Background: an optimization exercise with open tools, aiming at small area, a short achievable clock period and few clock cycles. Do not read the settings as production practice.
The RTL was checked by simulation tests, not by an equivalence proof against the original design.
Not every run is shown, and edits may drop behaviour that the tests do not exercise.
The clock cells of runs 7 to 9 come from the design's own scripts or RTL, not from TritonCTS.
No driver is modelled on the clock port, so clock power and skew are understated where the tree is cut down; a real chip needs a root buffer or a tree.

===== design/flow/run.sh =====
#!/bin/bash
# synth_recipe.tcl (not shown) runs the flow's synth.tcl, then flattens the netlist and writes it again
# the make line also repeats each setting of config.mk as NAME=value (left out here)
make -C /OpenROAD-flow-scripts/flow DESIGN_CONFIG=/design/flow/config.mk WORK_HOME=/design/flow/orfs CLKGATE_MAP_FILE= SYNTH_SCRIPT=/design/flow/synth_recipe.tcl finish

===== design/flow/config.mk =====
export PLATFORM = sky130hd
export DESIGN_NAME = dual_cache
export DESIGN_NICKNAME = dual_cache
export VERILOG_FILES = /design/flow/design.v
export SDC_FILE = /design/flow/constraint.sdc
export NUM_CORES = 4
export LEC_CHECK = 0
export CAP_MARGIN = 20
export CORE_MARGIN = 2
export CORE_UTILIZATION = 40
export SLEW_MARGIN = 20

===== design/flow/constraint.sdc =====
create_clock -name core_clock -period 5.0 [get_ports {clk}]
set_input_delay 1.0000 -clock core_clock [delete_from_list [all_inputs] [get_ports {clk}]]
set_output_delay 1.0000 -clock core_clock [all_outputs]
set_load 0.01 [all_outputs]

===== design/flow/design.v =====
`timescale 1ns / 1ns
module L1_cache( out_data, cache_clk, read_select, write_select, write_data, write_enable, rst);
input cache_clk;
input [7:0] write_data;
input [2:0] write_select;
input	[2:0] read_select;
input write_enable;
input rst;
output reg [7:0] out_data;
reg [7:0] data_memory [0:7];				 
integer i;
		always @ (posedge cache_clk)
				begin
					if(rst)
						out_data<=0;
					else
						out_data <= data_memory [read_select];
				end
		always @ (posedge cache_clk)
				begin
					if(rst)
						for (i = 0; i < 8; i = i + 1) 
						begin 
							data_memory[i] <= 8'd0;
						end   
					else
						if(write_enable)
						begin
							data_memory [write_select] <= write_data;
						end
				 end
endmodule
`timescale 1ns / 1ns
module Tag_array( out_data, TA_clk, read_select, write_select, write_data, write_enable, rst, finish, read_enable);
input TA_clk;
input [5:0] write_data;
input [2:0] write_select;
input	[2:0] read_select;
input write_enable;
input rst;
input read_enable;
output reg [5:0] out_data;
output reg finish;
reg [5:0] data_memory [0:7];				 
integer i;		
		always @ (posedge TA_clk)
				begin	
					if(rst)
					begin
						out_data<=0;
						finish<=0;
					end	
					else	if(finish == 1)
						finish <= 0;
					else if(read_enable)
						begin
							finish <= 1;
							out_data <= data_memory [read_select];
						end
				end
		always @ (posedge TA_clk)
				begin
					if(rst)
						for (i = 0; i < 8; i = i + 1) 
						begin 
							data_memory[i] <= 6'd0;
						end  
					else
					if(write_enable)
						begin
							data_memory [write_select] <= write_data;
						end
				 end
endmodule
`timescale 1ns / 1ns
module cache_ctrl (CC_clk, rst, address, read_data, write_data, start, read_operation, cache_busy,
                   write_opn_to_bus, bus_rdata, bus_address, bus_wdata, finish, bus_access, finish_out,
                   flag_snoop, snoop_address);
input CC_clk;
input rst;
input start;
input [7:0] address;
input read_operation;
input [7:0] write_data;
input finish;                    
input [7:0] bus_rdata;
input flag_snoop;
input [7:0] snoop_address;
output reg [7:0] read_data;
output cache_busy;
output reg write_opn_to_bus;
output reg bus_access;
output [7:0] bus_address;
output [7:0] bus_wdata;
output reg finish_out;
localparam IDLE = 2'd0, TAG = 2'd1, BUS = 2'd2;
reg [1:0] state;
reg [7:0] local_address;
reg [7:0] local_data;
reg local_read;
reg [2:0] L1_read_address, TA_read_address;
reg TA_read_enable;
wire [7:0] out_data_L1;
wire [5:0] out_data_TA;
wire TA_finish;
wire own_done = (state == BUS) && finish;
wire hit = out_data_TA[5] && (out_data_TA[4:0] == local_address[7:3]);
wire write_mem_enable_L1 = own_done;
wire [2:0] L1_write_address = local_address[2:0];
wire [7:0] write_data_L1 = local_read ? bus_rdata : local_data;
wire write_mem_enable_TA = own_done || flag_snoop;
wire [2:0] TA_write_address = flag_snoop ? snoop_address[2:0] : local_address[2:0];
wire [5:0] write_data_TA = flag_snoop ? 6'd0 : {1'b1, local_address[7:3]};
L1_cache L1 ( out_data_L1 , CC_clk, L1_read_address , L1_write_address , write_data_L1 , write_mem_enable_L1, rst);
Tag_array TA( out_data_TA , CC_clk, TA_read_address , TA_write_address , write_data_TA , write_mem_enable_TA, rst, TA_finish, TA_read_enable);
assign cache_busy = (state != IDLE);
assign bus_address = local_address;
assign bus_wdata = local_data;
always @(posedge CC_clk)
begin
	if(rst)
	begin
		state <= IDLE;
		local_address <= 0;
		local_data <= 0;
		local_read <= 0;
		L1_read_address <= 0;
		TA_read_address <= 0;
		TA_read_enable <= 0;
		read_data <= 0;
		finish_out <= 0;
		bus_access <= 0;
		write_opn_to_bus <= 0;
	end
	else
	begin
		finish_out <= 0;
		case(state)
		IDLE:
			if(start)
			begin
				local_address <= address;
				local_data <= write_data;
				local_read <= read_operation;
				TA_read_address <= address[2:0];
				L1_read_address <= address[2:0];
				TA_read_enable <= 1;
				state <= TAG;
			end
		TAG:
			if(TA_finish)
			begin
				TA_read_enable <= 0;
				if(local_read && hit)
				begin
					read_data <= out_data_L1;
					finish_out <= 1;
					state <= IDLE;
				end
				else
				begin
					bus_access <= 1;
					write_opn_to_bus <= ~local_read;
					state <= BUS;
				end
			end
		default:
			if(finish)
			begin
				bus_access <= 0;
				finish_out <= 1;
				if(local_read)
					read_data <= bus_rdata;
				state <= IDLE;
			end
		endcase
	end
end
endmodule
`timescale 1ns / 1ns
module bus_arb(clk, rst, write_op1, write_op2, in_address1, in_address2, in_data1, in_data2, start1, start2,
               out_data1, out_data2, finish_flag1, finish_flag2, flag_to_1, flag_to_2, address_to_1, address_to_2,
               mem_req, mem_we, mem_addr, mem_wdata, mem_ack, mem_rdata);
input clk, rst;
input write_op1, write_op2, start1, start2;
input [7:0] in_address1, in_address2, in_data1, in_data2;
output [7:0] out_data1, out_data2;
output finish_flag1, finish_flag2;
output flag_to_1, flag_to_2;
output [7:0] address_to_1, address_to_2;
output reg mem_req;
output reg mem_we;
output reg [7:0] mem_addr;
output reg [7:0] mem_wdata;
input mem_ack;
input [7:0] mem_rdata;
localparam NN = 2'd0, C1 = 2'd1, C2 = 2'd2;
reg [1:0] state;
always @(posedge clk)
begin
	if(rst)
	begin
		state <= NN;
		mem_req <= 0;
		mem_we <= 0;
		mem_addr <= 0;
		mem_wdata <= 0;
	end
	else if(state == NN)
	begin
		if(start1)
		begin
			state <= C1;
			mem_req <= 1;
			mem_we <= write_op1;
			mem_addr <= in_address1;
			mem_wdata <= in_data1;
		end
		else if(start2)
		begin
			state <= C2;
			mem_req <= 1;
			mem_we <= write_op2;
			mem_addr <= in_address2;
			mem_wdata <= in_data2;
		end
	end
	else if(mem_ack)
	begin
		state <= NN;
		mem_req <= 0;
	end
end
assign finish_flag1 = mem_ack && (state == C1);
assign finish_flag2 = mem_ack && (state == C2);
assign out_data1 = mem_rdata;
assign out_data2 = mem_rdata;
assign flag_to_2 = finish_flag1 && mem_we;
assign flag_to_1 = finish_flag2 && mem_we;
assign address_to_1 = mem_addr;
assign address_to_2 = mem_addr;
endmodule
`timescale 1ns / 1ns
module dual_cache(clk, rst,
                  start1, read_operation1, in_address1, in_data1, out_data1, finish1, cache_busy1,
                  start2, read_operation2, in_address2, in_data2, out_data2, finish2, cache_busy2,
                  mem_req, mem_we, mem_addr, mem_wdata, mem_ack, mem_rdata);
input clk, rst;
input start1, read_operation1, start2, read_operation2;
input [7:0] in_address1, in_address2;
input [7:0] in_data1, in_data2;
output [7:0] out_data1, out_data2;
output finish1, finish2;
output cache_busy1, cache_busy2;
output mem_req, mem_we;
output [7:0] mem_addr, mem_wdata;
input mem_ack;
input [7:0] mem_rdata;
wire write_op1, write_op2;
wire finish_flag1, finish_flag2;
wire [7:0] write_select_Mem1, write_select_Mem2, write_data_Mem1, write_data_Mem2;
wire bus_access1, bus_access2;
wire [7:0] out_data_Mem1, out_data_Mem2;
wire flag_to_1, flag_to_2;
wire [7:0] address_to_1, address_to_2;
bus_arb busmem1(clk, rst, write_op1, write_op2, write_select_Mem1, write_select_Mem2, write_data_Mem1, write_data_Mem2,
                bus_access1, bus_access2, out_data_Mem1, out_data_Mem2, finish_flag1, finish_flag2,
                flag_to_1, flag_to_2, address_to_1, address_to_2,
                mem_req, mem_we, mem_addr, mem_wdata, mem_ack, mem_rdata);
cache_ctrl cc1(clk, rst, in_address1, out_data1, in_data1, start1, read_operation1, cache_busy1,
               write_op1, out_data_Mem1, write_select_Mem1, write_data_Mem1, finish_flag1, bus_access1, finish1,
               flag_to_1, address_to_1);
cache_ctrl cc2(clk, rst, in_address2, out_data2, in_data2, start2, read_operation2, cache_busy2,
               write_op2, out_data_Mem2, write_select_Mem2, write_data_Mem2, finish_flag2, bus_access2, finish2,
               flag_to_2, address_to_2);
endmodule

### Full-chip view from the flow's report step, run 1

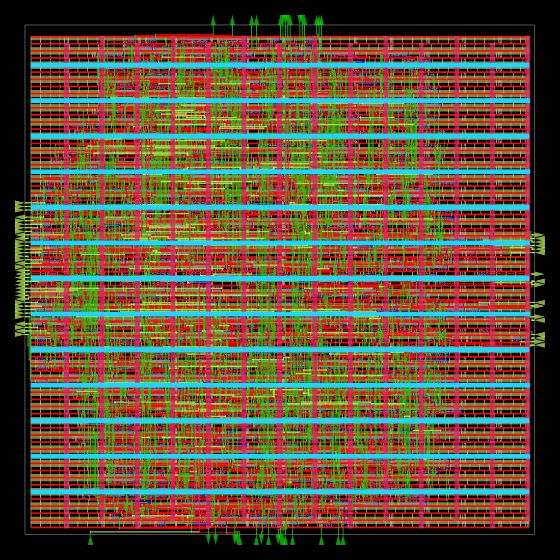
Die ar.: 37970 um2
Core Rows: 69
DRT Wirelength: 39300 um
die height: 194.9 um

### Flops by top-level scope, run 1

Other sequential cells in the stronger gray, the rest of the logic in the fainter gray.
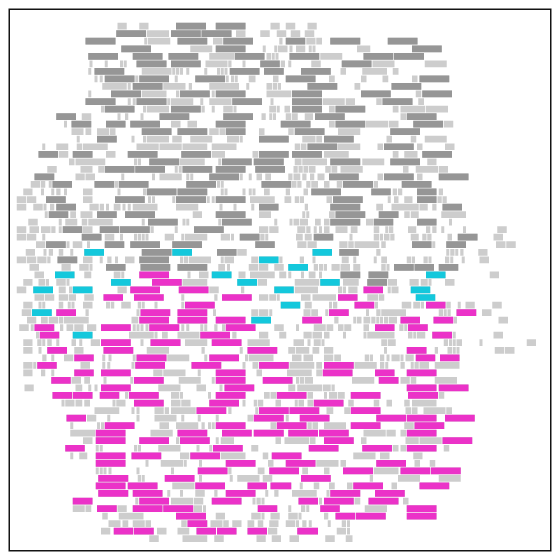
legend:
  cyan:
    scope: busmem1
    sequential_cells: 20
  magenta:
    scope: cc2
    sequential_cells: 158
not colored: 158
Layout Cells excl Fill: 1707
Core Util, Final: 0.4762

==> notes.md, run 1 <==
- Status: no timing/DRC/antenna violations
- Initial core utilization: 0.4077
- Worst hold stages: 2
- Initial antenna violation count: 0
- Cell Chain, Critical Path: clkdlybuf4s50_1 > and4b_1 > and3_1 > a21oi_1 > o21ai_0
- GP Congestion: 0.8372
- Hold Startpoint: cc1.write_opn_to_bus$_SDFFE_PP0P_
- TritonRoute pass-1 iters: 5
- Clock latency at the later pin of the worst-skew pair: 0.54 ns
- Post-CTS Setup Inserts: 0
- TritonCTS clock tree: yes
- Share of cells above drive strength 1: 0.1324
- Top cell type by total area after synthesis: edfxtp_1
- Synth warn: 4
- Die X: about 190 um
- Post-route ant nets: 0
- CTS buffer count: 36
- Max-capacitance violation count: 0
- Clk slew on worst S/H paths: approximately 0.06 ns
- Delay-heaviest family, CP: compound AO/OA/AOI/OAI gates
- Minimum clock period: around 3.3 ns
- Commonest non-fill, non-tap cell in the layout: edfxtp_1
- First-pass GRT wire length: around 60000 um
- Grt ovf: 0
- Vias in the first global route: between 9000 and 10000
- # diodes: 0
- Routed vias: 9479
- DP HPWL: roughly 27000 um
- Worst R2R Path Depth: 3
- Hold Vio Cnt, Final: 0
- Ports: between 80 and 90
- Register area share after synthesis: 0.6154
- Max-slew violations: 0
- Crit path largest cell delay: roughly 0.75 ns
- Root cell of the clock tree: clkbuf_16
- Cell variety after synth: between 40 and 50
- Syn Inst Count: between 1000 and 1500
- CP Buf/Inv Count: 1
- Worst slew margin: 0.2497
- Crit-path max FO: 20
- Global-route usage over all layers: 0.2094
- Area delta synth->final: 16.80%
- Initial DRC count: between 900 and 1000
- DR vias/cell: 5.553
- CP endpoint kind: flop
- Ranking of synthesized cells by area: edfxtp_1 46%, dfxtp_1 15%, mux4_2 8.7%
- Wirelength per Cell: ~23 um
- Filler instances: 3192
- Mapped Area: 14570 um2
- Fmax: around 300 MHz
- Worst Hold Class: reg2reg
- Hold Path End: cc1.write_opn_to_bus$_SDFFE_PP0P_
- Buffers on Ports: 84
- Net count after synthesis: 1202
- Post-route setup TNS: 0 ns
- Top cell type's share of synthesized area: 0.4616
- Post-CTS Hold Fix Bufs: 0
- Data arrival, critical path: approximately 3.5 ns
- Final nets: 1265
- RR Endpoint: cc1.TA.data_memory[3][2]$_SDFFCE_PN0P_
- Longest Clk Path Bufs: 3
- Slew @ Worst Pin: 1.094 ns
- DRC Markers: 0
- Post-CTS sizing: 0
- Largest net degree at the start of global routing: slightly below 50
- RSZ-0062 raised after global routing: no
- Fin crit share: 0.6683
- Critical path type: in2reg
- Reg2Reg Launch Point: cc1.L1_read_address[1]$_SDFFE_PP0P_
- FF+latch count, synth: about 340
- Clk_skew: between 0.015 and 0.02 ns
- CTS Sinks: 336
- H-tree levels: 2
- Crit path required time: about 5.2 ns
- # setup viols final: 0
- Avg Cell Area, Syn: ~13 um2
- Critical path's slowest cell: o21ai_0
- Dpl cells: roughly 1600
- Worst Setup Start Kind: input pin
- Commonest non-fill, non-tap cells in the layout: 224 x edfxtp_1, 181 x nor2_1, 112 x nand2_1
- Reg-to-reg setup timing slack: 1.85 ns
- Core box area: around 36000 um2
Testbench counts for the RTL of run 1, summed over its fixed seeds: cycles 18,012.
### Routed clock nets over the placement, run 1

Scale bar: 50 um.
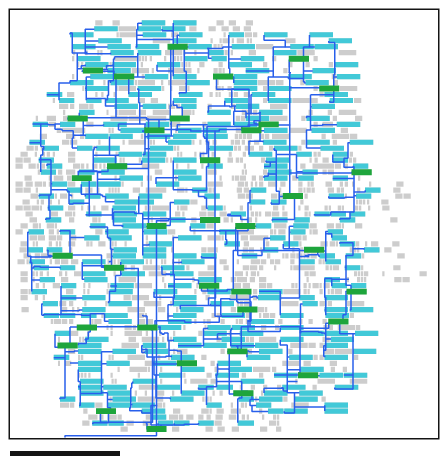
legend:
  cyan:
    item: flip-flops
    count: 336
  blue:
    item: clock wires
    length: 4190 um
  green:
    item: clock-net drivers
    count: 36
routed clock nets: 37

### Sequential cells grouped by signal name, run 1

Other sequential cells in the stronger gray, the rest of the logic in the fainter gray.
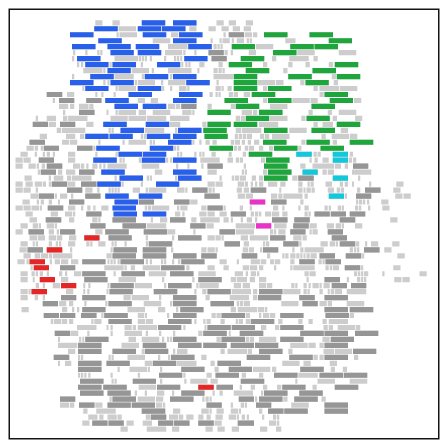
legend:
  cyan:
    signal: cc1.TA.out_data
    sequential_cells: 6
  green:
    signal: cc1.TA.data_memory
    sequential_cells: 48
  magenta:
    signal: busmem1.state
    sequential_cells: 2
  red:
    signal: cc2.local_data
    sequential_cells: 8
    where: west
  blue:
    signal: cc1.L1.data_memory
    sequential_cells: 64

## run 1: worst register-to-register path: stages, from the launching register on
cell,delay [ns]
dfxtp_1,0.97
nor2b_1,0.86
a21oi_1,0.19
o21ai_0,0.75
## run 1: synthesized netlist by cell type, drive strengths merged
| cell type | instances |
|---|---|
| mux2 | 2 |
| o21ai | 28 |
| nand4 | 3 |
| a31oi | 17 |
| a21o | 3 |
| nand2 | 112 |
| a21oi | 55 |
| a211oi | 35 |
| or3 | 2 |
| o211a | 1 |
| inv | 19 |
| mux2i | 79 |
| dfxtp | 112 |
| nor2 | 181 |
| buf | 38 |
| edfxtp | 224 |
| nand4b | 4 |
| nor2b | 8 |
| a22o | 3 |
| and3 | 45 |
| xor2 | 10 |
| nor3 | 5 |
| clkbuf | 43 |
| nor3b | 3 |
| mux4 | 56 |
| and4b | 3 |
| nor4b | 1 |
| o21a | 1 |
| nor4 | 4 |
| nand3 | 7 |
| o41ai | 2 |
| o32a | 1 |
| a31o | 2 |
| and2 | 44 |
| o31ai | 2 |
## run 1: per-layer routing
layer,GRT usage,routed length (um)
met2,0.3287,18290
met1,0.3037,17590
met4,0.05344,803
met3,0.03436,2617
met5,0,0
## run 1: flip-flops by register name (all words and copies together), names as in the netlist, 2 cells and up
name                 flops
busmem1.mem_addr         8
busmem1.mem_wdata        8
busmem1.state            2
cc1.L1.data_memory      64
cc1.L1.out_data          8
cc1.L1_read_address      2
cc1.TA.data_memory      48
cc1.TA.out_data          6
cc1.local_address        6
cc1.local_data           8
cc1.read_data            8
cc1.state                2
cc2.L1.data_memory      64
cc2.L1.out_data          8
cc2.TA.data_memory      48
cc2.TA.out_data          6
cc2.local_address        8
cc2.local_data           8
cc2.read_data            8
cc2.state                2
## run 1: worst max path at each step
stage / startpoint / endpoint / slack (ns) / depth (start not counted)
2_1_floorplan: mem_ack / cc2.TA.data_memory[2][0]$_SDFFCE_PN0P_ / 2.08 / 5
3_3_place_gp: mem_ack / cc1.TA.data_memory[3][5]$_SDFFCE_PN0P_ / 1.24 / 5
3_5_place_dp: mem_ack / cc1.TA.data_memory[3][0]$_SDFFCE_PN0P_ / 1.17 / 5
4_1_cts: mem_ack / cc2.TA.data_memory[2][4]$_SDFFCE_PN0P_ / 1.71 / 5
5_1_grt: mem_ack / cc1.TA.data_memory[3][2]$_SDFFCE_PN0P_ / 1.47 / 5
6_report: mem_ack / cc1.TA.data_memory[3][2]$_SDFFCE_PN0P_ / 1.66 / 5
## run 1: layout make-up
| class | instances | area, um2 | area share |
|---|---|---|---|
| flip-flops and latches | 336 | 8971 | 0.5271 |
| well taps | 461 | 576.8 | 0.03389 |
| repair buffers | 106 | 1003 | 0.05895 |
| inverters | 19 | 71.32 | 0.004190 |
| clock inverters | 12 | 145.1 | 0.008527 |
| clock buffers | 54 | 1071 | 0.06292 |
| multi-input cells | 719 | 5182 | 0.3045 |
## run 1: stage by stage
step / util / hold slack [ns] / instance area [um2] / setup WS [ns]
finish: 0.4762 / 0.4672 / 17020 / 1.659
CTS: 0.4762 / 0.4708 / 17020 / 1.710
global placement: 0.4422 / 0.4495 / 15810 / 1.236
global route: 0.4762 / 0.5052 / 17020 / 1.470
detailed placement: 0.4422 / 0.4620 / 15810 / 1.173
floorplan: - / 0.4254 / 14570 / 2.077
## run 1: cells by family (layout without fill, tap and decap cells)
logic type / after synthesis / after routing / share of synthesized area
compound gates: 150 / 150 / 0.06955
xor+xnor: 10 / 10 / 0.006010
buf+inv: 100 / 191 / 0.02936
flops: 336 / 336 / 0.6154
mux: 137 / 137 / 0.1426
simple gates: 422 / 422 / 0.1370
## Run 2: what changed since run 1
==> design/flow/design.v (replaced) <==
`timescale 1ns / 1ns
module bus_arb(clk, rst,
               start1, read_operation1, in_address1, in_data1,
               start2, read_operation2, in_address2, in_data2,
               out_data1, out_data2, finish1, finish2, cache_busy1, cache_busy2,
               mem_req, mem_we, mem_addr, mem_wdata, mem_ack, mem_rdata);
input clk, rst;
input start1, read_operation1, start2, read_operation2;
input [7:0] in_address1, in_address2, in_data1, in_data2;
output [7:0] out_data1, out_data2;
output reg finish1, finish2;
output reg cache_busy1, cache_busy2;
output reg mem_req;
output reg mem_we;
output reg [7:0] mem_addr, mem_wdata;
input mem_ack;
input [7:0] mem_rdata;
reg smp;             
reg owner;           
reg [7:0] rdata;
wire start_owner = owner ? start2 : start1;
wire start_other = owner ? start1 : start2;
wire free = ~mem_req | (smp & mem_ack);
wire load = free & start_other;    
always @(posedge clk)
begin
	if(rst)
	begin
		mem_req <= 0;
		smp <= 0;
		owner <= 0;
		finish1 <= 0;
		finish2 <= 0;
		cache_busy1 <= 1;
		cache_busy2 <= 1;
	end
	else
	begin
		finish1 <= smp & mem_ack & ~owner;
		finish2 <= smp & mem_ack & owner;
		cache_busy1 <= ~(load & owner);
		cache_busy2 <= ~(load & ~owner);
		if(mem_req & ~smp)
			smp <= 1;
		else if(free)
		begin
			smp <= 0;
			mem_req <= start_other;
			if(start_other | start_owner)
				owner <= ~owner;
		end
	end
end
always @(posedge clk)
begin
	rdata <= mem_rdata;
	if(free)
	begin
		mem_we <= owner ? ~read_operation1 : ~read_operation2;
		mem_addr <= owner ? in_address1 : in_address2;
		mem_wdata <= owner ? in_data1 : in_data2;
	end
end
assign out_data1 = rdata;
assign out_data2 = rdata;
endmodule
`timescale 1ns / 1ns
module dual_cache(clk, rst,
                  start1, read_operation1, in_address1, in_data1, out_data1, finish1, cache_busy1,
                  start2, read_operation2, in_address2, in_data2, out_data2, finish2, cache_busy2,
                  mem_req, mem_we, mem_addr, mem_wdata, mem_ack, mem_rdata);
input clk, rst;
input start1, read_operation1, start2, read_operation2;
input [7:0] in_address1, in_address2;
input [7:0] in_data1, in_data2;
output [7:0] out_data1, out_data2;
output finish1, finish2;
output cache_busy1, cache_busy2;
output mem_req, mem_we;
output [7:0] mem_addr, mem_wdata;
input mem_ack;
input [7:0] mem_rdata;
bus_arb busmem1(.clk(clk), .rst(rst),
                .start1(start1), .read_operation1(read_operation1), .in_address1(in_address1), .in_data1(in_data1),
                .start2(start2), .read_operation2(read_operation2), .in_address2(in_address2), .in_data2(in_data2),
                .out_data1(out_data1), .out_data2(out_data2), .finish1(finish1), .finish2(finish2),
                .cache_busy1(cache_busy1), .cache_busy2(cache_busy2),
                .mem_req(mem_req), .mem_we(mem_we), .mem_addr(mem_addr), .mem_wdata(mem_wdata),
                .mem_ack(mem_ack), .mem_rdata(mem_rdata));
endmodule
--- a/design/flow/config.mk
+++ b/design/flow/config.mk
@@ -5,6 +5,7 @@
 export SDC_FILE = /design/flow/constraint.sdc
 export NUM_CORES = 4
 export LEC_CHECK = 0
+export ABC_AREA = 1
 export CAP_MARGIN = 20
 export CORE_MARGIN = 2
 export CORE_UTILIZATION = 40
### Routed clock nets over the placement, run 2

Scale bar: 20 um.
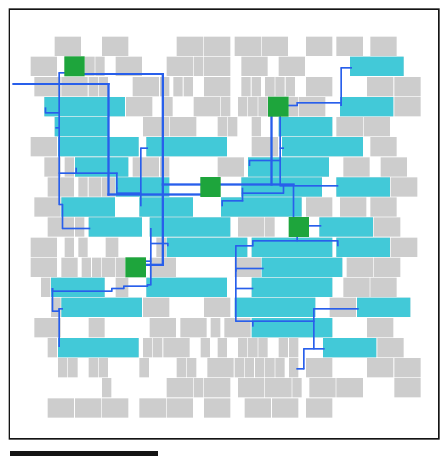
legend:
  cyan:
    item: flip-flops
    count: 32
  green:
    item: clock-net drivers
    count: 5
  blue:
    item: clock wires
    length: 324 um
routed clock nets: 6

### Wire density map, run 2

Scale bar: 20 um. The die is cut into 12 by 12 equal tiles; white is low, dark blue is high, scaled to the fullest tile. Values are wire area over tile area, all layers added.
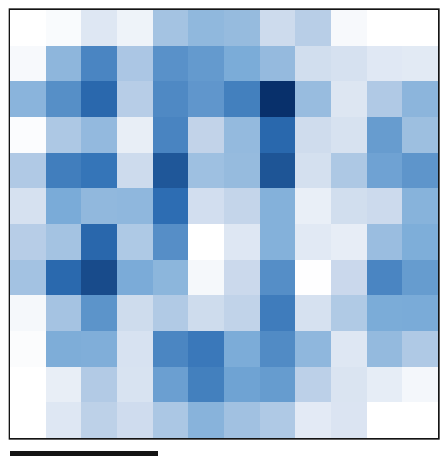
tiles over half the peak: 24%
fullest tile: 0.37
densest ninth of the die: north
mean over tiles: 0.13
nearly empty tiles: 6.9%

### Wires at chosen ports, followed through buffers, run 2

Scale bar: 20 um.
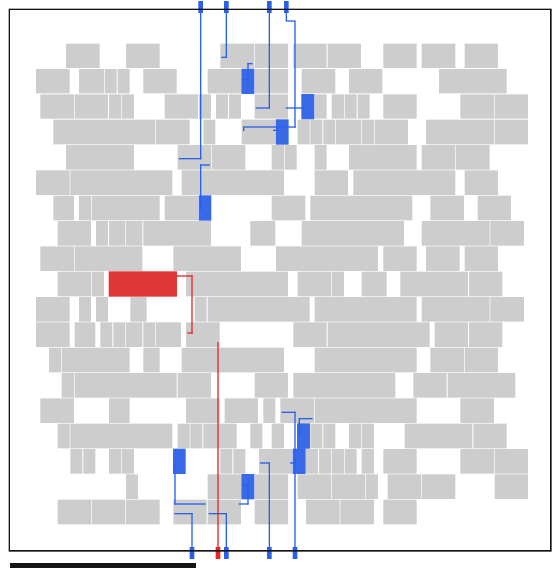
legend:
  blue:
    port: in_data1
    direction: input
    edge: 4 north, 4 south
    end_cells: 8
    buffers: 8
    wire: 116 um
  red:
    port: cache_busy2
    direction: output
    edge: south
    end_cells: 1
    buffers: 1
    wire: 30.4 um

### Full-chip view from the flow's report step, run 2

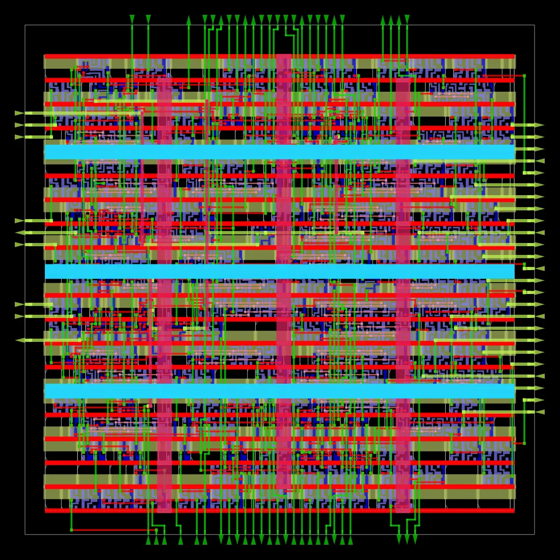
Core Rows: 19
Post-Layout Inst Area: 2014 um2
Layout Cells excl Fill: 223
Ports: 85
Core Util, Final: 0.7305

==> run 2 against run 1 <==
Effect of this change: final area shrank 88%; via count decreased by 89%; flip-flop and latch count decreased by 304; still clean; wire length fell by 93%; largest cell class is now non-clock buffers.
==> notes.md, run 2 <==
- CP Buf/Inv Count: 1 (unchanged)
- Longest Clk Path Bufs: 2 (was 3)
- Most used flip-flop cell after synthesis: edfxtp_1 (unchanged)
- Cell Chain, Critical Path: clkdlybuf4s50_1 > nand2_1 > nand2_1 > nand3_1 > nand2_1 > nor2_1 (was clkdlybuf4s50_1 > and4b_1 > and3_1 > a21oi_1 > o21ai_0)
- EDFF count, synth: 17 (was 224)
- Hold Vio Cnt, Final: 0 (unchanged)
- Max-slew violations: 0 (unchanged)
- DR vias/cell: 4.605 (was 5.553)
- Top cell type by total area after synthesis: edfxtp_1 (unchanged)
- First-pass GRT wire length: 4160 um (was 59750 um)
- CTS buffer count: 5 (was 36)
- Buffers on Ports: 84 (unchanged)
- TritonRoute pass-1 iters: 4 (was 5)
- Final nets: 238 (was 1265)
- Critical path depth: 6 (was 5)
- Register area share after synthesis: 0.6960 (was 0.6154)
- Post-Synth Adder-Cell Area: 0 (unchanged)
- DRC Markers: 0 (unchanged)
- Crit path required time: 5.22 ns (was 5.15 ns)
- Avg Cell Area, Syn: 10.49 um2 (was 12.62 um2)
- Root cell of the clock tree: clkbuf_4 (was clkbuf_16)
- Ranking of synthesized cells by area: edfxtp_1 44%, dfxtp_1 26%, nand2_1 17% (was edfxtp_1 46%, dfxtp_1 15%, mux4_2 8.7%)
- Filler instances: 216 (was 3192)
- Area delta synth->final: 72.93% (was 16.80%)
- Largest net degree at the start of global routing: 24 (was 49)
- Clock latency at the later pin of the worst-skew pair: 0.33 ns (was 0.54 ns)
- Synth warn: 1 (was 4)
- Mapped Area: 1165 um2 (was 14570 um2)
- Clk slew on worst S/H paths: 0.09 ns (was 0.06 ns)
- Met1 wire length: 847 um (was 17590 um)
- Post-CTS Hold Fix Bufs: 0 (unchanged)
- Post-route ant nets: 0 (unchanged)
- Mux contribution to synthesized area: 0.008593 (was 0.1426)
- Post-route setup TNS: 0 ns (unchanged)
- Worst R2R Path Depth: 3 (unchanged)
- Cell variety after synth: 14 (was 47)
- Die X: 57.97 um (was 194.9 um)
- GP Congestion: 0.8318 (was 0.8372)
- Delay-heaviest family, CP: simple AND/OR/NAND/NOR gates (was compound AO/OA/AOI/OAI gates)
- # setup viols final: 0 (unchanged)
- Die height: 57.97 um (was 194.9 um)
- DRT Wirelength: 2708 um (was 39300 um)
- Critical path's slowest cell: nand2_1 (was o21ai_0)
- Largest family of logic cells by synthesized area: simple AND/OR/NAND/NOR gates (was multiplexers)
- # diodes: 0 (unchanged)
- Initial core utilization: 0.4224 (was 0.4077)
- WL met3: 231 um (was 2617 um)
- Max-capacitance violation count: 0 (unchanged)
- Post-CTS sizing: 0 (unchanged)
- Post-synthesis simple-gate area fraction: 0.2041 (was 0.1370)
- Die ar.: 3360 um2 (was 37970 um2)
- Routed vias: 1027 (was 9479)
- CP endpoint kind: flop (unchanged)
- H-tree levels: 2 (unchanged)
- Post-CTS Setup Inserts: 0 (unchanged)
- Worst hold stages: 2 (unchanged)
- Routed length on met2: 1564 um (was 18290 um)
- Fmax: 447.5 MHz (was 299.3 MHz)
- Status: no timing/DRC/antenna violations (unchanged)
- Global-route usage over all layers: 0.1701 (was 0.2094)
- Initial antenna violation count: 0 (unchanged)
- Max layer used: met4 (unchanged)
- Net count after synthesis: 158 (was 1202)
- Largest regs: busmem1.mem_addr (8), busmem1.mem_wdata (8), busmem1.rdata (8) (was cc1.L1.data_memory (64), cc2.L1.data_memory (64))
- Vias in the first global route: 943 (was 9359)
- Initial DRC count: 14 (was 943)
- Slew @ Worst Pin: 0.8321 ns (was 1.094 ns)
- Grt ovf: 0 (unchanged)
- Commonest non-fill, non-tap cells in the layout: 84 x clkdlybuf4s50_1, 54 x nand2_1, 17 x edfxtp_1 (was 224 x edfxtp_1, 181 x nor2_1, 112 x nand2_1)
- TritonCTS clock tree: yes (unchanged)
- RSZ-0062 raised after global routing: no (unchanged)
- Wirelength per Cell: 12.14 um (was 23.02 um)
- Clk_skew: 0.007179 ns (was 0.01694 ns)
- Crit-path max FO: 23 (was 20)
- FF+latch count, synth: 32 (was 336)
- Worst Setup Start Kind: input pin (unchanged)
- Worst Hold Class: reg2reg (unchanged)
- Data arrival, critical path: 2.45 ns (was 3.49 ns)
- Worst slew margin: 0.4439 (was 0.2497)
- Minimum clock period: 2.235 ns (was 3.341 ns)
- Synth top cells by count: 54 x nand2_1, 17 x edfxtp_1, 15 x dfxtp_1 (was 224 x edfxtp_1, 181 x nor2_1, 112 x dfxtp_1, 112 x nand2_1, 78 x mux2i_1)
- Compound-Gate Fraction of Synth Area: 0.009667 (was 0.06955)
- Core box area: 2758 um2 (was 35740 um2)
- Crit path largest cell delay: 0.62 ns (was 0.75 ns)
- Syn Inst Count: 111 (was 1155)
- Critical path type: in2reg (unchanged)
Testbench counts for the RTL of run 2, summed over its fixed seeds: cycles 14,280.
==> run 2: area by class of cell <==
type                    instances  area [um2]  area share
inverters                       4       15.01    0.007453
clock inverters                 1       5.005    0.002484
repair buffers                 84       840.8      0.4174
multi-input cells              64       259.0      0.1286
clock buffers                   7       45.04     0.02236
well taps                      31       38.79     0.01925
flip-flops and latches         32       810.8      0.4025
==> run 2: per-layer routing <==
layer	GRT usage	vias up
li1	-	509
met1	0.1523	466
met2	0.3328	43
met3	0.05804	9
met4	0.07973	0
met5	0	-
==> run 2: worst paths after layout <==
check / from / endpoint
worst max-delay path: mem_ack / busmem1.owner$_SDFFE_PP0P_
worst min-delay path: busmem1.smp$_SDFFE_PP0P_ / busmem1.finish2$_SDFF_PP0_
worst max register to register: busmem1.owner$_SDFFE_PP0P_ / busmem1.mem_addr[4]$_DFFE_PP_
worst min register to register: busmem1.smp$_SDFFE_PP0P_ / busmem1.finish2$_SDFF_PP0_
==> run 2: tightest hold or removal path, stage by stage (launching register included) <==
cell and delay [ns]:
dfxtp_1 0.31, nand2_1 0.09, nor3_1 0.05
==> run 2: cells by family (layout without fill, tap and decap cells) <==
family	count (synthesis)	count (layout)
DFF	32	32
AOI/OAI and AO/OA	2	2
muxes	1	1
buffers and inverters	15	96
and+or+nand+nor	61	61
==> run 2: per-stage QoR <==
stage	instances	worst slack [ns]	area [um2]	hold slack, ns
finish	223	2.765	2014	0.4803
global route	223	2.617	2014	0.5317
CTS	223	2.761	2014	0.4906
detailed placement	215	2.400	1964	0.4780
global placement	215	2.464	1964	0.4553
floorplan	111	3.082	1165	0.4428
## Run 3: what changed since run 2
==> design/flow/flow/run.sh (new file) <==
#!/bin/bash
# Standard layout, with the port buffers made from sky130_fd_sc_hd__buf_1
# instead of the delay buffer buffer_ports picks by default.
set -euo pipefail
bash standard.sh 'BUFFER_PORTS_ARGS=-buffer_cell sky130_fd_sc_hd__buf_1' finish > standard_make.log 2>&1
==> design/flow/standard.sh (new file) <==
#!/bin/bash
# synth_recipe.tcl (not shown) runs the flow's synth.tcl, then flattens the netlist and writes it again
# the make line also repeats each setting of config.mk as NAME=value (left out here)
make -C /OpenROAD-flow-scripts/flow DESIGN_CONFIG=/design/flow/config.mk WORK_HOME=/design/flow/orfs CLKGATE_MAP_FILE= SYNTH_SCRIPT=/design/flow/synth_recipe.tcl "${@:-finish}"
--- a/design/flow/config.mk
+++ b/design/flow/config.mk
@@ -5,8 +5,8 @@
 export SDC_FILE = /design/flow/constraint.sdc
 export NUM_CORES = 4
 export LEC_CHECK = 0
-export ABC_AREA = 1
 export CAP_MARGIN = 20
 export CORE_MARGIN = 2
 export CORE_UTILIZATION = 40
+export SETUP_SLACK_MARGIN = 3.5
 export SLEW_MARGIN = 20
removed: design/flow/run.sh
### Wire density map, run 3

Scale bar: 20 um. The die is cut into 12 by 12 equal tiles; white is low, dark blue is high, scaled to the fullest tile. Values are wire area over tile area, all layers added.
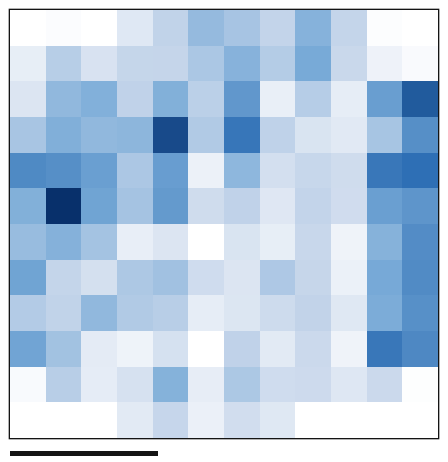
mean over tiles: 0.12
densest ninth of the die: west
nearly empty tiles: 10%
tiles over half the peak: 17%
fullest tile: 0.39

### Full-chip view from the flow's report step, run 3

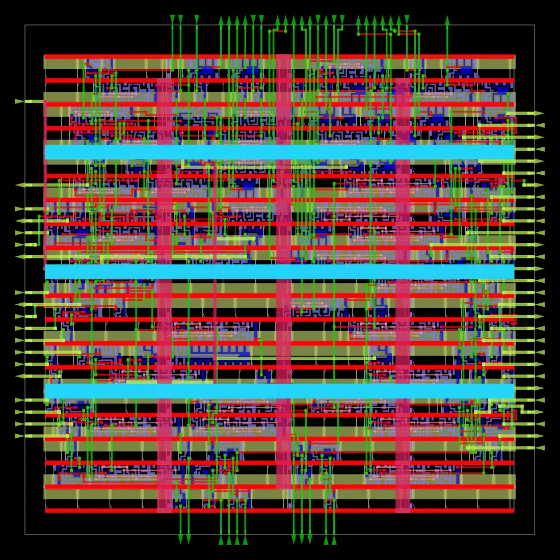
Post-Layout Inst Area: 1690 um2
DRT Wirelength: 2267 um
Die X: 58.00 um
Die ar.: 3363 um2

### Wires at chosen ports, followed through buffers, run 3

Scale bar: 20 um.
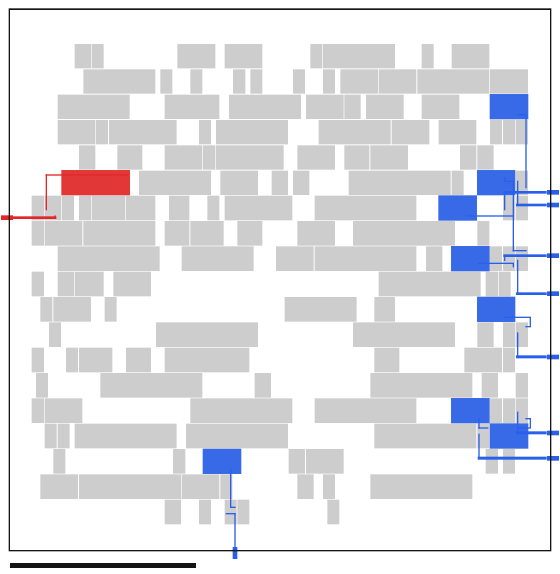
legend:
  blue:
    port: in_data1
    direction: input
    edge: 7 east, 1 south
    end_cells: 8
    buffers: 8
    wire: 89.7 um
  red:
    port: cache_busy2
    direction: output
    edge: west
    end_cells: 1
    buffers: 1
    wire: 17.0 um

### Routed clock nets over the placement, run 3

Scale bar: 20 um.
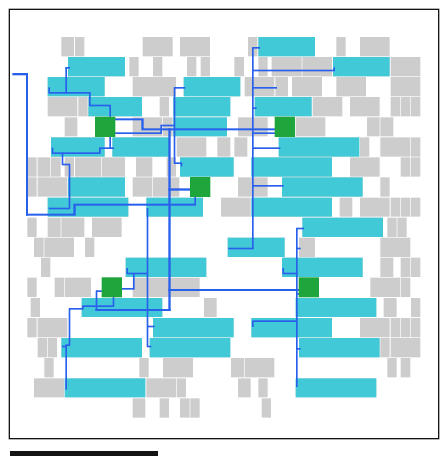
legend:
  green:
    item: clock-net drivers
    count: 5
  cyan:
    item: flip-flops
    count: 32
  blue:
    item: clock wires
    length: 341 um
routed clock nets: 6
clk_skew: 0.01157 ns
clock latency at the later pin of the worst-skew pair: 0.33 ns

==> run 3 against run 2 <==
Effect of this change: hold slack better by 0.0035 ns; synthesized area is 0.11% higher; non-clock buffer count stayed put; largest cell class is now registers.
==> notes.md, run 3 <==
- Hold Path End: busmem1.finish1$_SDFF_PP0_ (was busmem1.finish2$_SDFF_PP0_)
- # diodes: 0 (unchanged)
- Ranking of synthesized cells by area: edfxtp_1 44%, dfxtp_1 26%, mux2_2 15% (was edfxtp_1 44%, dfxtp_1 26%, nand2_1 17%)
- Clk slew on worst S/H paths: 0.10 ns (was 0.09 ns)
- Worst slew margin: 0.6793 (was 0.4439)
- Synth warn: 1 (unchanged)
- Net count after synthesis: 120 (was 158)
- Data arrival, critical path: 0.86 ns (was 2.45 ns)
- Post-synthesis simple-gate area fraction: 0.03970 (was 0.2041)
- Post-route ant nets: 0 (unchanged)
- Ports: 85 (unchanged)
- EDFF count, synth: 17 (unchanged)
- Layout Cells excl Fill: 186 (was 223)
- Hold Vio Cnt, Final: 0 (unchanged)
- Initial antenna violation count: 0 (unchanged)
- Mapped Area: 1166 um2 (was 1165 um2)
- Register area share after synthesis: 0.6953 (was 0.6960)
- FF+latch count, synth: 32 (unchanged)
- Largest net degree at the start of global routing: 23 (was 24)
- CTS buffer count: 5 (unchanged)
- Core Util, Final: 0.6130 (was 0.7305)
- CP endpoint kind: output port (was flop)
- Dpl cells: 178 (was 215)
- Crit path largest cell delay: 0.39 ns (was 0.62 ns)
- Cell variety after synth: 15 (was 14)
- Root cell of the clock tree: clkbuf_4 (unchanged)
- Hold slack: 0.4838 ns (was 0.4803 ns)
- Global-route usage over all layers: 0.1424 (was 0.1701)
- GP Congestion: 0.6338 (was 0.8318)
- Post-route setup TNS: 0 ns (unchanged)
- Slew @ Worst Pin: 0.4810 ns (was 0.8321 ns)
- Critical path's slowest cell: edfxtp_1 (was nand2_1)
- Core Rows: 19 (unchanged)
- Top cell type's share of synthesized area: 0.4378 (was 0.4382)
- Delay-heaviest family, CP: flip-flops (was simple AND/OR/NAND/NOR gates)
- Share of cells above drive strength 1: 0.4452 (was 0.03646)
- # setup viols final: 0 (unchanged)
- Initial core utilization: 0.4229 (was 0.4224)
- Post-CTS Hold Fix Bufs: 0 (unchanged)
- First-pass GRT wire length: 3339 um (was 4160 um)
- Worst hold stages: 2 (unchanged)
- Vias in the first global route: 753 (was 943)
- Minimum clock period: 1.859 ns (was 2.235 ns)
- Max-slew violations: 0 (unchanged)
- Worst Hold Class: reg2reg (unchanged)
- Cell Chain, Critical Path: clkbuf_2 (was clkdlybuf4s50_1 > nand2_1 > nand2_1 > nand3_1 > nand2_1 > nor2_1)
- CP Buf/Inv Count: 1 (unchanged)
- Initial DRC count: 9 (was 14)
- Crit path required time: 4.00 ns (was 5.22 ns)
- RR Endpoint: busmem1.mem_wdata[5]$_DFFE_PP_ (was busmem1.mem_addr[4]$_DFFE_PP_)
- Crit path from: busmem1.mem_addr[1]$_DFFE_PP_ (was mem_ack)
- Compound-Gate Fraction of Synth Area: 0.01717 (was 0.009667)
- Hold Startpoint: busmem1.smp$_SDFFE_PP0P_ (unchanged)
- Commonest non-fill, non-tap cell in the layout: buf_1 (was clkdlybuf4s50_1)
- Fin crit share: 0.3718 (was 0.4470)
- DP HPWL: 1590 um (was 2150 um)
- Fmax: 537.9 MHz (was 447.5 MHz)
- Status: no timing/DRC/antenna violations (unchanged)
- Crit-path max FO: 1 (was 23)
- CTS Sinks: 32 (unchanged)
- Buffers on Ports: 84 (unchanged)
run 3: timing repair:
action	CTS	global route
endpoints found under the setup margin	54	38
gates resized for setup	45	15
setup buffers	0	0
run 3: how the worst max path moves through the flow:
stage	to	slack, ns	cells after the start
after floorplan	busmem1.owner$_SDFFE_PP0P_	3.40	3
after global placement	busmem1.mem_wdata[0]$_DFFE_PP_	3.23	2
after detailed placement	busmem1.owner$_SDFFE_PP0P_	3.20	4
after CTS	mem_addr[1]	3.13	1
after global routing	mem_wdata[4]	3.07	1
final	mem_addr[1]	3.14	1
run 3: kinds of logic after synthesis:
kind of cell,after synthesis
flip-flops,32
AND/OR/NAND/NOR,9
AO/OA/AOI/OAI,3
buffers and inverters,10
multiplexers,19
run 3: final cells by class:
class                           instances  area (um2)  area share
Sequential cell                        32       824.5      0.4878
Timing Repair Buffer                   84       466.7      0.2761
Clock buffer                            6       62.56     0.03701
Tap cell                               31       38.79     0.02295
Multi-Input combinational cell         31       286.5      0.1695
Clock inverter                          2       11.26    0.006662
run 3: per-layer routing:
| metal | wire length (um) | global-route usage |
|---|---|---|
| met3 | 283 | 0.07813 |
| met2 | 1148 | 0.2403 |
| met1 | 791 | 0.1414 |
| met4 | 43 | 0.06977 |
| met5 | 0 | 0 |
run 3: stage by stage:
| stage | setup WS [ns] | cell area (um2) |
|---|---|---|
| after global routing | 3.072 | 1690 |
| after detailed placement | 3.198 | 1451 |
| after global placement | 3.225 | 1451 |
| after floorplan | 3.405 | 1176 |
| after CTS | 3.132 | 1657 |
| final | 3.141 | 1690 |
## Run 4: what changed since run 3
--- a/design/flow/config.mk
+++ b/design/flow/config.mk
@@ -8,5 +8,7 @@
 export CAP_MARGIN = 20
 export CORE_MARGIN = 2
 export CORE_UTILIZATION = 40
-export SETUP_SLACK_MARGIN = 3.5
+export CTS_BUF_LIST = sky130_fd_sc_hd__clkbuf_16
+export CTS_CLUSTER_DIAMETER = 500
+export CTS_CLUSTER_SIZE = 100
 export SLEW_MARGIN = 20
==> run 4 against run 3 <==
Effect of this change: maximum frequency up 4.2%; count of clock-buffer cells in the layout down 1; final area down 6.6%; sequential share of layout area up 2.6 points; critical path type is now in2reg.
==> notes.md, run 4 <==
- Worst slew margin: 0.4140 (was 0.6793)
- Final nets: 201 (unchanged)
- Worst Setup Start Kind: input pin (was flop)
- # diodes: 0 (unchanged)
- Crit path from: mem_ack (was busmem1.mem_addr[1]$_DFFE_PP_)
- Cell Chain, Critical Path: buf_1 > a21bo_2 > o21ai_0 > mux2i_1 (was clkbuf_2)
- Share of cells above drive strength 1: 0.1548 (was 0.4452)
- Clock latency at the later pin of the worst-skew pair: 0.26 ns (was 0.33 ns)
- Post-route ant nets: 0 (unchanged)
- Avg Cell Area, Syn: 15.97 um2 (unchanged)
- Ranking of synthesized cells by area: edfxtp_1 44%, dfxtp_1 26%, mux2_2 15% (unchanged)
- Hold slack: 0.4664 ns (was 0.4838 ns)
- Post-CTS sizing: 0 (was 45)
- First-pass GRT wire length: 3374 um (was 3339 um)
- Critical Path End: busmem1.owner$_SDFFE_PP0P_ (was mem_addr[1])
- Synth warn: 1 (unchanged)
- Crit path largest cell delay: 0.46 ns (was 0.39 ns)
- Area delta synth->final: 35.41% (was 44.96%)
- Fin crit share: 0.3569 (was 0.3718)
- CP endpoint kind: flop (was output port)
- Commonest non-fill, non-tap cell in the layout: buf_1 (unchanged)
- Data arrival, critical path: 1.93 ns (was 0.86 ns)
- Status: no timing/DRC/antenna violations (unchanged)
- Mapped Area: 1166 um2 (unchanged)
- Max-capacitance violation count: 0 (unchanged)
- Cell variety after synth: 15 (unchanged)
- Synth async-reset ratio: 0 (unchanged)
- Core Rows: 19 (unchanged)
- # setup viols final: 0 (unchanged)
- Worst Hold Class: reg2reg (unchanged)
- Post-CTS Hold Fix Bufs: 0 (unchanged)
- Post-CTS Setup Inserts: 0 (unchanged)
- Grt ovf: 0 (unchanged)
- TritonRoute pass-1 iters: 4 (unchanged)
- Slew @ Worst Pin: 0.8778 ns (was 0.4810 ns)
- Ports: 85 (unchanged)
- Vias in the first global route: 790 (was 753)
- Minimum clock period: 1.784 ns (was 1.859 ns)
- CTS Sinks: 32 (unchanged)
- Post-route setup TNS: 0 ns (unchanged)
- Core box area: 2758 um2 (unchanged)
- Initial antenna violation count: 0 (unchanged)
- GP Congestion: 0.6515 (was 0.6338)
- Fmax: 560.4 MHz (was 537.9 MHz)
- Longest Clk Path Bufs: 2 (unchanged)
- Clk_skew: 0.003843 ns (was 0.01157 ns)
- FF+latch count, synth: 32 (unchanged)
- Wirelength per Cell: 11.68 um (was 12.19 um)
- Crit path required time: 5.15 ns (was 4.00 ns)
- Largest net degree at the start of global routing: 23 (unchanged)
- Most common cell in the netlist: edfxtp_1 (unchanged)
- Worst R2R Path Depth: 1 (unchanged)
- Largest regs: busmem1.mem_addr (8), busmem1.mem_wdata (8), busmem1.rdata (8) (unchanged)
- Routed vias: 839 (was 846)
- RR Endpoint: busmem1.mem_addr[3]$_DFFE_PP_ (was busmem1.mem_wdata[5]$_DFFE_PP_)
- RSZ-0062 raised after global routing: no (was yes)
- CTS buffer count: 5 (unchanged)
- Synth top cells by count: 17 x edfxtp_1, 16 x mux2_2, 15 x dfxtp_1 (unchanged)
- DR vias/cell: 4.511 (was 4.548)
- Top cell type's share of synthesized area: 0.4378 (unchanged)
- Initial core utilization: 0.4229 (unchanged)
- EDFF count, synth: 17 (unchanged)
- Filler instances: 261 (was 239)
- Die X: 58.00 um (unchanged)
- Commonest non-fill, non-tap cells in the layout: 84 x buf_1, 17 x edfxtp_1, 16 x mux2_2 (was 53 x buf_1, 18 x buf_6, 17 x edfxtp_1)
- Global-route usage over all layers: 0.1378 (was 0.1424)
- Die ar.: 3363 um2 (unchanged)
- Initial DRC count: 11 (was 9)
- Max-slew violations: 0 (unchanged)
- Clk slew on worst S/H paths: 0.05 ns (was 0.10 ns)
- DRC Markers: 0 (unchanged)
- Syn Inst Count: 73 (unchanged)
- Most used flip-flop cell after synthesis: edfxtp_1 (unchanged)
- Reg2Reg Launch Point: busmem1.owner$_SDFFE_PP0P_ (unchanged)
- DP HPWL: 1667 um (was 1590 um)
- Critical path's slowest cell: a21bo_2 (was edfxtp_1)
- Net count after synthesis: 120 (unchanged)
- Top cell type by total area after synthesis: edfxtp_1 (unchanged)
- Hold Vio Cnt, Final: 0 (unchanged)
- Crit-path max FO: 22 (was 1)
- Critical path type: in2reg (was reg2out)
- Root cell of the clock tree: clkbuf_16 (was clkbuf_4)
- Reg-to-reg setup timing slack: 3.43 ns (was 3.70 ns)
- Register area share after synthesis: 0.6953 (unchanged)
- TritonCTS clock tree: yes (unchanged)
- H-tree levels: 2 (unchanged)
==> run 4: how the worst min path moves through the flow <==
| stage | from | to | cells past startpoint |
|---|---|---|---|
| final | busmem1.smp$_SDFFE_PP0P_ | busmem1.finish1$_SDFF_PP0_ | 2 |
| after global routing | busmem1.smp$_SDFFE_PP0P_ | busmem1.finish2$_SDFF_PP0_ | 2 |
| after CTS | busmem1.smp$_SDFFE_PP0P_ | busmem1.finish1$_SDFF_PP0_ | 2 |
| after detailed placement | busmem1.smp$_SDFFE_PP0P_ | busmem1.finish1$_SDFF_PP0_ | 2 |
| after global placement | busmem1.smp$_SDFFE_PP0P_ | busmem1.finish1$_SDFF_PP0_ | 2 |
| after floorplan | busmem1.smp$_SDFFE_PP0P_ | busmem1.finish1$_SDFF_PP0_ | 2 |
==> run 4: final cells by class <==
class / instances / area, um2 / share of cell area
clock inverters: 3 / 12.51 / 0.007924
flip-flops and latches: 32 / 810.8 / 0.5135
multi-input cells: 31 / 276.5 / 0.1751
clock buffers: 5 / 125.1 / 0.07924
repair buffers: 84 / 315.3 / 0.1997
well taps: 31 / 38.79 / 0.02456
==> run 4: stage by stage <==
step / cell area, um2 / setup WS, ns / util / std cells
floorplan: 1166 / 3.212 / - / 73
global placement: 1441 / 2.978 / 0.5227 / 178
detailed placement: 1441 / 2.927 / 0.5227 / 178
CTS: 1579 / 3.201 / 0.5726 / 186
global route: 1579 / 3.144 / 0.5726 / 186
finish: 1579 / 3.216 / 0.5726 / 186
==> run 4: cells by family after synthesis <==
group,after synthesis,synth area share
AO/OA/AOI/OAI,3,0.01716
flip-flops,32,0.6953
buffers and inverters,10,0.06759
multiplexers,19,0.1803
AND/OR/NAND/NOR,9,0.03970
==> run 4: critical path, delay by kind of cell <==
| kind | cells | cell delay (ns) |
|---|---|---|
| AOI/OAI and AO/OA | 2 | 0.68 |
| muxes | 1 | 0.15 |
| buffers and inverters | 1 | 0.09 |
==> run 4: per-layer routing <==
| metal | vias to the layer above | track usage | share of wire |
|---|---|---|---|
| met3 | 2 | 0.06920 | 0.14 |
| met1 | 371 | 0.1637 | 0.38 |
| met5 | - | 0 | 0 |
| met2 | 52 | 0.2110 | 0.47 |
| li1 | 414 | - | - |
| met4 | 0 | 0.05980 | 0.0060 |
### Routed clock nets over the placement, run 4

Scale bar: 20 um.
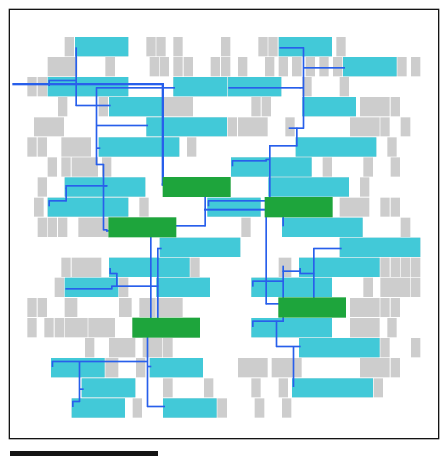
legend:
  blue:
    item: clock wires
    length: 350 um
  cyan:
    item: flip-flops
    count: 32
  green:
    item: clock-net drivers
    count: 5
routed clock nets: 6

### Placement by cell class, run 4

Fill, decap, tap and diode cells in gray.
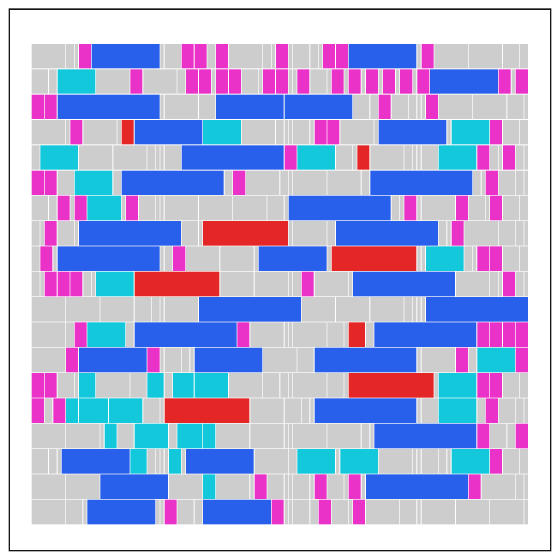
legend:
  red:
    class: clock drivers and dummy loads
    cells: 8
    share_of_their_area: 8.9%
  cyan:
    class: remaining logic cells
    cells: 31
    share_of_their_area: 18%
  magenta:
    class: remaining buffers and delay cells
    cells: 84
    share_of_their_area: 20%
  blue:
    class: registers
    cells: 32
    share_of_their_area: 53%

### Full-chip view from the flow's report step, run 4

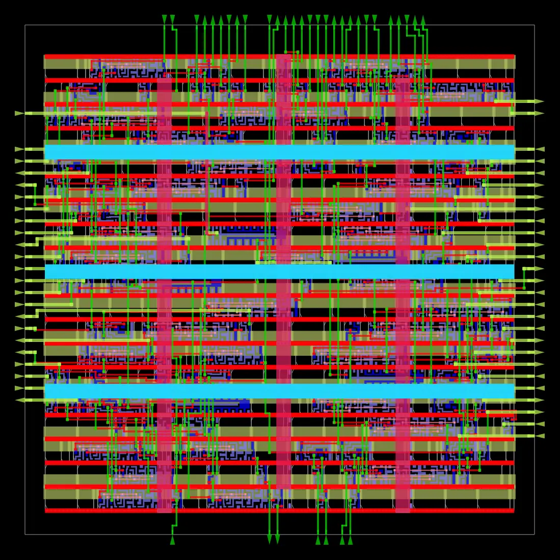
Core Util, Final: 0.5726
die height: 58.00 um
DRT Wirelength: 2173 um
Post-Layout Inst Area: 1579 um2
Layout Cells excl Fill: 186

### Wires at chosen ports, followed through buffers, run 4

Scale bar: 20 um.
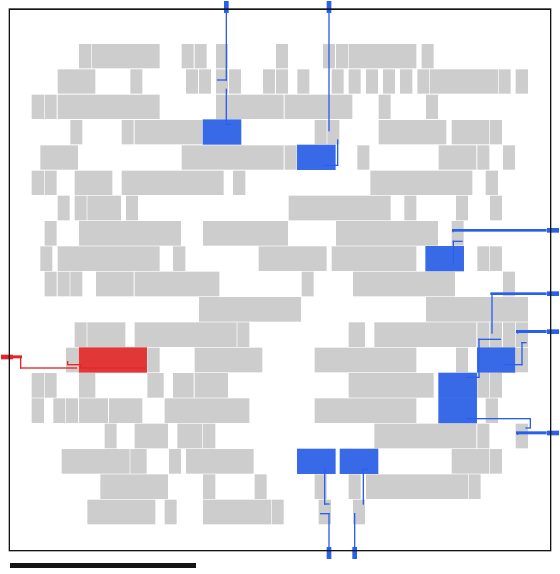
legend:
  red:
    port: cache_busy2
    direction: output
    edge: west
    end_cells: 1
    buffers: 1
    wire: 16.8 um
  blue:
    port: in_data1
    direction: input
    edge: 4 east, 2 north, 2 south
    end_cells: 8
    buffers: 8
    wire: 96.1 um
Buffers on Ports: 84

### Wire density map, run 4

Scale bar: 20 um. The die is cut into 12 by 12 equal tiles; white is low, dark blue is high, scaled to the fullest tile. Values are wire area over tile area, all layers added.
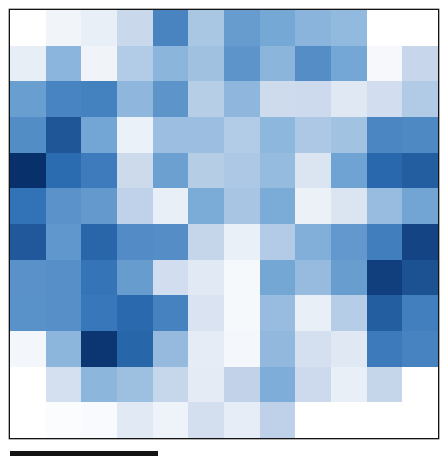

## Run 5: what changed since run 4
--- a/design/flow/design.v
+++ b/design/flow/design.v
@@ -9,7 +9,7 @@
 input [7:0] in_address1, in_address2, in_data1, in_data2;
 output [7:0] out_data1, out_data2;
 output reg finish1, finish2;
-output reg cache_busy1, cache_busy2;
+output cache_busy1, cache_busy2;
 output reg mem_req;
 output reg mem_we;
 output reg [7:0] mem_addr, mem_wdata;
@@ -21,7 +21,7 @@
 wire start_owner = owner ? start2 : start1;
 wire start_other = owner ? start1 : start2;
 wire free = ~mem_req | (smp & mem_ack);
-wire load = free & start_other;    
+wire load = free & start_other;
 always @(posedge clk)
 begin
 	if(rst)
@@ -31,15 +31,11 @@
 		owner <= 0;
 		finish1 <= 0;
 		finish2 <= 0;
-		cache_busy1 <= 1;
-		cache_busy2 <= 1;
 	end
 	else
 	begin
 		finish1 <= smp & mem_ack & ~owner;
 		finish2 <= smp & mem_ack & owner;
-		cache_busy1 <= ~(load & owner);
-		cache_busy2 <= ~(load & ~owner);
 		if(mem_req & ~smp)
 			smp <= 1;
 		else if(free)
@@ -54,13 +50,15 @@
 always @(posedge clk)
 begin
 	rdata <= mem_rdata;
-	if(free)
+	if(load)
 	begin
 		mem_we <= owner ? ~read_operation1 : ~read_operation2;
 		mem_addr <= owner ? in_address1 : in_address2;
 		mem_wdata <= owner ? in_data1 : in_data2;
 	end
 end
+assign cache_busy1 = ~(mem_req & ~smp & ~owner);
+assign cache_busy2 = ~(mem_req & ~smp & owner);
 assign out_data1 = rdata;
 assign out_data2 = rdata;
 endmodule
==> design/flow/run.sh (new file) <==
#!/bin/bash
# synth_recipe.tcl (not shown) runs the flow's synth.tcl, then flattens the netlist and writes it again
# the make line also repeats each setting of config.mk as NAME=value (left out here)
make -C /OpenROAD-flow-scripts/flow DESIGN_CONFIG=/design/flow/config.mk WORK_HOME=/design/flow/orfs CLKGATE_MAP_FILE= SYNTH_SCRIPT=/design/flow/synth_recipe.tcl finish
--- a/design/flow/config.mk
+++ b/design/flow/config.mk
@@ -8,7 +8,4 @@
 export CAP_MARGIN = 20
 export CORE_MARGIN = 2
 export CORE_UTILIZATION = 40
-export CTS_BUF_LIST = sky130_fd_sc_hd__clkbuf_16
-export CTS_CLUSTER_DIAMETER = 500
-export CTS_CLUSTER_SIZE = 100
 export SLEW_MARGIN = 20
removed: design/flow/flow/run.sh
removed: design/flow/standard.sh
### Wire density map, run 5

Scale bar: 20 um. The die is cut into 12 by 12 equal tiles; white is low, dark blue is high, scaled to the fullest tile. Values are wire area over tile area, all layers added.
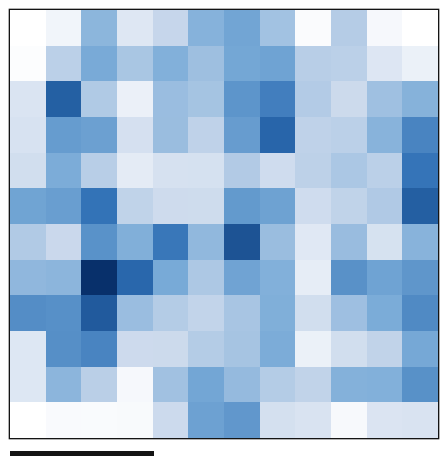
nearly empty tiles: 2.8%
fullest tile: 0.33
tiles over half the peak: 26%
mean over tiles: 0.12
DRT Wirelength: 2576 um
routed vias: 884
Wirelength per Cell: 13.70 um
global-route usage over all layers: 0.1625

### Full-chip view from the flow's report step, run 5

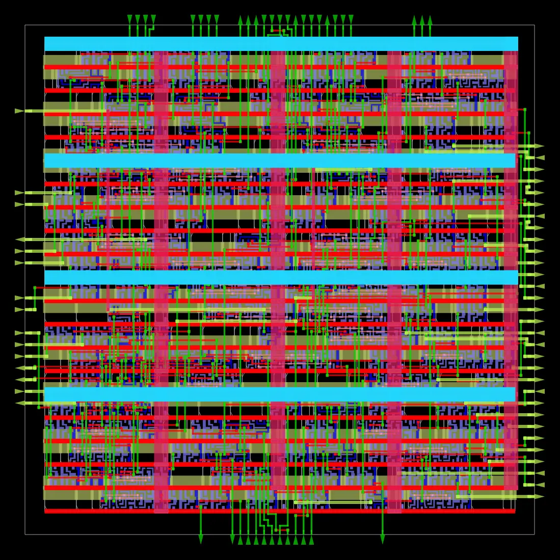
Die X: 59.31 um
Post-Layout Inst Area: 2061 um2
die height: 59.31 um

==> run 5 against run 4 <==
Effect of this change: still clean; largest cell class is now non-clock buffers; global-route usage increased by 2.5 points; via count increased by 5.4%; non-clock buffer count increased by 1; critical endpoint is now cache_busy2; first-iteration DRC count decreased by 27%; final area increased by 31%; synthesized area increased by 4.9%.
==> notes.md, run 5 <==
- Core box area: 2978 um2 (was 2758 um2)
- Fmax: 379.3 MHz (was 560.4 MHz)
- Top cell type by total area after synthesis: edfxtp_1 (unchanged)
- Data arrival, critical path: 1.64 ns (was 1.93 ns)
- RSZ-0062 raised after global routing: no (unchanged)
- Register area: 770.7 um2 (was 810.8 um2)
- Worst slew margin: 0.3935 (was 0.4140)
- Core Util, Final: 0.6920 (was 0.5726)
- Ports: 85 (unchanged)
- Final nets: 201 (unchanged)
- Slew @ Worst Pin: 0.9097 ns (was 0.8778 ns)
- Worst R2R Path Depth: 3 (was 1)
- Synth async-reset ratio: 0 (unchanged)
- Net count after synthesis: 120 (unchanged)
- Register area share after synthesis: 0.6299 (was 0.6953)
- Commonest non-fill, non-tap cell in the layout: clkdlybuf4s50_1 (was buf_1)
- Critical path type: reg2out (was in2reg)
- GP Congestion: 0.7478 (was 0.6515)
- Post-CTS sizing: 0 (unchanged)
- Vias in the first global route: 922 (was 790)
- Largest regs: busmem1.mem_addr (8), busmem1.mem_wdata (8), busmem1.rdata (8) (unchanged)
- Ranking of synthesized cells by area: edfxtp_1 42%, dfxtp_1 21%, mux2_4 20% (was edfxtp_1 44%, dfxtp_1 26%, mux2_2 15%)
- Post-route setup TNS: 0 ns (unchanged)
- Placed cell area: 2011 um2 (was 1441 um2)
- Post-route ant nets: 0 (unchanged)
- Clk slew on worst S/H paths: 0.09 ns (was 0.05 ns)
- Commonest non-fill, non-tap cells in the layout: 84 x clkdlybuf4s50_1, 17 x edfxtp_1, 16 x mux2_4 (was 84 x buf_1, 17 x edfxtp_1, 16 x mux2_2)
- Root cell of the clock tree: clkbuf_4 (was clkbuf_16)
- DRC Markers: 0 (unchanged)
- TritonCTS clock tree: yes (unchanged)
- Filler instances: 242 (was 261)
- Cell variety after synth: 19 (was 15)
- Max-slew violations: 0 (unchanged)
- Largest net degree at the start of global routing: 24 (was 23)
- Longest Clk Path Bufs: 2 (unchanged)
- Mapped Area: 1224 um2 (was 1166 um2)
- Worst Setup Start Kind: flop (was input pin)
- Initial DRC count: 8 (was 11)
- CTS buffer count: 5 (unchanged)
- H-tree levels: 2 (unchanged)
- Avg Cell Area, Syn: 16.76 um2 (was 15.97 um2)
- Synth top cells by count: 17 x edfxtp_1, 16 x mux2_4, 13 x dfxtp_1 (was 17 x edfxtp_1, 16 x mux2_2, 15 x dfxtp_1)
- Share of cells above drive strength 1: 0.1742 (was 0.1548)
- Reg2Reg Launch Point: busmem1.owner$_SDFFE_PP0P_ (unchanged)
- Synth warn: 1 (unchanged)
- Multi-input logic area: 350.3 um2 (was 276.5 um2)
- CTS Sinks: 30 (was 32)
- Syn Inst Count: 73 (unchanged)
- Initial antenna violation count: 0 (unchanged)
- # setup viols final: 0 (unchanged)
- Area delta synth->final: 68.41% (was 35.41%)
- Crit path required time: 4.00 ns (was 5.15 ns)
- CP endpoint kind: output port (was flop)
- Minimum clock period: 2.637 ns (was 1.784 ns)
- Reg-to-reg setup timing slack: 3.08 ns (was 3.43 ns)
- Max-capacitance violation count: 0 (unchanged)
- Die ar.: 3518 um2 (was 3363 um2)
- TritonRoute pass-1 iters: 2 (was 4)
- Clk_skew: 0.003802 ns (was 0.003843 ns)
- Fin crit share: 0.5273 (was 0.3569)
- Hold Vio Cnt, Final: 0 (unchanged)
- Grt ovf: 0 (unchanged)
- Worst Hold Class: reg2reg (unchanged)
- Most common cell in the netlist: edfxtp_1 (unchanged)
- Buffers on Ports: 84 (unchanged)
- Hold Startpoint: busmem1.mem_req$_SDFFE_PP0P_ (was busmem1.smp$_SDFFE_PP0P_)
- Crit-path max FO: 23 (was 22)
- DP HPWL: 2015 um (was 1667 um)
- DR vias/cell: 4.702 (was 4.511)
- # diodes: 0 (unchanged)
- Status: no timing/DRC/antenna violations (unchanged)
- Post-CTS Hold Fix Bufs: 0 (unchanged)
- EDFF count, synth: 17 (unchanged)
- Top cell type's share of synthesized area: 0.4172 (was 0.4378)
- RR Endpoint: busmem1.mem_addr[0]$_DFFE_PP_ (was busmem1.mem_addr[3]$_DFFE_PP_)
- Initial core utilization: 0.4109 (was 0.4229)
- FF+latch count, synth: 30 (was 32)
- Hold Path End: busmem1.smp$_SDFFE_PP0P_ (was busmem1.finish1$_SDFF_PP0_)
- Most used flip-flop cell after synthesis: edfxtp_1 (unchanged)
Testbench counts for the RTL of run 5, summed over its fixed seeds: cycles 14,280.
### Placement by cell class, run 5

Fill, decap, tap and diode cells in gray.
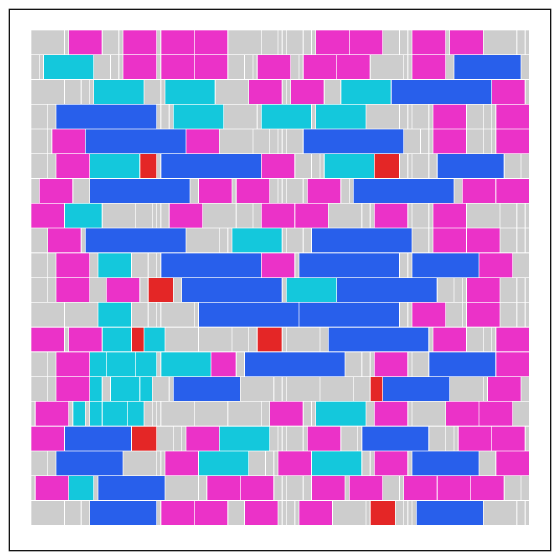
legend:
  cyan:
    class: remaining logic cells
    cells: 32
    share_of_their_area: 17%
  blue:
    class: registers
    cells: 30
    share_of_their_area: 38%
  red:
    class: clock drivers and dummy loads
    cells: 8
    share_of_their_area: 2.5%
  magenta:
    class: remaining buffers and delay cells
    cells: 85
    share_of_their_area: 42%
Core Rows: 20
fraction of area in registers: 0.3740

### Routed clock nets over the placement, run 5

Scale bar: 20 um.
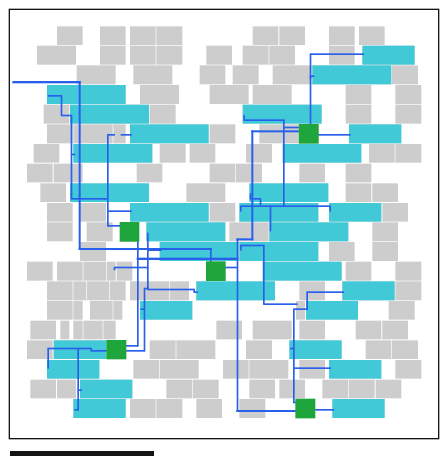
legend:
  cyan:
    item: flip-flops
    count: 30
  blue:
    item: clock wires
    length: 363 um
  green:
    item: clock-net drivers
    count: 5
routed clock nets: 6
clock latency at the later pin of the worst-skew pair: 0.32 ns

-- run 5: per-layer routing --
metal  GRT usage  routed length (um)  vias to the layer above
met5           0                   0                        -
met4      0.1266                  38                        0
met3     0.06114                 266                        4
met2      0.2826                1416                       52
met1      0.1503                 855                      409
li1            -                   -                      419
-- run 5: layout make-up --
class                   count  area share
repair buffers             85      0.4117
clock buffers               6     0.02004
well taps                  33     0.02004
clock inverters             2    0.004250
flip-flops and latches     30      0.3740
multi-input cells          32      0.1700
-- run 5: logic make-up (layout without fill, tap and decap cells) --
group                  count (synthesis)  after routing  share of synthesized area
and+or+nand+nor                       10             10                    0.04603
DFF                                   30             30                     0.6299
AOI/OAI and AO/OA                      3              3                    0.01534
muxes                                 19             19                     0.2219
buffers and inverters                 11             93                    0.08691
-- run 5: per-stage QoR --
step	setup slack [ns]	hold WS, ns	std cells
after floorplan	2.581	0.5186	73
after global placement	2.294	0.5286	180
after detailed placement	2.251	0.5428	180
after CTS	2.319	0.5593	188
after global routing	2.234	0.5953	188
final	2.363	0.5565	188
-- run 5: worst max-delay path by stage --
stage,depth (start not counted),to,startpoint
floorplan,2,busmem1.mem_addr[0]$_DFFE_PP_,mem_ack
global placement,3,busmem1.mem_addr[4]$_DFFE_PP_,mem_ack
detailed placement,3,busmem1.mem_addr[4]$_DFFE_PP_,mem_ack
CTS,3,cache_busy2,busmem1.owner$_SDFFE_PP0P_
global route,3,cache_busy2,busmem1.owner$_SDFFE_PP0P_
finish,3,cache_busy2,busmem1.owner$_SDFFE_PP0P_
-- run 5: critical path, cell delays in order, from the launching register on --
cell and delay [ns]:
dfxtp_1 0.34, buf_4 0.35, nand3b_1 0.13, clkdlybuf4s50_1 0.50
## Run 6: what changed since run 5
--- a/design/flow/design.v
+++ b/design/flow/design.v
@@ -9,56 +9,61 @@
 input [7:0] in_address1, in_address2, in_data1, in_data2;
 output [7:0] out_data1, out_data2;
 output reg finish1, finish2;
-output cache_busy1, cache_busy2;
+output reg cache_busy1, cache_busy2;
 output reg mem_req;
 output reg mem_we;
 output reg [7:0] mem_addr, mem_wdata;
 input mem_ack;
 input [7:0] mem_rdata;
 reg smp;             
+reg idle;            
 reg owner;           
 reg [7:0] rdata;
 wire start_owner = owner ? start2 : start1;
 wire start_other = owner ? start1 : start2;
-wire free = ~mem_req | (smp & mem_ack);
-wire load = free & start_other;
+wire free = idle | (smp & mem_ack);
+wire load = free & start_other;    
 always @(posedge clk)
 begin
 	if(rst)
 	begin
 		mem_req <= 0;
+		idle <= 1;
 		smp <= 0;
 		owner <= 0;
 		finish1 <= 0;
 		finish2 <= 0;
+		cache_busy1 <= 1;
+		cache_busy2 <= 1;
 	end
 	else
 	begin
 		finish1 <= smp & mem_ack & ~owner;
 		finish2 <= smp & mem_ack & owner;
-		if(mem_req & ~smp)
+		cache_busy1 <= ~(load & owner);
+		cache_busy2 <= ~(load & ~owner);
+		if(~idle & ~smp)
 			smp <= 1;
 		else if(free)
 		begin
 			smp <= 0;
 			mem_req <= start_other;
+			idle <= ~start_other;
 			if(start_other | start_owner)
 				owner <= ~owner;
 		end
 	end
 end
+wire sel1 = free & owner;
+wire sel2 = free & ~owner;
+wire hold = ~free;
 always @(posedge clk)
 begin
 	rdata <= mem_rdata;
-	if(load)
-	begin
-		mem_we <= owner ? ~read_operation1 : ~read_operation2;
-		mem_addr <= owner ? in_address1 : in_address2;
-		mem_wdata <= owner ? in_data1 : in_data2;
-	end
+	mem_we <= (sel1 & ~read_operation1) | (sel2 & ~read_operation2) | (hold & mem_we);
+	mem_addr <= ({8{sel1}} & in_address1) | ({8{sel2}} & in_address2) | ({8{hold}} & mem_addr);
+	mem_wdata <= ({8{sel1}} & in_data1) | ({8{sel2}} & in_data2) | ({8{hold}} & mem_wdata);
 end
-assign cache_busy1 = ~(mem_req & ~smp & ~owner);
-assign cache_busy2 = ~(mem_req & ~smp & owner);
 assign out_data1 = rdata;
 assign out_data2 = rdata;
 endmodule
--- a/design/flow/config.mk
+++ b/design/flow/config.mk
@@ -5,7 +5,9 @@
 export SDC_FILE = /design/flow/constraint.sdc
 export NUM_CORES = 4
 export LEC_CHECK = 0
+export ABC_AREA = 1
 export CAP_MARGIN = 20
 export CORE_MARGIN = 2
 export CORE_UTILIZATION = 40
+export SETUP_SLACK_MARGIN = 2.9
 export SLEW_MARGIN = 20
### Wires at chosen ports, followed through buffers, run 6

Scale bar: 20 um.
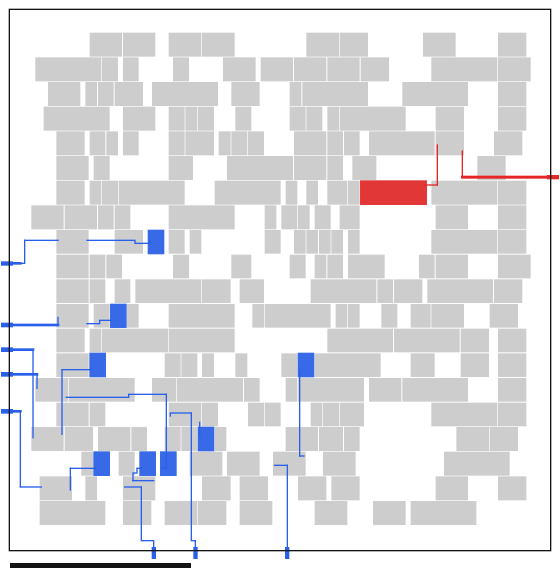
legend:
  blue:
    port: in_data1
    direction: input
    edge: 5 west, 3 south
    end_cells: 8
    buffers: 8
    wire: 141 um
  red:
    port: cache_busy2
    direction: output
    edge: east
    end_cells: 1
    buffers: 1
    wire: 18.1 um

### Full-chip view from the flow's report step, run 6

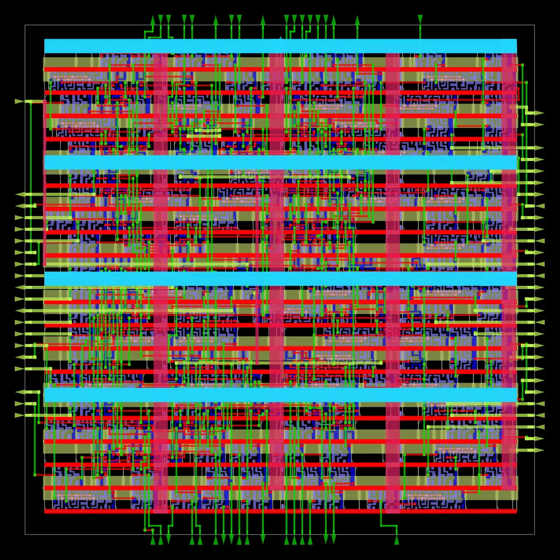
Post-Layout Inst Area: 1991 um2
Core Util, Final: 0.6629
Die ar.: 3551 um2

==> run 6 against run 5 <==
Effect of this change: hold slack got worse by 0.078 ns; largest cell class unchanged; register-to-register slack improved by 0.28 ns; final cell count rose by 34%; clock skew barely moved; global-route usage rose by 2.1 points; synthesized cell count rose by 96%; maximum frequency rose by 29%; via count rose by 39%; still clean; critical path depth rose by 3.
==> notes.md, run 6 <==
- Status: no timing/DRC/antenna violations (unchanged)
- # diodes: 0 (unchanged)
- CTS buffer count: 5 (unchanged)
- Fmax: 488.8 MHz (was 379.3 MHz)
- Multi-input logic area: 419.2 um2 (was 350.3 um2)
- Layout Cells excl Fill: 251 (was 188)
- Dpl cells: 243 (was 180)
- GP Congestion: 0.6779 (was 0.7478)
- Commonest non-fill, non-tap cells in the layout: 51 x nand3_1, 46 x clkdlybuf4s50_1, 38 x dlygate4sd2_1 (was 84 x clkdlybuf4s50_1, 17 x edfxtp_1, 16 x mux2_4)
- Longest Clk Path Bufs: 2 (unchanged)
- Critical path's slowest cell: clkdlybuf4s50_1 (unchanged)
- Largest regs: busmem1.mem_addr (8), busmem1.mem_wdata (8), busmem1.rdata (8) (unchanged)
- Vias in the first global route: 1102 (was 922)
- Post-CTS Hold Fix Bufs: 0 (unchanged)
- H-tree levels: 2 (unchanged)
- DRC Markers: 0 (unchanged)
- Grt ovf: 0 (unchanged)
- Core Rows: 20 (unchanged)
- Top cell type's share of synthesized area: 0.5344 (was 0.4172)
- Worst Setup Start Kind: input pin (was flop)
- Synth top cells by count: 51 x nand3_1, 33 x dfxtp_1, 23 x nand2_1 (was 17 x edfxtp_1, 16 x mux2_4, 13 x dfxtp_1)
- Ranking of synthesized cells by area: dfxtp_1 53%, nand3_1 21%, nand2_1 7.0% (was edfxtp_1 42%, dfxtp_1 21%, mux2_4 20%)
- Fin crit share: 0.4092 (was 0.5273)
- Post-CTS Setup Inserts: 0 (unchanged)
- Initial DRC count: 25 (was 8)
- Register area share after synthesis: 0.5344 (was 0.6299)
- CTS Sinks: 33 (was 30)
- Syn Inst Count: 143 (was 73)
- Most common cell in the netlist: nand3_1 (was edfxtp_1)
- CP endpoint kind: flop (was output port)
- Mapped Area: 1236 um2 (was 1224 um2)
- Crit-path max FO: 41 (was 23)
- RSZ-0062 raised after global routing: no (unchanged)
- Cell Chain, Critical Path: clkdlybuf4s50_1 > nand2_2 > nand2_4 > inv_4 > nand2_1 > nand3_1 (was buf_4 > nand3b_1 > clkdlybuf4s50_1)
- Crit path required time: 5.21 ns (was 4.00 ns)
- DR vias/cell: 4.884 (was 4.702)
- DP HPWL: 2184 um (was 2015 um)
- Net count after synthesis: 190 (was 120)
- First-pass GRT wire length: 4733 um (was 3960 um)
- Hold Vio Cnt, Final: 0 (unchanged)
- Critical path type: in2reg (was reg2out)
- Routed vias: 1226 (was 884)
- TritonCTS clock tree: yes (unchanged)
- Initial core utilization: 0.4117 (was 0.4109)
- Buffers on Ports: 84 (unchanged)
- Post-route ant nets: 0 (unchanged)
- Max-slew violations: 0 (unchanged)
- Area delta synth->final: 61.03% (was 68.41%)
- Die X: 59.59 um (was 59.31 um)
- Die height: 59.59 um (was 59.31 um)
- Ports: 85 (unchanged)
- Minimum clock period: 2.046 ns (was 2.637 ns)
- Global-route usage over all layers: 0.1831 (was 0.1625)
- Synth async-reset ratio: 0 (unchanged)
- Initial antenna violation count: 0 (unchanged)
- Slew @ Worst Pin: 0.7983 ns (was 0.9097 ns)
- Post-route setup TNS: 0 ns (unchanged)
- Clock latency at the later pin of the worst-skew pair: 0.32 ns (about the same)
- Clk slew on worst S/H paths: 0.09 ns (about the same)
- Data arrival, critical path: 2.25 ns (was 1.64 ns)
- Avg Cell Area, Syn: 8.645 um2 (was 16.76 um2)
- Top cell type by total area after synthesis: dfxtp_1 (was edfxtp_1)
- Max-capacitance violation count: 0 (unchanged)
- Root cell of the clock tree: clkbuf_4 (unchanged)
- Filler instances: 283 (was 242)
- Largest net degree at the start of global routing: 42 (was 24)
- EDFF count, synth: 0 (was 17)
- Register area: 660.6 um2 (was 770.7 um2)
- Clk_skew: 0.004247 ns (was 0.003802 ns)
- Worst slew margin: 0.4671 (was 0.3935)
- Share of cells above drive strength 1: 0.05046 (was 0.1742)
- # setup viols final: 0 (unchanged)
- Cell variety after synth: 17 (was 19)
- Worst Hold Class: reg2reg (unchanged)
- DRT Wirelength: 3016 um (was 2576 um)
- Final nets: 264 (was 201)
- Crit path largest cell delay: 0.47 ns (was 0.50 ns)
- FF+latch count, synth: 33 (was 30)
- Wirelength per Cell: 12.02 um (was 13.70 um)
- TritonRoute pass-1 iters: 4 (was 2)
- Post-CTS sizing: 38 (was 0)
- Commonest non-fill, non-tap cell in the layout: nand3_1 (was clkdlybuf4s50_1)
- Synth warn: 1 (unchanged)
- Most used flip-flop cell after synthesis: dfxtp_1 (was edfxtp_1)
Testbench counts for the RTL of run 6, summed over its fixed seeds: cycles 14,280.
### Wire density map, run 6

Scale bar: 20 um. The die is cut into 12 by 12 equal tiles; white is low, dark blue is high, scaled to the fullest tile. Values are wire area over tile area, all layers added.
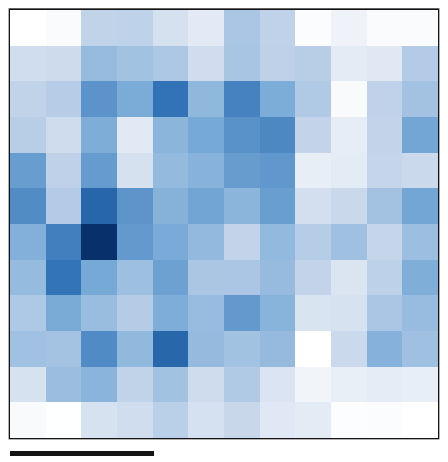
emptiest ninth of the die: south-east
nearly empty tiles: 4.2%
fullest tile: 0.42

### Placement by cell class, run 6

Fill, decap, tap and diode cells in gray.
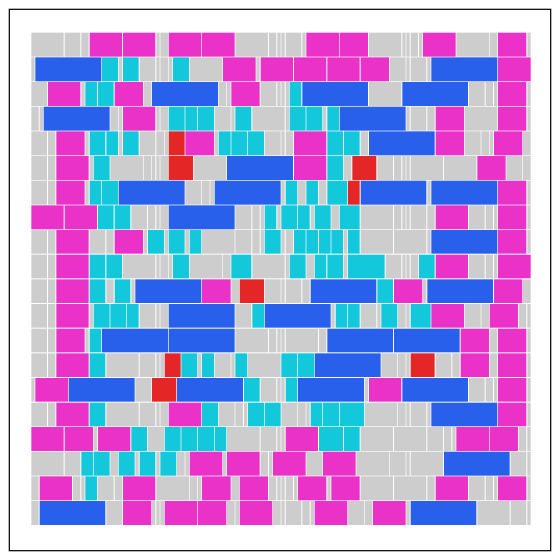
legend:
  cyan:
    class: remaining logic cells
    cells: 93
    share_of_their_area: 23%
  red:
    class: clock drivers and dummy loads
    cells: 8
    share_of_their_area: 2.6%
  blue:
    class: registers
    cells: 33
    share_of_their_area: 34%
  magenta:
    class: remaining buffers and delay cells
    cells: 84
    share_of_their_area: 41%
fraction of area in registers: 0.3319
core box area: 3003 um2

==> run 6: changes by cell type in the layout (fill, tap and decap cells not counted), moves of 4 or more <==
cell | previous run | this run
nand3_1 | 0 | 51
clkdlybuf4s50_1 | 84 | 46
dlygate4sd2_1 | 0 | 38
nand2_1 | 2 | 23
dfxtp_1 | 13 | 33
edfxtp_1 | 17 | 0
mux2_4 | 16 | 0
inv_1 | 0 | 4
==> run 6: through the flow <==
step / instance area, um2 / util / setup WS (ns) / hold slack (ns)
after global placement: 1987 / 0.6617 / 2.657 / 0.4544
after detailed placement: 1987 / 0.6617 / 2.618 / 0.4573
after floorplan: 1236 / - / 3.429 / 0.4715
final: 1991 / 0.6629 / 2.954 / 0.4783
after CTS: 1991 / 0.6629 / 2.969 / 0.4829
after global routing: 1991 / 0.6629 / 2.901 / 0.4950
==> run 6: cell type report <==
cell class,instances,share of cell area
multi-input combinational,87,0.2106
sequential,33,0.3319
clock buffer,6,0.02074
timing repair buffer,84,0.3985
inverter,6,0.01257
clock inverter,2,0.005028
tap,33,0.02074
==> run 6: worst paths after layout <==
| kind | startpoint | to | slack (ns) | cells after the start |
|---|---|---|---|---|
| max | mem_ack | busmem1.mem_wdata[1]$_DFF_P_ | 2.95 | 6 |
| min | busmem1.mem_addr[5]$_DFF_P_ | busmem1.mem_addr[5]$_DFF_P_ | 0.48 | 2 |
| max reg2reg | busmem1.owner$_SDFFE_PP0P_ | busmem1.mem_req$_SDFFE_PP0P_ | 3.36 | 5 |
| min reg2reg | busmem1.mem_addr[5]$_DFF_P_ | busmem1.mem_addr[5]$_DFF_P_ | 0.48 | 2 |
==> run 6: worst max-delay path, delay by kind of cell <==
| kind | cells | cell delay, ns |
|---|---|---|
| simple gates | 4 | 0.60 |
| buf+inv | 2 | 0.64 |
==> run 6: logic make-up after synthesis <==
family | after synthesis | synth area share
buffers and inverters | 23 | 0.1265
AOI/OAI and AO/OA | 3 | 0.01214
and+or+nand+nor | 84 | 0.3269
DFF | 33 | 0.5344
==> run 6: metal layers <==
layer  vias to the layer above  wire length (um)  track usage
met3                         5               300      0.08515
met2                        58              1482       0.3187
li1                        618                 -            -
met4                         0                40      0.06667
met1                       545              1193       0.1924
met5                         -                 0            0
## Run 7: what changed since run 6
==> design/flow/flow/run.sh (new file) <==
#!/bin/bash
# Standard layout with three changes:
#  - the port buffers are sky130_fd_sc_hd__buf_1 instead of the delay buffer
#    buffer_ports picks by default;
#  - after clock tree synthesis, flow/clock.tcl replaces the two-level clock
#    tree with two clock buffers, each driving half of the flip-flops;
#  - it then repairs setup timing with a margin, so that the resizer works on
#    the paths that set the achieved clock period.
set -euo pipefail
here=$(pwd)
export CLOCK_REPAIR_MARGIN=3.33
export CLOCK_ROOT_BUFS=2
export CLOCK_ROOT_BUF=sky130_fd_sc_hd__clkbuf_8
bash standard.sh 'BUFFER_PORTS_ARGS=-buffer_cell sky130_fd_sc_hd__buf_1' "POST_CTS_TCL=$here/flow/clock.tcl" finish > standard_make.log 2>&1
==> design/flow/flow/clock.tcl (new file) <==
# Replace the clock tree that clock_tree_synthesis built with a single clock
# buffer: clk -> one buffer -> every flip-flop clock pin. The design is small
# enough that one buffer drives all its flip-flops with low slew, and the
# clock then reaches every flip-flop through the same single buffer.
set clkbuf_master sky130_fd_sc_hd__clkbuf_16
if {[info exists ::env(CLOCK_ROOT_BUF)]} { set clkbuf_master $::env(CLOCK_ROOT_BUF) }
set block [ord::get_db_block]
set db [ord::get_db]
set clknet [[$block findBTerm clk] getNet]

# every flip-flop clock pin
set sinks {}
foreach pin [all_registers -clock_pins -edge_triggered] {
  lappend sinks [sta::sta_to_db_pin $pin]
}

# the clock tree cells: everything reached from clk through nets of buffers
# and inverters, that is not a flip-flop
set tree {}
set todo [list $clknet]
while {[llength $todo]} {
  set net [lindex $todo 0]
  set todo [lrange $todo 1 end]
  foreach it [$net getITerms] {
    if {![$it isInputSignal]} { continue }
    set inst [$it getInst]
    if {[lsearch -exact $sinks $it] >= 0} { continue }
    if {[lsearch -exact $tree $inst] >= 0} { continue }
    lappend tree $inst
    foreach o [$inst getITerms] {
      if {[$o isOutputSignal] && [$o getNet] ne "NULL"} { lappend todo [$o getNet] }
    }
  }
}

# CLOCK_ROOT_BUFS buffers (default 1), each driving an equal share of the
# flip-flops, split by position (left to right).
set nbuf 1
if {[info exists ::env(CLOCK_ROOT_BUFS)]} { set nbuf $::env(CLOCK_ROOT_BUFS) }
set keyed {}
foreach it $sinks {
  set bb [[$it getInst] getBBox]
  lappend keyed [list [expr {([$bb xMin] + [$bb xMax]) / 2}] [expr {([$bb yMin] + [$bb yMax]) / 2}] $it]
}
set keyed [lsort -integer -index 0 $keyed]
foreach inst $tree {
  puts "clock.tcl: removing [$inst getName] ([[$inst getMaster] getName])"
  set nets {}
  foreach o [$inst getITerms] {
    if {[$o isOutputSignal] && [$o getNet] ne "NULL"} { lappend nets [$o getNet] }
  }
  odb::dbInst_destroy $inst
  foreach n $nets { if {[llength [$n getITerms]] == 0 && [llength [$n getBTerms]] == 0} { odb::dbNet_destroy $n } }
}
set total [llength $keyed]
for {set b 0} {$b < $nbuf} {incr b} {
  set lo [expr {$b * $total / $nbuf}]
  set hi [expr {($b + 1) * $total / $nbuf - 1}]
  set group [lrange $keyed $lo $hi]
  set newnet [odb::dbNet_create $block clk_root_$b]
  $newnet setSigType CLOCK
  set sx 0; set sy 0
  foreach k $group {
    lassign $k x y it
    set sx [expr {$sx + $x}]; set sy [expr {$sy + $y}]
    $it disconnect
    $it connect $newnet
  }
  set inst [odb::dbInst_create $block [$db findMaster $clkbuf_master] clkbuf_root_$b]
  $inst setLocation [expr {$sx / [llength $group]}] [expr {$sy / [llength $group]}]
  $inst setPlacementStatus PLACED
  [$inst findITerm A] connect $clknet
  [$inst findITerm X] connect $newnet
  puts "clock.tcl: [llength $group] flip-flops on $clkbuf_master clkbuf_root_$b"
}
detailed_placement
estimate_parasitics -placement
report_clock_skew

# With the final clock tree in place, let the resizer work on the paths that
# set the achieved period, aiming for CLOCK_REPAIR_MARGIN ns of setup slack.
if {[info exists ::env(CLOCK_REPAIR_MARGIN)]} {
  repair_timing -setup -setup_margin $::env(CLOCK_REPAIR_MARGIN) -verbose
  detailed_placement
  estimate_parasitics -placement
}
report_worst_slack -max
report_design_area
==> design/flow/standard.sh (new file) <==
#!/bin/bash
# synth_recipe.tcl (not shown) runs the flow's synth.tcl, then flattens the netlist and writes it again
# the make line also repeats each setting of config.mk as NAME=value (left out here)
make -C /OpenROAD-flow-scripts/flow DESIGN_CONFIG=/design/flow/config.mk WORK_HOME=/design/flow/orfs CLKGATE_MAP_FILE= SYNTH_SCRIPT=/design/flow/synth_recipe.tcl "${@:-finish}"
==> design/flow/config.mk (replaced) <==
export PLATFORM = sky130hd
export DESIGN_NAME = dual_cache
export DESIGN_NICKNAME = dual_cache
export VERILOG_FILES = /design/flow/design.v
export SDC_FILE = /design/flow/constraint.sdc
export NUM_CORES = 4
export LEC_CHECK = 0
export CAP_MARGIN = 20
export CORE_AREA = 2.3 2.3 57.7 57.7
export DIE_AREA = 0 0 60 60
export SLEW_MARGIN = 20
removed: design/flow/run.sh
### Routed clock nets over the placement, run 7

Scale bar: 20 um.
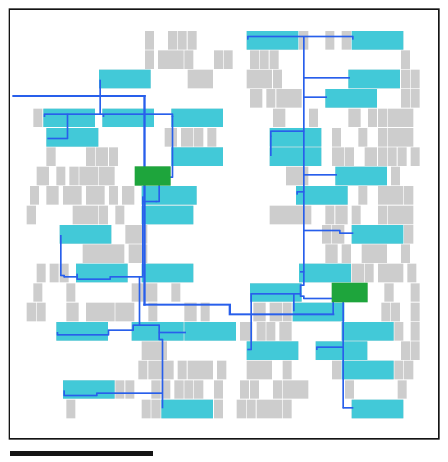
legend:
  blue:
    item: clock wires
    length: 339 um
  cyan:
    item: flip-flops
    count: 33
  green:
    item: clock-net drivers
    count: 2
routed clock nets: 3

### Wire density map, run 7

Scale bar: 20 um. The die is cut into 12 by 12 equal tiles; white is low, dark blue is high, scaled to the fullest tile. Values are wire area over tile area, all layers added.
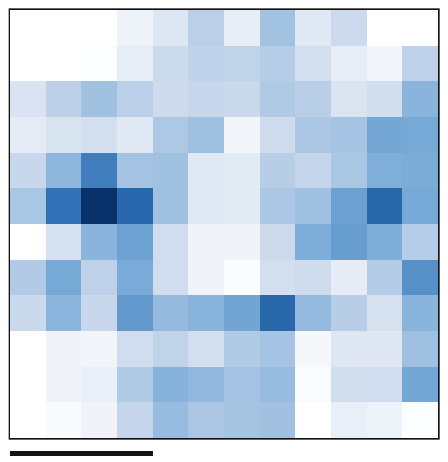
emptiest ninth of the die: north-west
fullest tile: 0.42
mean over tiles: 0.12
nearly empty tiles: 9.7%
tiles over half the peak: 12%
global-route usage over all layers: 0.1397
DRT Wirelength: 2536 um
Wirelength per Cell: 11.27 um

==> run 7 against run 6 <==
Effect of this change: still clean on timing, DRC and antenna; hold slack got worse by 0.028 ns; synthesized cell count fell by 20%; final area shrank 24%; global-route usage decreased by 4.3 points; final cell count down 10%; register-to-register slack better by 0.25 ns.
==> notes.md, run 7 <==
- Fin crit share: 0.3327 (was 0.4092)
- Commonest non-fill, non-tap cell in the layout: buf_1 (was nand3_1)
- Commonest non-fill, non-tap cells in the layout: 81 x buf_1, 32 x dfxtp_1, 17 x mux2i_1, 17 x nand2_1, 17 x o21ai_1 (was 51 x nand3_1, 46 x clkdlybuf4s50_1, 38 x dlygate4sd2_1)
- Cell Chain, Critical Path: buf_1 (was clkdlybuf4s50_1 > nand2_2 > nand2_4 > inv_4 > nand2_1 > nand3_1)
- Most common cell in the netlist: dfxtp_1 (was nand3_1)
- Clk_skew: 0.003277 ns (was 0.004247 ns)
- Final nets: 246 (was 264)
- Top cell type's share of synthesized area: 0.5629 (was 0.5344)
- Synth async-reset ratio: 0 (unchanged)
- Reg2Reg Launch Point: busmem1.owner$_SDFFE_PP0P_ (unchanged)
- DR vias/cell: 4.684 (was 4.884)
- Critical path depth: 1 (was 6)
- Vias in the first global route: 874 (was 1102)
- Fmax: 601.1 MHz (was 488.8 MHz)
- Post-route ant nets: 0 (unchanged)
- Initial core utilization: 0.3908 (was 0.4117)
- Crit-path max FO: 2 (was 41)
- RSZ-0062 raised after global routing: no (unchanged)
- Top cell type by total area after synthesis: dfxtp_1 (unchanged)
- Filler instances: 321 (was 283)
- Slew @ Worst Pin: 0.6023 ns (was 0.7983 ns)
- Net count after synthesis: 162 (was 190)
- Crit path required time: 4.00 ns (was 5.21 ns)
- Grt met2 use: 0.2407 (was 0.3187)
- Clock latency at the later pin of the worst-skew pair: 0.15 ns (was 0.32 ns)
- Max-slew violations: 0 (unchanged)
- Clk slew on worst S/H paths: 0.10 ns (was 0.09 ns)
- Register area share after synthesis: 0.5629 (was 0.5344)
- Worst Setup Start Kind: flop (was input pin)
- M1 GR Usage: 0.1653 (was 0.1924)
- FF+latch count, synth: 33 (unchanged)
- Core Rows: 20 (unchanged)
- Crit path from: busmem1.mem_wdata[5]$_DFF_P_ (was mem_ack)
- Dpl cells: 219 (was 243)
- Busiest grt layer: met2 (unchanged)
- # setup viols final: 0 (unchanged)
- Grt ovf: 0 (unchanged)
- # diodes: 0 (unchanged)
- RR Endpoint: busmem1.cache_busy1$_SDFF_PP1_ (was busmem1.mem_req$_SDFFE_PP0P_)
- CTS Sinks: 33 (unchanged)
- Delay-heaviest family, CP: flip-flops (was buffers and inverters)
- Worst Hold Class: reg2reg (unchanged)
- Core box area: 3003 um2 (unchanged)
- EDFF count, synth: 0 (unchanged)
- Avg Cell Area, Syn: 10.21 um2 (was 8.645 um2)
- Critical path's slowest cell: dfxtp_1 (was clkdlybuf4s50_1)
- Data arrival, critical path: 0.66 ns (was 2.25 ns)
- Post-route setup TNS: 0 ns (unchanged)
- Crit path largest cell delay: 0.35 ns (was 0.47 ns)
- Ranking of synthesized cells by area: dfxtp_1 56%, mux2i_1 14%, o21ai_1 7.2% (was dfxtp_1 53%, nand3_1 21%, nand2_1 7.0%)
- Mapped Area: 1174 um2 (was 1236 um2)
- Placed cell area: 1446 um2 (was 1987 um2)
- Synth warn: 1 (unchanged)
- Buffers on Ports: 84 (unchanged)
- Reg-to-reg setup timing slack: 3.61 ns (was 3.36 ns)
- CP Buf/Inv Count: 1 (was 2)
- DP HPWL: 1766 um (was 2184 um)
- Status: no timing/DRC/antenna violations (unchanged)
- Largest net degree at the start of global routing: 22 (was 42)
- Syn Inst Count: 115 (was 143)
- Cell variety after synth: 17 (unchanged)
- Ports: 85 (unchanged)
- Most used flip-flop cell after synthesis: dfxtp_1 (unchanged)
- TritonRoute pass-1 iters: 4 (unchanged)
- Worst R2R Path Depth: 2 (was 5)
- First-pass GRT wire length: 3712 um (was 4733 um)
- DRC Markers: 0 (unchanged)
- Worst slew margin: 0.5985 (was 0.4671)
- CP endpoint kind: output port (was flop)
- Share of cells above drive strength 1: 0.05729 (was 0.05046)
- Routed vias: 1054 (was 1226)
- Hold Vio Cnt, Final: 0 (unchanged)
- Critical path type: reg2out (was in2reg)
- Minimum clock period: 1.664 ns (was 2.046 ns)
- Hold Startpoint: busmem1.mem_addr[6]$_DFF_P_ (was busmem1.mem_addr[5]$_DFF_P_)
- Initial DRC count: 13 (was 25)
- Largest regs: busmem1.mem_addr (8), busmem1.mem_wdata (8), busmem1.rdata (8) (unchanged)
- Area delta synth->final: 29.42% (was 61.03%)
### Placement by cell class, run 7

Fill, decap, tap and diode cells in gray.
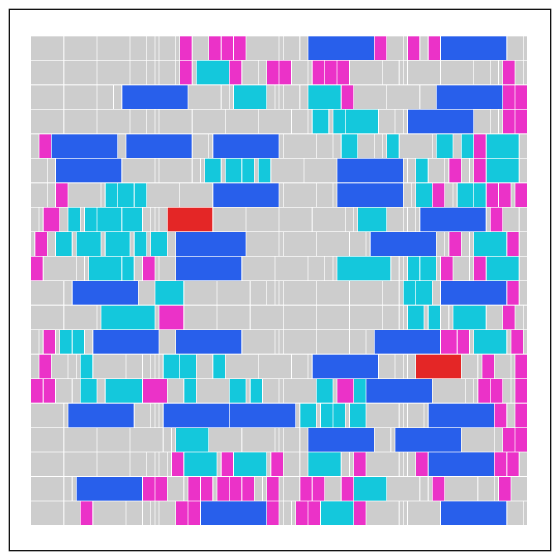
legend:
  cyan:
    class: remaining logic cells
    cells: 71
    share_of_their_area: 31%
  magenta:
    class: remaining buffers and delay cells
    cells: 86
    share_of_their_area: 23%
  red:
    class: clock-net drivers
    cells: 2
    share_of_their_area: 1.9%
  blue:
    class: registers
    cells: 33
    share_of_their_area: 45%

### Full-chip view from the flow's report step, run 7

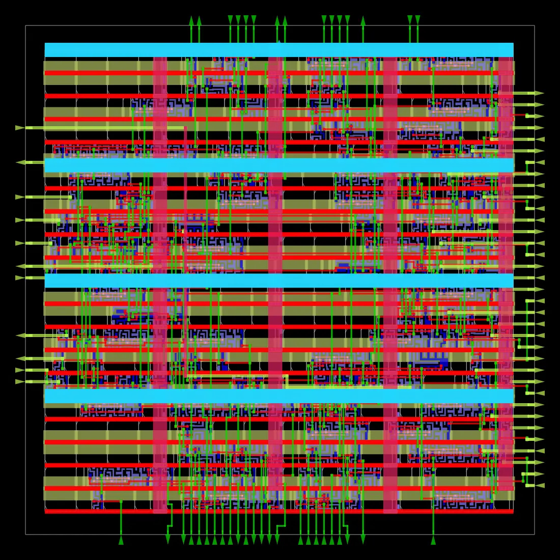
Die X: 60 um
Die ar.: 3600 um2
Post-Layout Inst Area: 1519 um2
Core Util, Final: 0.5058
Layout Cells excl Fill: 225

[run 7: changes by cell type after synthesis, moves of 3 or more]
cell     previous run  this run
nor2_1              2         8
nand3_1            51         1
nand2_1            23        17
o21ai_1             1        17
mux2i_1             0        17
inv_1               4         0
buf_4              11         8
[run 7: worst min-delay path by stage]
stage,end,slack [ns],cells past startpoint
floorplan,busmem1.finish1$_SDFF_PP0_,0.46,2
global placement,busmem1.mem_addr[6]$_DFF_P_,0.43,2
detailed placement,busmem1.mem_addr[5]$_DFF_P_,0.44,2
global route,busmem1.mem_addr[5]$_DFF_P_,0.47,2
finish,busmem1.mem_addr[6]$_DFF_P_,0.45,2
[run 7: kinds of logic after synthesis]
kind of cell | after synthesis | synth area share
DFF | 33 | 0.5629
buffers and inverters | 13 | 0.07783
and+or+nand+nor | 29 | 0.1013
muxes | 18 | 0.1546
AOI/OAI and AO/OA | 22 | 0.1034
[run 7: layout make-up]
class                      count  area (um2)  share of cell area
sequential                    33       661.9              0.4357
timing repair buffer          86       334.1              0.2199
multi-input combinational     71       454.2              0.2990
tap                           33       41.29             0.02718
buffer                         2       27.53             0.01812
[run 7: stage by stage]
step	worst slack (ns)	hold slack [ns]
after floorplan	3.395	0.4629
after global placement	2.675	0.4348
after detailed placement	2.927	0.4414
after global routing	3.275	0.4737
final	3.336	0.4500
[run 7: metal layers]
metal | share of wire | vias to the layer above | wire, um
li1 | - | 535 | -
met1 | 0.42 | 469 | 1071
met2 | 0.48 | 47 | 1210
met4 | 0.011 | 0 | 29
met5 | 0 | - | 0
met3 | 0.089 | 3 | 225
## Run 8: what changed since run 7
--- a/design/flow/config.mk
+++ b/design/flow/config.mk
@@ -5,6 +5,7 @@
 export SDC_FILE = /design/flow/constraint.sdc
 export NUM_CORES = 4
 export LEC_CHECK = 0
+export ABC_AREA = 1
 export CAP_MARGIN = 20
 export CORE_AREA = 2.3 2.3 57.7 57.7
 export DIE_AREA = 0 0 60 60
==> run 8 against run 7 <==
Effect of this change: critical path depth stayed put; hold slack better by 0.026 ns; wire length is 8.7% higher; synthesized cell count is 24% higher; die area stayed put; clock skew is 0.0042 ns higher.
==> notes.md, run 8 <==
- Status: no timing/DRC/antenna violations (unchanged)
- Final nets: 266 (was 246)
- Clock latency at the later pin of the worst-skew pair: 0.16 ns (was 0.15 ns)
- Worst slew margin: 0.7075 (was 0.5985)
- Top cell type's share of synthesized area: 0.5344 (was 0.5629)
- DP HPWL: 1972 um (was 1766 um)
- CP Buf/Inv Count: 1 (unchanged)
- TritonRoute pass-1 iters: 4 (unchanged)
- Slew @ Worst Pin: 0.4387 ns (was 0.6023 ns)
- Initial DRC count: 28 (was 13)
- EDFF count, synth: 0 (unchanged)
- Largest net degree at the start of global routing: 42 (was 22)
- Synth top cells by count: 51 x nand3_1, 33 x dfxtp_1, 23 x nand2_1 (was 33 x dfxtp_1, 17 x mux2i_1, 17 x nand2_1, 17 x o21ai_1)
- Minimum clock period: 1.662 ns (was 1.664 ns)
- Fmax: 601.8 MHz (was 601.1 MHz)
- # diodes: 0 (unchanged)
- Dpl cells: 243 (was 219)
- Commonest non-fill, non-tap cell in the layout: buf_1 (unchanged)
- Crit path from: busmem1.mem_addr[2]$_DFF_P_ (was busmem1.mem_wdata[5]$_DFF_P_)
- Crit path required time: 4.00 ns (about the same)
- Wirelength per Cell: 11.25 um (was 11.27 um)
- Delay-heaviest family, CP: flip-flops (unchanged)
- Top cell type by total area after synthesis: dfxtp_1 (unchanged)
- First-pass GRT wire length: 4333 um (was 3712 um)
- Critical path's slowest cell: dfxtp_1 (unchanged)
- DR vias/cell: 4.894 (was 4.684)
- Max-capacitance violation count: 0 (unchanged)
- Ports: 85 (unchanged)
- Ranking of synthesized cells by area: dfxtp_1 53%, nand3_1 21%, nand2_1 7.0% (was dfxtp_1 56%, mux2i_1 14%, o21ai_1 7.2%)
- Core Util, Final: 0.5033 (was 0.5058)
- Cell variety after synth: 17 (unchanged)
- Initial antenna violation count: 0 (unchanged)
- Cell Chain, Critical Path: buf_1 (unchanged)
- Syn Inst Count: 143 (was 115)
- Hold Vio Cnt, Final: 0 (unchanged)
- Fin crit share: 0.3323 (was 0.3327)
- Core Rows: 20 (unchanged)
- Global-route usage over all layers: 0.1575 (was 0.1397)
- Initial core utilization: 0.4117 (was 0.3908)
- Vias in the first global route: 994 (was 874)
- FF+latch count, synth: 33 (unchanged)
- Worst Setup Start Kind: flop (unchanged)
- Area delta synth->final: 22.27% (was 29.42%)
- Buffers on Ports: 84 (unchanged)
- Reg2Reg Launch Point: busmem1.owner$_SDFFE_PP0P_ (unchanged)
- Crit path largest cell delay: 0.35 ns (about the same)
- Avg Cell Area, Syn: 8.645 um2 (was 10.21 um2)
- Die ar.: 3600 um2 (unchanged)
- Worst Hold Class: reg2reg (unchanged)
- Net count after synthesis: 190 (was 162)
- Share of cells above drive strength 1: 0.07075 (was 0.05729)
- Register area share after synthesis: 0.5344 (was 0.5629)
- Most used flip-flop cell after synthesis: dfxtp_1 (unchanged)
- Synth warn: 1 (unchanged)
- Synth async-reset ratio: 0 (unchanged)
- Largest regs: busmem1.mem_addr (8), busmem1.mem_wdata (8), busmem1.rdata (8) (unchanged)
- Clk slew on worst S/H paths: 0.10 ns (about the same)
- Commonest non-fill, non-tap cells in the layout: 76 x buf_1, 51 x nand3_1, 32 x dfxtp_1 (was 81 x buf_1, 32 x dfxtp_1, 17 x mux2i_1, 17 x nand2_1, 17 x o21ai_1)
- Layout Cells excl Fill: 245 (was 225)
- Post-route ant nets: 0 (unchanged)
- Hold Startpoint: busmem1.mem_addr[5]$_DFF_P_ (was busmem1.mem_addr[6]$_DFF_P_)
- RSZ-0062 raised after global routing: no (unchanged)
- Die height: 60 um (unchanged)
- Die X: 60 um (unchanged)
- CP endpoint kind: output port (unchanged)
- GP Congestion: 0.6133 (was 0.6013)
- Mapped Area: 1236 um2 (was 1174 um2)
- Core box area: 3003 um2 (unchanged)
- Critical path type: reg2out (unchanged)
- DRC Markers: 0 (unchanged)
- Grt ovf: 0 (unchanged)
- Data arrival, critical path: 0.66 ns (about the same)
- Post-route setup TNS: 0 ns (unchanged)
- DRT Wirelength: 2757 um (was 2536 um)
- Crit-path max FO: 2 (unchanged)
- CTS Sinks: 33 (unchanged)
- Most common cell in the netlist: nand3_1 (was dfxtp_1)
- Routed vias: 1199 (was 1054)
- # setup viols final: 0 (unchanged)
- Max-slew violations: 0 (unchanged)
[run 8: final cells by class]
class,count,area (um2)
buffer,2,27.53
fill,320,1491
timing repair buffer,84,325.3
sequential,33,661.9
tap,33,41.29
inverter,6,27.53
multi-input combinational,87,427.9
[run 8: path summary, 6_finish.rpt]
kind	end	cells after the start	slack [ns]
hold reg to reg	busmem1.mem_addr[5]$_DFF_P_	2	0.48
setup / recovery	mem_addr[2]	1	3.34
setup reg to reg	busmem1.mem_req$_SDFFE_PP0P_	5	3.70
hold / removal	busmem1.mem_addr[5]$_DFF_P_	2	0.48
[run 8: cell families (layout without fill, tap and decap cells)]
kind of cell,after synthesis,after routing,synth area share
DFF,33,33,0.5344
AOI/OAI and AO/OA,3,3,0.01214
and+or+nand+nor,84,84,0.3269
buffers and inverters,23,92,0.1265
[run 8: per-layer routing]
layer | global-route usage | part of all wire | vias to the layer above
met3 | 0.04329 | 0.081 | 2
met1 | 0.1841 | 0.40 | 538
li1 | - | - | 607
met5 | 0 | 0 | -
met4 | 0.03810 | 0.0054 | 0
met2 | 0.2826 | 0.51 | 52
[run 8: metrics by stage]
stage               hold slack (ns)  worst slack (ns)  instance area (um2)
floorplan                    0.4715             3.429                 1236
global placement             0.4561             3.050                 1461
detailed placement           0.4538             3.021                 1461
global route                 0.5009             3.270                 1511
finish                       0.4761             3.338                 1511
### Wire density map, run 8

Scale bar: 20 um. The die is cut into 12 by 12 equal tiles; white is low, dark blue is high, scaled to the fullest tile. Values are wire area over tile area, all layers added.
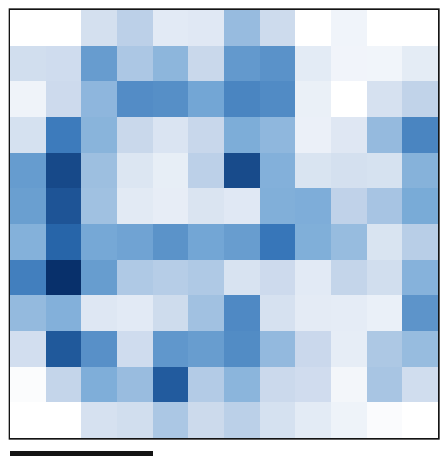
nearly empty tiles: 6.9%
tiles over half the peak: 23%
mean over tiles: 0.13
fullest tile: 0.38

### Placement by cell class, run 8

Fill, decap, tap and diode cells in gray.
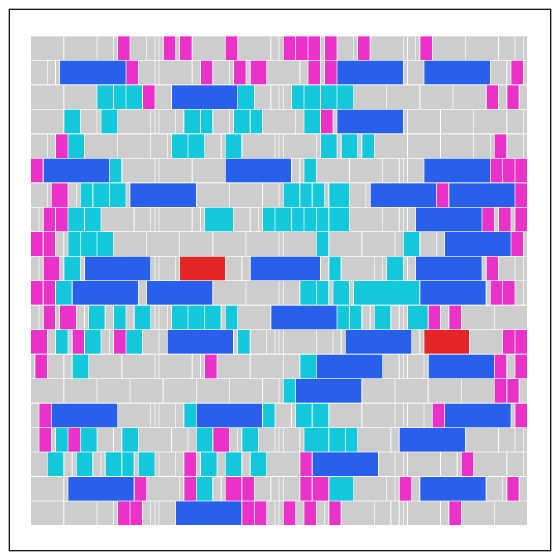
legend:
  cyan:
    class: remaining logic cells
    cells: 93
    share_of_their_area: 31%
  blue:
    class: registers
    cells: 33
    share_of_their_area: 45%
  magenta:
    class: remaining buffers and delay cells
    cells: 84
    share_of_their_area: 22%
  red:
    class: clock-net drivers
    cells: 2
    share_of_their_area: 1.9%

### Routed clock nets over the placement, run 8

Scale bar: 20 um.
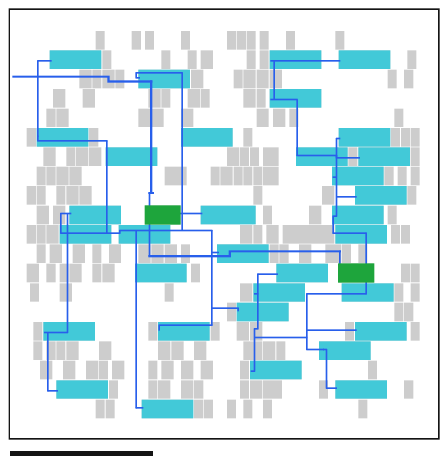
legend:
  cyan:
    item: flip-flops
    count: 33
  blue:
    item: clock wires
    length: 375 um
  green:
    item: clock-net drivers
    count: 2
flops lie: spread over the die
routed clock nets: 3
clk_skew: 0.007467 ns

### Wires at chosen ports, followed through buffers, run 8

Scale bar: 20 um.
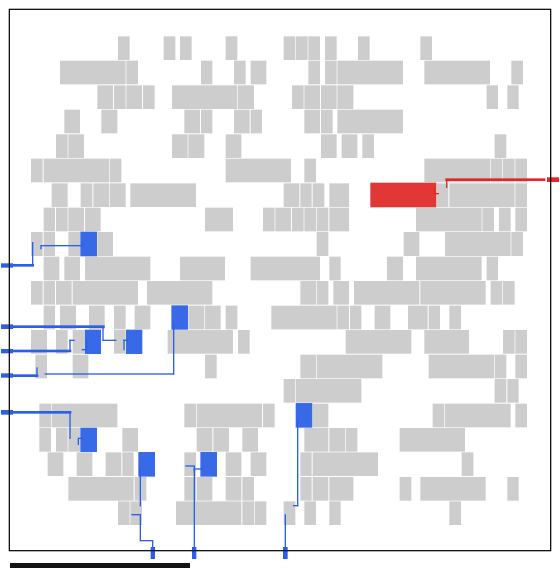
legend:
  blue:
    port: in_data1
    direction: input
    edge: 5 west, 3 south
    end_cells: 8
    buffers: 8
    wire: 102 um
  red:
    port: cache_busy2
    direction: output
    edge: east
    end_cells: 1
    buffers: 1
    wire: 12.8 um

## Run 9: what changed since run 8
--- a/design/flow/flow/run.sh
+++ b/design/flow/flow/run.sh
@@ -8,7 +8,7 @@
 #    the paths that set the achieved clock period.
 set -euo pipefail
 here=$(pwd)
-export CLOCK_REPAIR_MARGIN=3.33
+export CLOCK_REPAIR_MARGIN=3.28
 export CLOCK_ROOT_BUFS=2
 export CLOCK_ROOT_BUF=sky130_fd_sc_hd__clkbuf_8
 bash standard.sh 'BUFFER_PORTS_ARGS=-buffer_cell sky130_fd_sc_hd__buf_1' "POST_CTS_TCL=$here/flow/clock.tcl" finish > standard_make.log 2>&1
### Routed clock nets over the placement, run 9

Scale bar: 20 um.
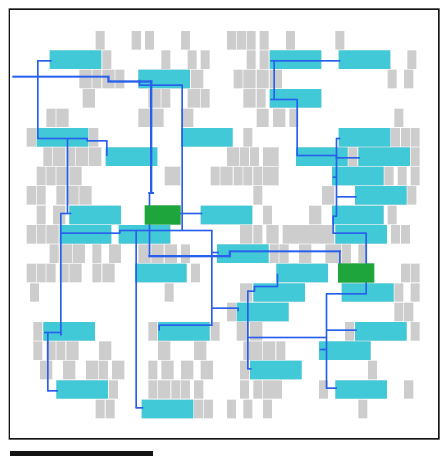
legend:
  cyan:
    item: flip-flops
    count: 33
  green:
    item: clock-net drivers
    count: 2
  blue:
    item: clock wires
    length: 366 um
routed clock nets: 3
clock latency at the later pin of the worst-skew pair: 0.16 ns
clk_skew: 0.006934 ns

### Wires at chosen ports, followed through buffers, run 9

Scale bar: 20 um.
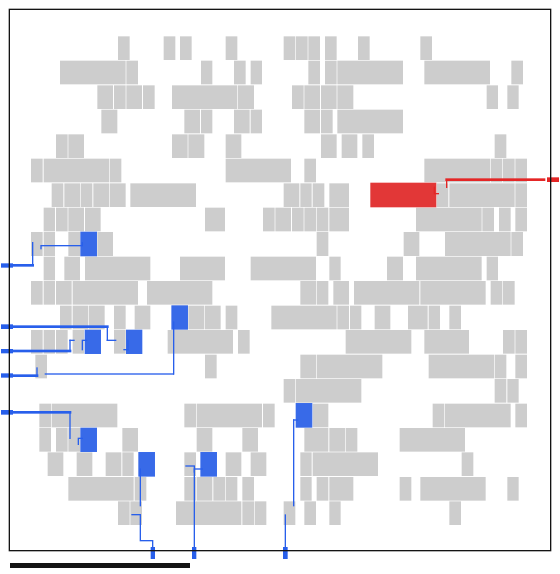
legend:
  blue:
    port: in_data1
    direction: input
    edge: 5 west, 3 south
    end_cells: 8
    buffers: 8
    wire: 102 um
  red:
    port: cache_busy2
    direction: output
    edge: east
    end_cells: 1
    buffers: 1
    wire: 12.8 um

### Wire density map, run 9

Scale bar: 20 um. The die is cut into 12 by 12 equal tiles; white is low, dark blue is high, scaled to the fullest tile. Values are wire area over tile area, all layers added.
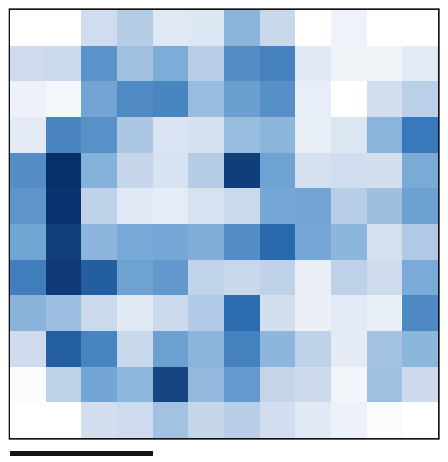
tiles over half the peak: 28%
nearly empty tiles: 6.2%
emptiest ninth of the die: north-east
fullest tile: 0.35
mean over tiles: 0.12
densest ninth of the die: west

### Full-chip view from the flow's report step, run 9

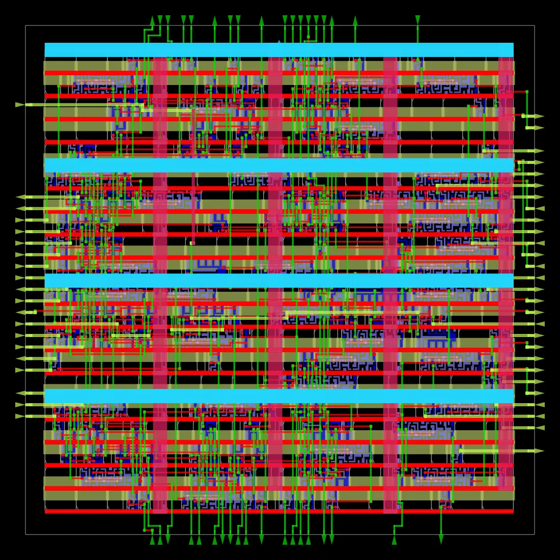
Layout Cells excl Fill: 245
Post-Layout Inst Area: 1498 um2

==> run 9 against run 8 <==
Effect of this change: critical path depth grew 5; clock skew is 0.00053 ns lower; final cell count is the same; final area is 0.91% lower; die area is the same; global-route usage decreased by 0.18 points; critical path type is now in2reg; critical endpoint is now busmem1.mem_wdata[3]$_DFF_P_; largest cell class unchanged.
==> notes.md, run 9 <==
- EDFF count, synth: 0 (unchanged)
- Grt ovf: 0 (unchanged)
- Final nets: 266 (unchanged)
- Initial DRC count: 23 (was 28)
- FF+latch count, synth: 33 (unchanged)
- Initial antenna violation count: 0 (unchanged)
- Largest regs: busmem1.mem_addr (8), busmem1.mem_wdata (8), busmem1.rdata (8) (unchanged)
- Critical path type: in2reg (was reg2out)
- Global-route usage over all layers: 0.1557 (was 0.1575)
- Ranking of synthesized cells by area: dfxtp_1 53%, nand3_1 21%, nand2_1 7.0% (unchanged)
- Clk slew on worst S/H paths: 0.10 ns (about the same)
- Largest net degree at the start of global routing: 42 (unchanged)
- Synth warn: 1 (unchanged)
- Die height: 60 um (unchanged)
- # diodes: 0 (unchanged)
- # setup viols final: 0 (unchanged)
- Register area share after synthesis: 0.5344 (unchanged)
- Post-route ant nets: 0 (unchanged)
- DRT Wirelength: 2710 um (was 2757 um)
- Area delta synth->final: 21.15% (was 22.27%)
- Commonest non-fill, non-tap cell in the layout: buf_1 (unchanged)
- Mapped Area: 1236 um2 (unchanged)
- Grt met2 use: 0.2733 (was 0.2826)
- Crit path required time: 5.11 ns (was 4.00 ns)
- Most common cell in the netlist: nand3_1 (unchanged)
- GP Congestion: 0.6133 (unchanged)
- Top cell type by total area after synthesis: dfxtp_1 (unchanged)
- Busiest grt layer: met2 (unchanged)
- Fin crit share: 0.3354 (was 0.3323)
- DP HPWL: 1972 um (unchanged)
- Top cell type's share of synthesized area: 0.5344 (unchanged)
- Synth async-reset ratio: 0 (unchanged)
- Worst Setup Start Kind: input pin (was flop)
- Cell variety after synth: 17 (unchanged)
- Initial core utilization: 0.4117 (unchanged)
- Syn Inst Count: 143 (unchanged)
- Multi-input logic area: 427.9 um2 (unchanged)
- RSZ-0062 raised after global routing: no (unchanged)
- Dpl cells: 243 (unchanged)
- Status: no timing/DRC/antenna violations (unchanged)
- Die ar.: 3600 um2 (unchanged)
- Worst slew margin: 0.4641 (was 0.7075)
- Core box area: 3003 um2 (unchanged)
- Max-slew violations: 0 (unchanged)
- Vias in the first global route: 981 (was 994)
- Share of cells above drive strength 1: 0.02830 (was 0.07075)
- Data arrival, critical path: 1.79 ns (was 0.66 ns)
- Wirelength per Cell: 11.06 um (was 11.25 um)
- Buffers on Ports: 84 (unchanged)
==> run 9: cell count changes in the layout (fill, tap and decap cells not counted) <==
cell      previous run  this run
buf_1               76        84
clkbuf_2             8         0
dfxtp_1             32        33
dfxtp_2              1         0
inv_4                0         1
inv_6                1         0
==> run 9: final timing paths <==
kind,from,endpoint,slack (ns),cells past startpoint
hold / removal,busmem1.mem_addr[5]$_DFF_P_,busmem1.mem_addr[5]$_DFF_P_,0.48,2
hold reg to reg,busmem1.mem_addr[5]$_DFF_P_,busmem1.mem_addr[5]$_DFF_P_,0.48,2
setup reg to reg,busmem1.owner$_SDFFE_PP0P_,busmem1.mem_req$_SDFFE_PP0P_,3.35,5
setup / recovery,mem_ack,busmem1.mem_wdata[3]$_DFF_P_,3.32,6
==> run 9: stage by stage <==
step                      hold slack (ns)  utilization  setup slack [ns]  cell area, um2
after floorplan                    0.4715            -             3.429            1236
after global placement             0.4561       0.4867             3.050            1461
after detailed placement           0.4538       0.4867             3.021            1461
after global routing               0.5009       0.4988             3.174            1498
final                              0.4757       0.4988             3.323            1498
==> run 9: cell families after synthesis <==
group                  share of synthesized area
and+or+nand+nor                           0.3269
DFF                                       0.5344
buffers and inverters                     0.1265
AOI/OAI and AO/OA                        0.01214
==> run 9: critical path, stage by stage <==
cell,delay (ns)
buf_1,0.08
nand2_2,0.14
nand2_8,0.18
inv_4,0.22
nand2_1,0.08
nand3_1,0.08
==> run 9: layout make-up <==
| cell class | count | share of cell area |
|---|---|---|
| plain buffers | 2 | 0.01838 |
| multi-input cells | 87 | 0.2857 |
| inverters | 6 | 0.01671 |
| repair buffers | 84 | 0.2105 |
| flip-flops and latches | 33 | 0.4411 |
| well taps | 33 | 0.02757 |
==> run 9: metal layers <==
layer	wire length (um)	part of all wire
met1	1082	0.40
met2	1380	0.51
met3	232	0.086
met4	15	0.0055
met5	0	0

==> gallery <==
Placement by cell class.
Fill, decap, tap and diode cells in gray.
(a)
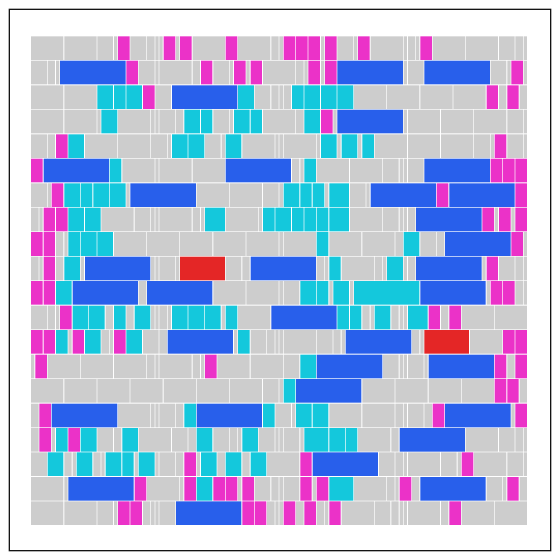
(b)
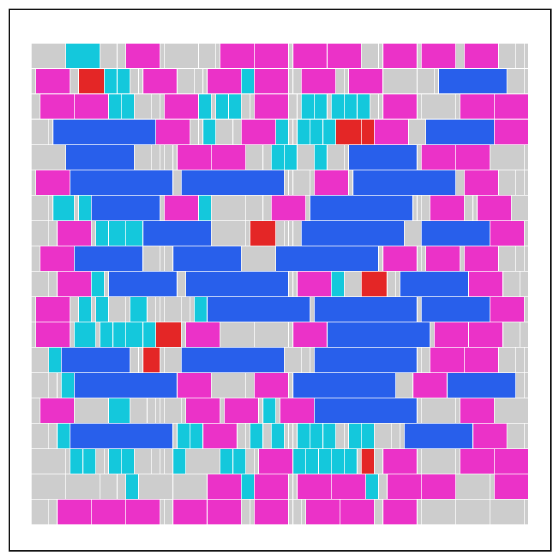
(c)
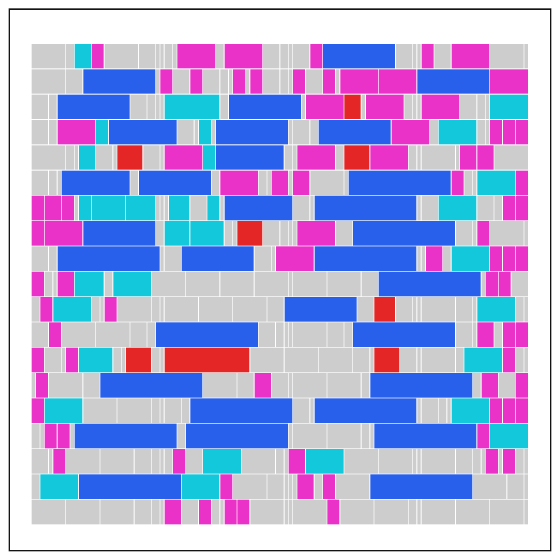
Of these, highest utilization: (b)
Of these, lowest utilization: (a)
(c): run 3
(b): run 2
(a): run 9

re-timing with driven ports:
Ports are ideal in the flow. The routed layouts listed here were re-timed in OpenROAD.
Step 1: set_driving_cell puts a clkbuf_16 on clk and a buf_2 on each other input, an assumption about the parent block.
Step 2, shift: input delay + t, output delay - t, t = (earliest + latest rising clock arrival at the registers) / 2. This alone moves slack from input paths to output paths.
a / b / c = no drivers / after step 1 / after step 2; a / b = the first two.
run	t (ns)	slack for setup (ns)	latest minus earliest clock arrival (ns)	slew at the worst register clock pin (ns)	worst data-port slew with drivers (ns)
run 1	0.577	1.659 / 1.624 / 1.047	0.018 / 0.018	0.06 / 0.06	0.08
run 2	0.344	2.765 / 2.763 / 2.420	0.012 / 0.013	0.10 / 0.10	0.04
run 3	0.348	3.141 / 3.119 / 3.213	0.012 / 0.012	0.10 / 0.10	0.03
run 4	0.290	3.216 / 3.207 / 2.930	0.006 / 0.006	0.05 / 0.05	0.03
run 5	0.342	2.363 / 2.341 / 2.274	0.008 / 0.008	0.09 / 0.09	0.04
run 6	0.342	2.954 / 2.945 / 2.603	0.005 / 0.004	0.09 / 0.09	0.04
run 7	0.188	3.336 / 3.301 / 3.164	0.003 / 0.004	0.10 / 0.10	0.03
run 8	0.190	3.338 / 3.304 / 3.157	0.008 / 0.008	0.10 / 0.10	0.04
run 9	0.189	3.323 / 3.291 / 3.141	0.008 / 0.008	0.10 / 0.10	0.04
After both steps setup and hold are still met in every run listed. For run 1, which loses most, drivers alone change the setup slack by -0.035 ns; drivers and shift together by -0.612 ns.
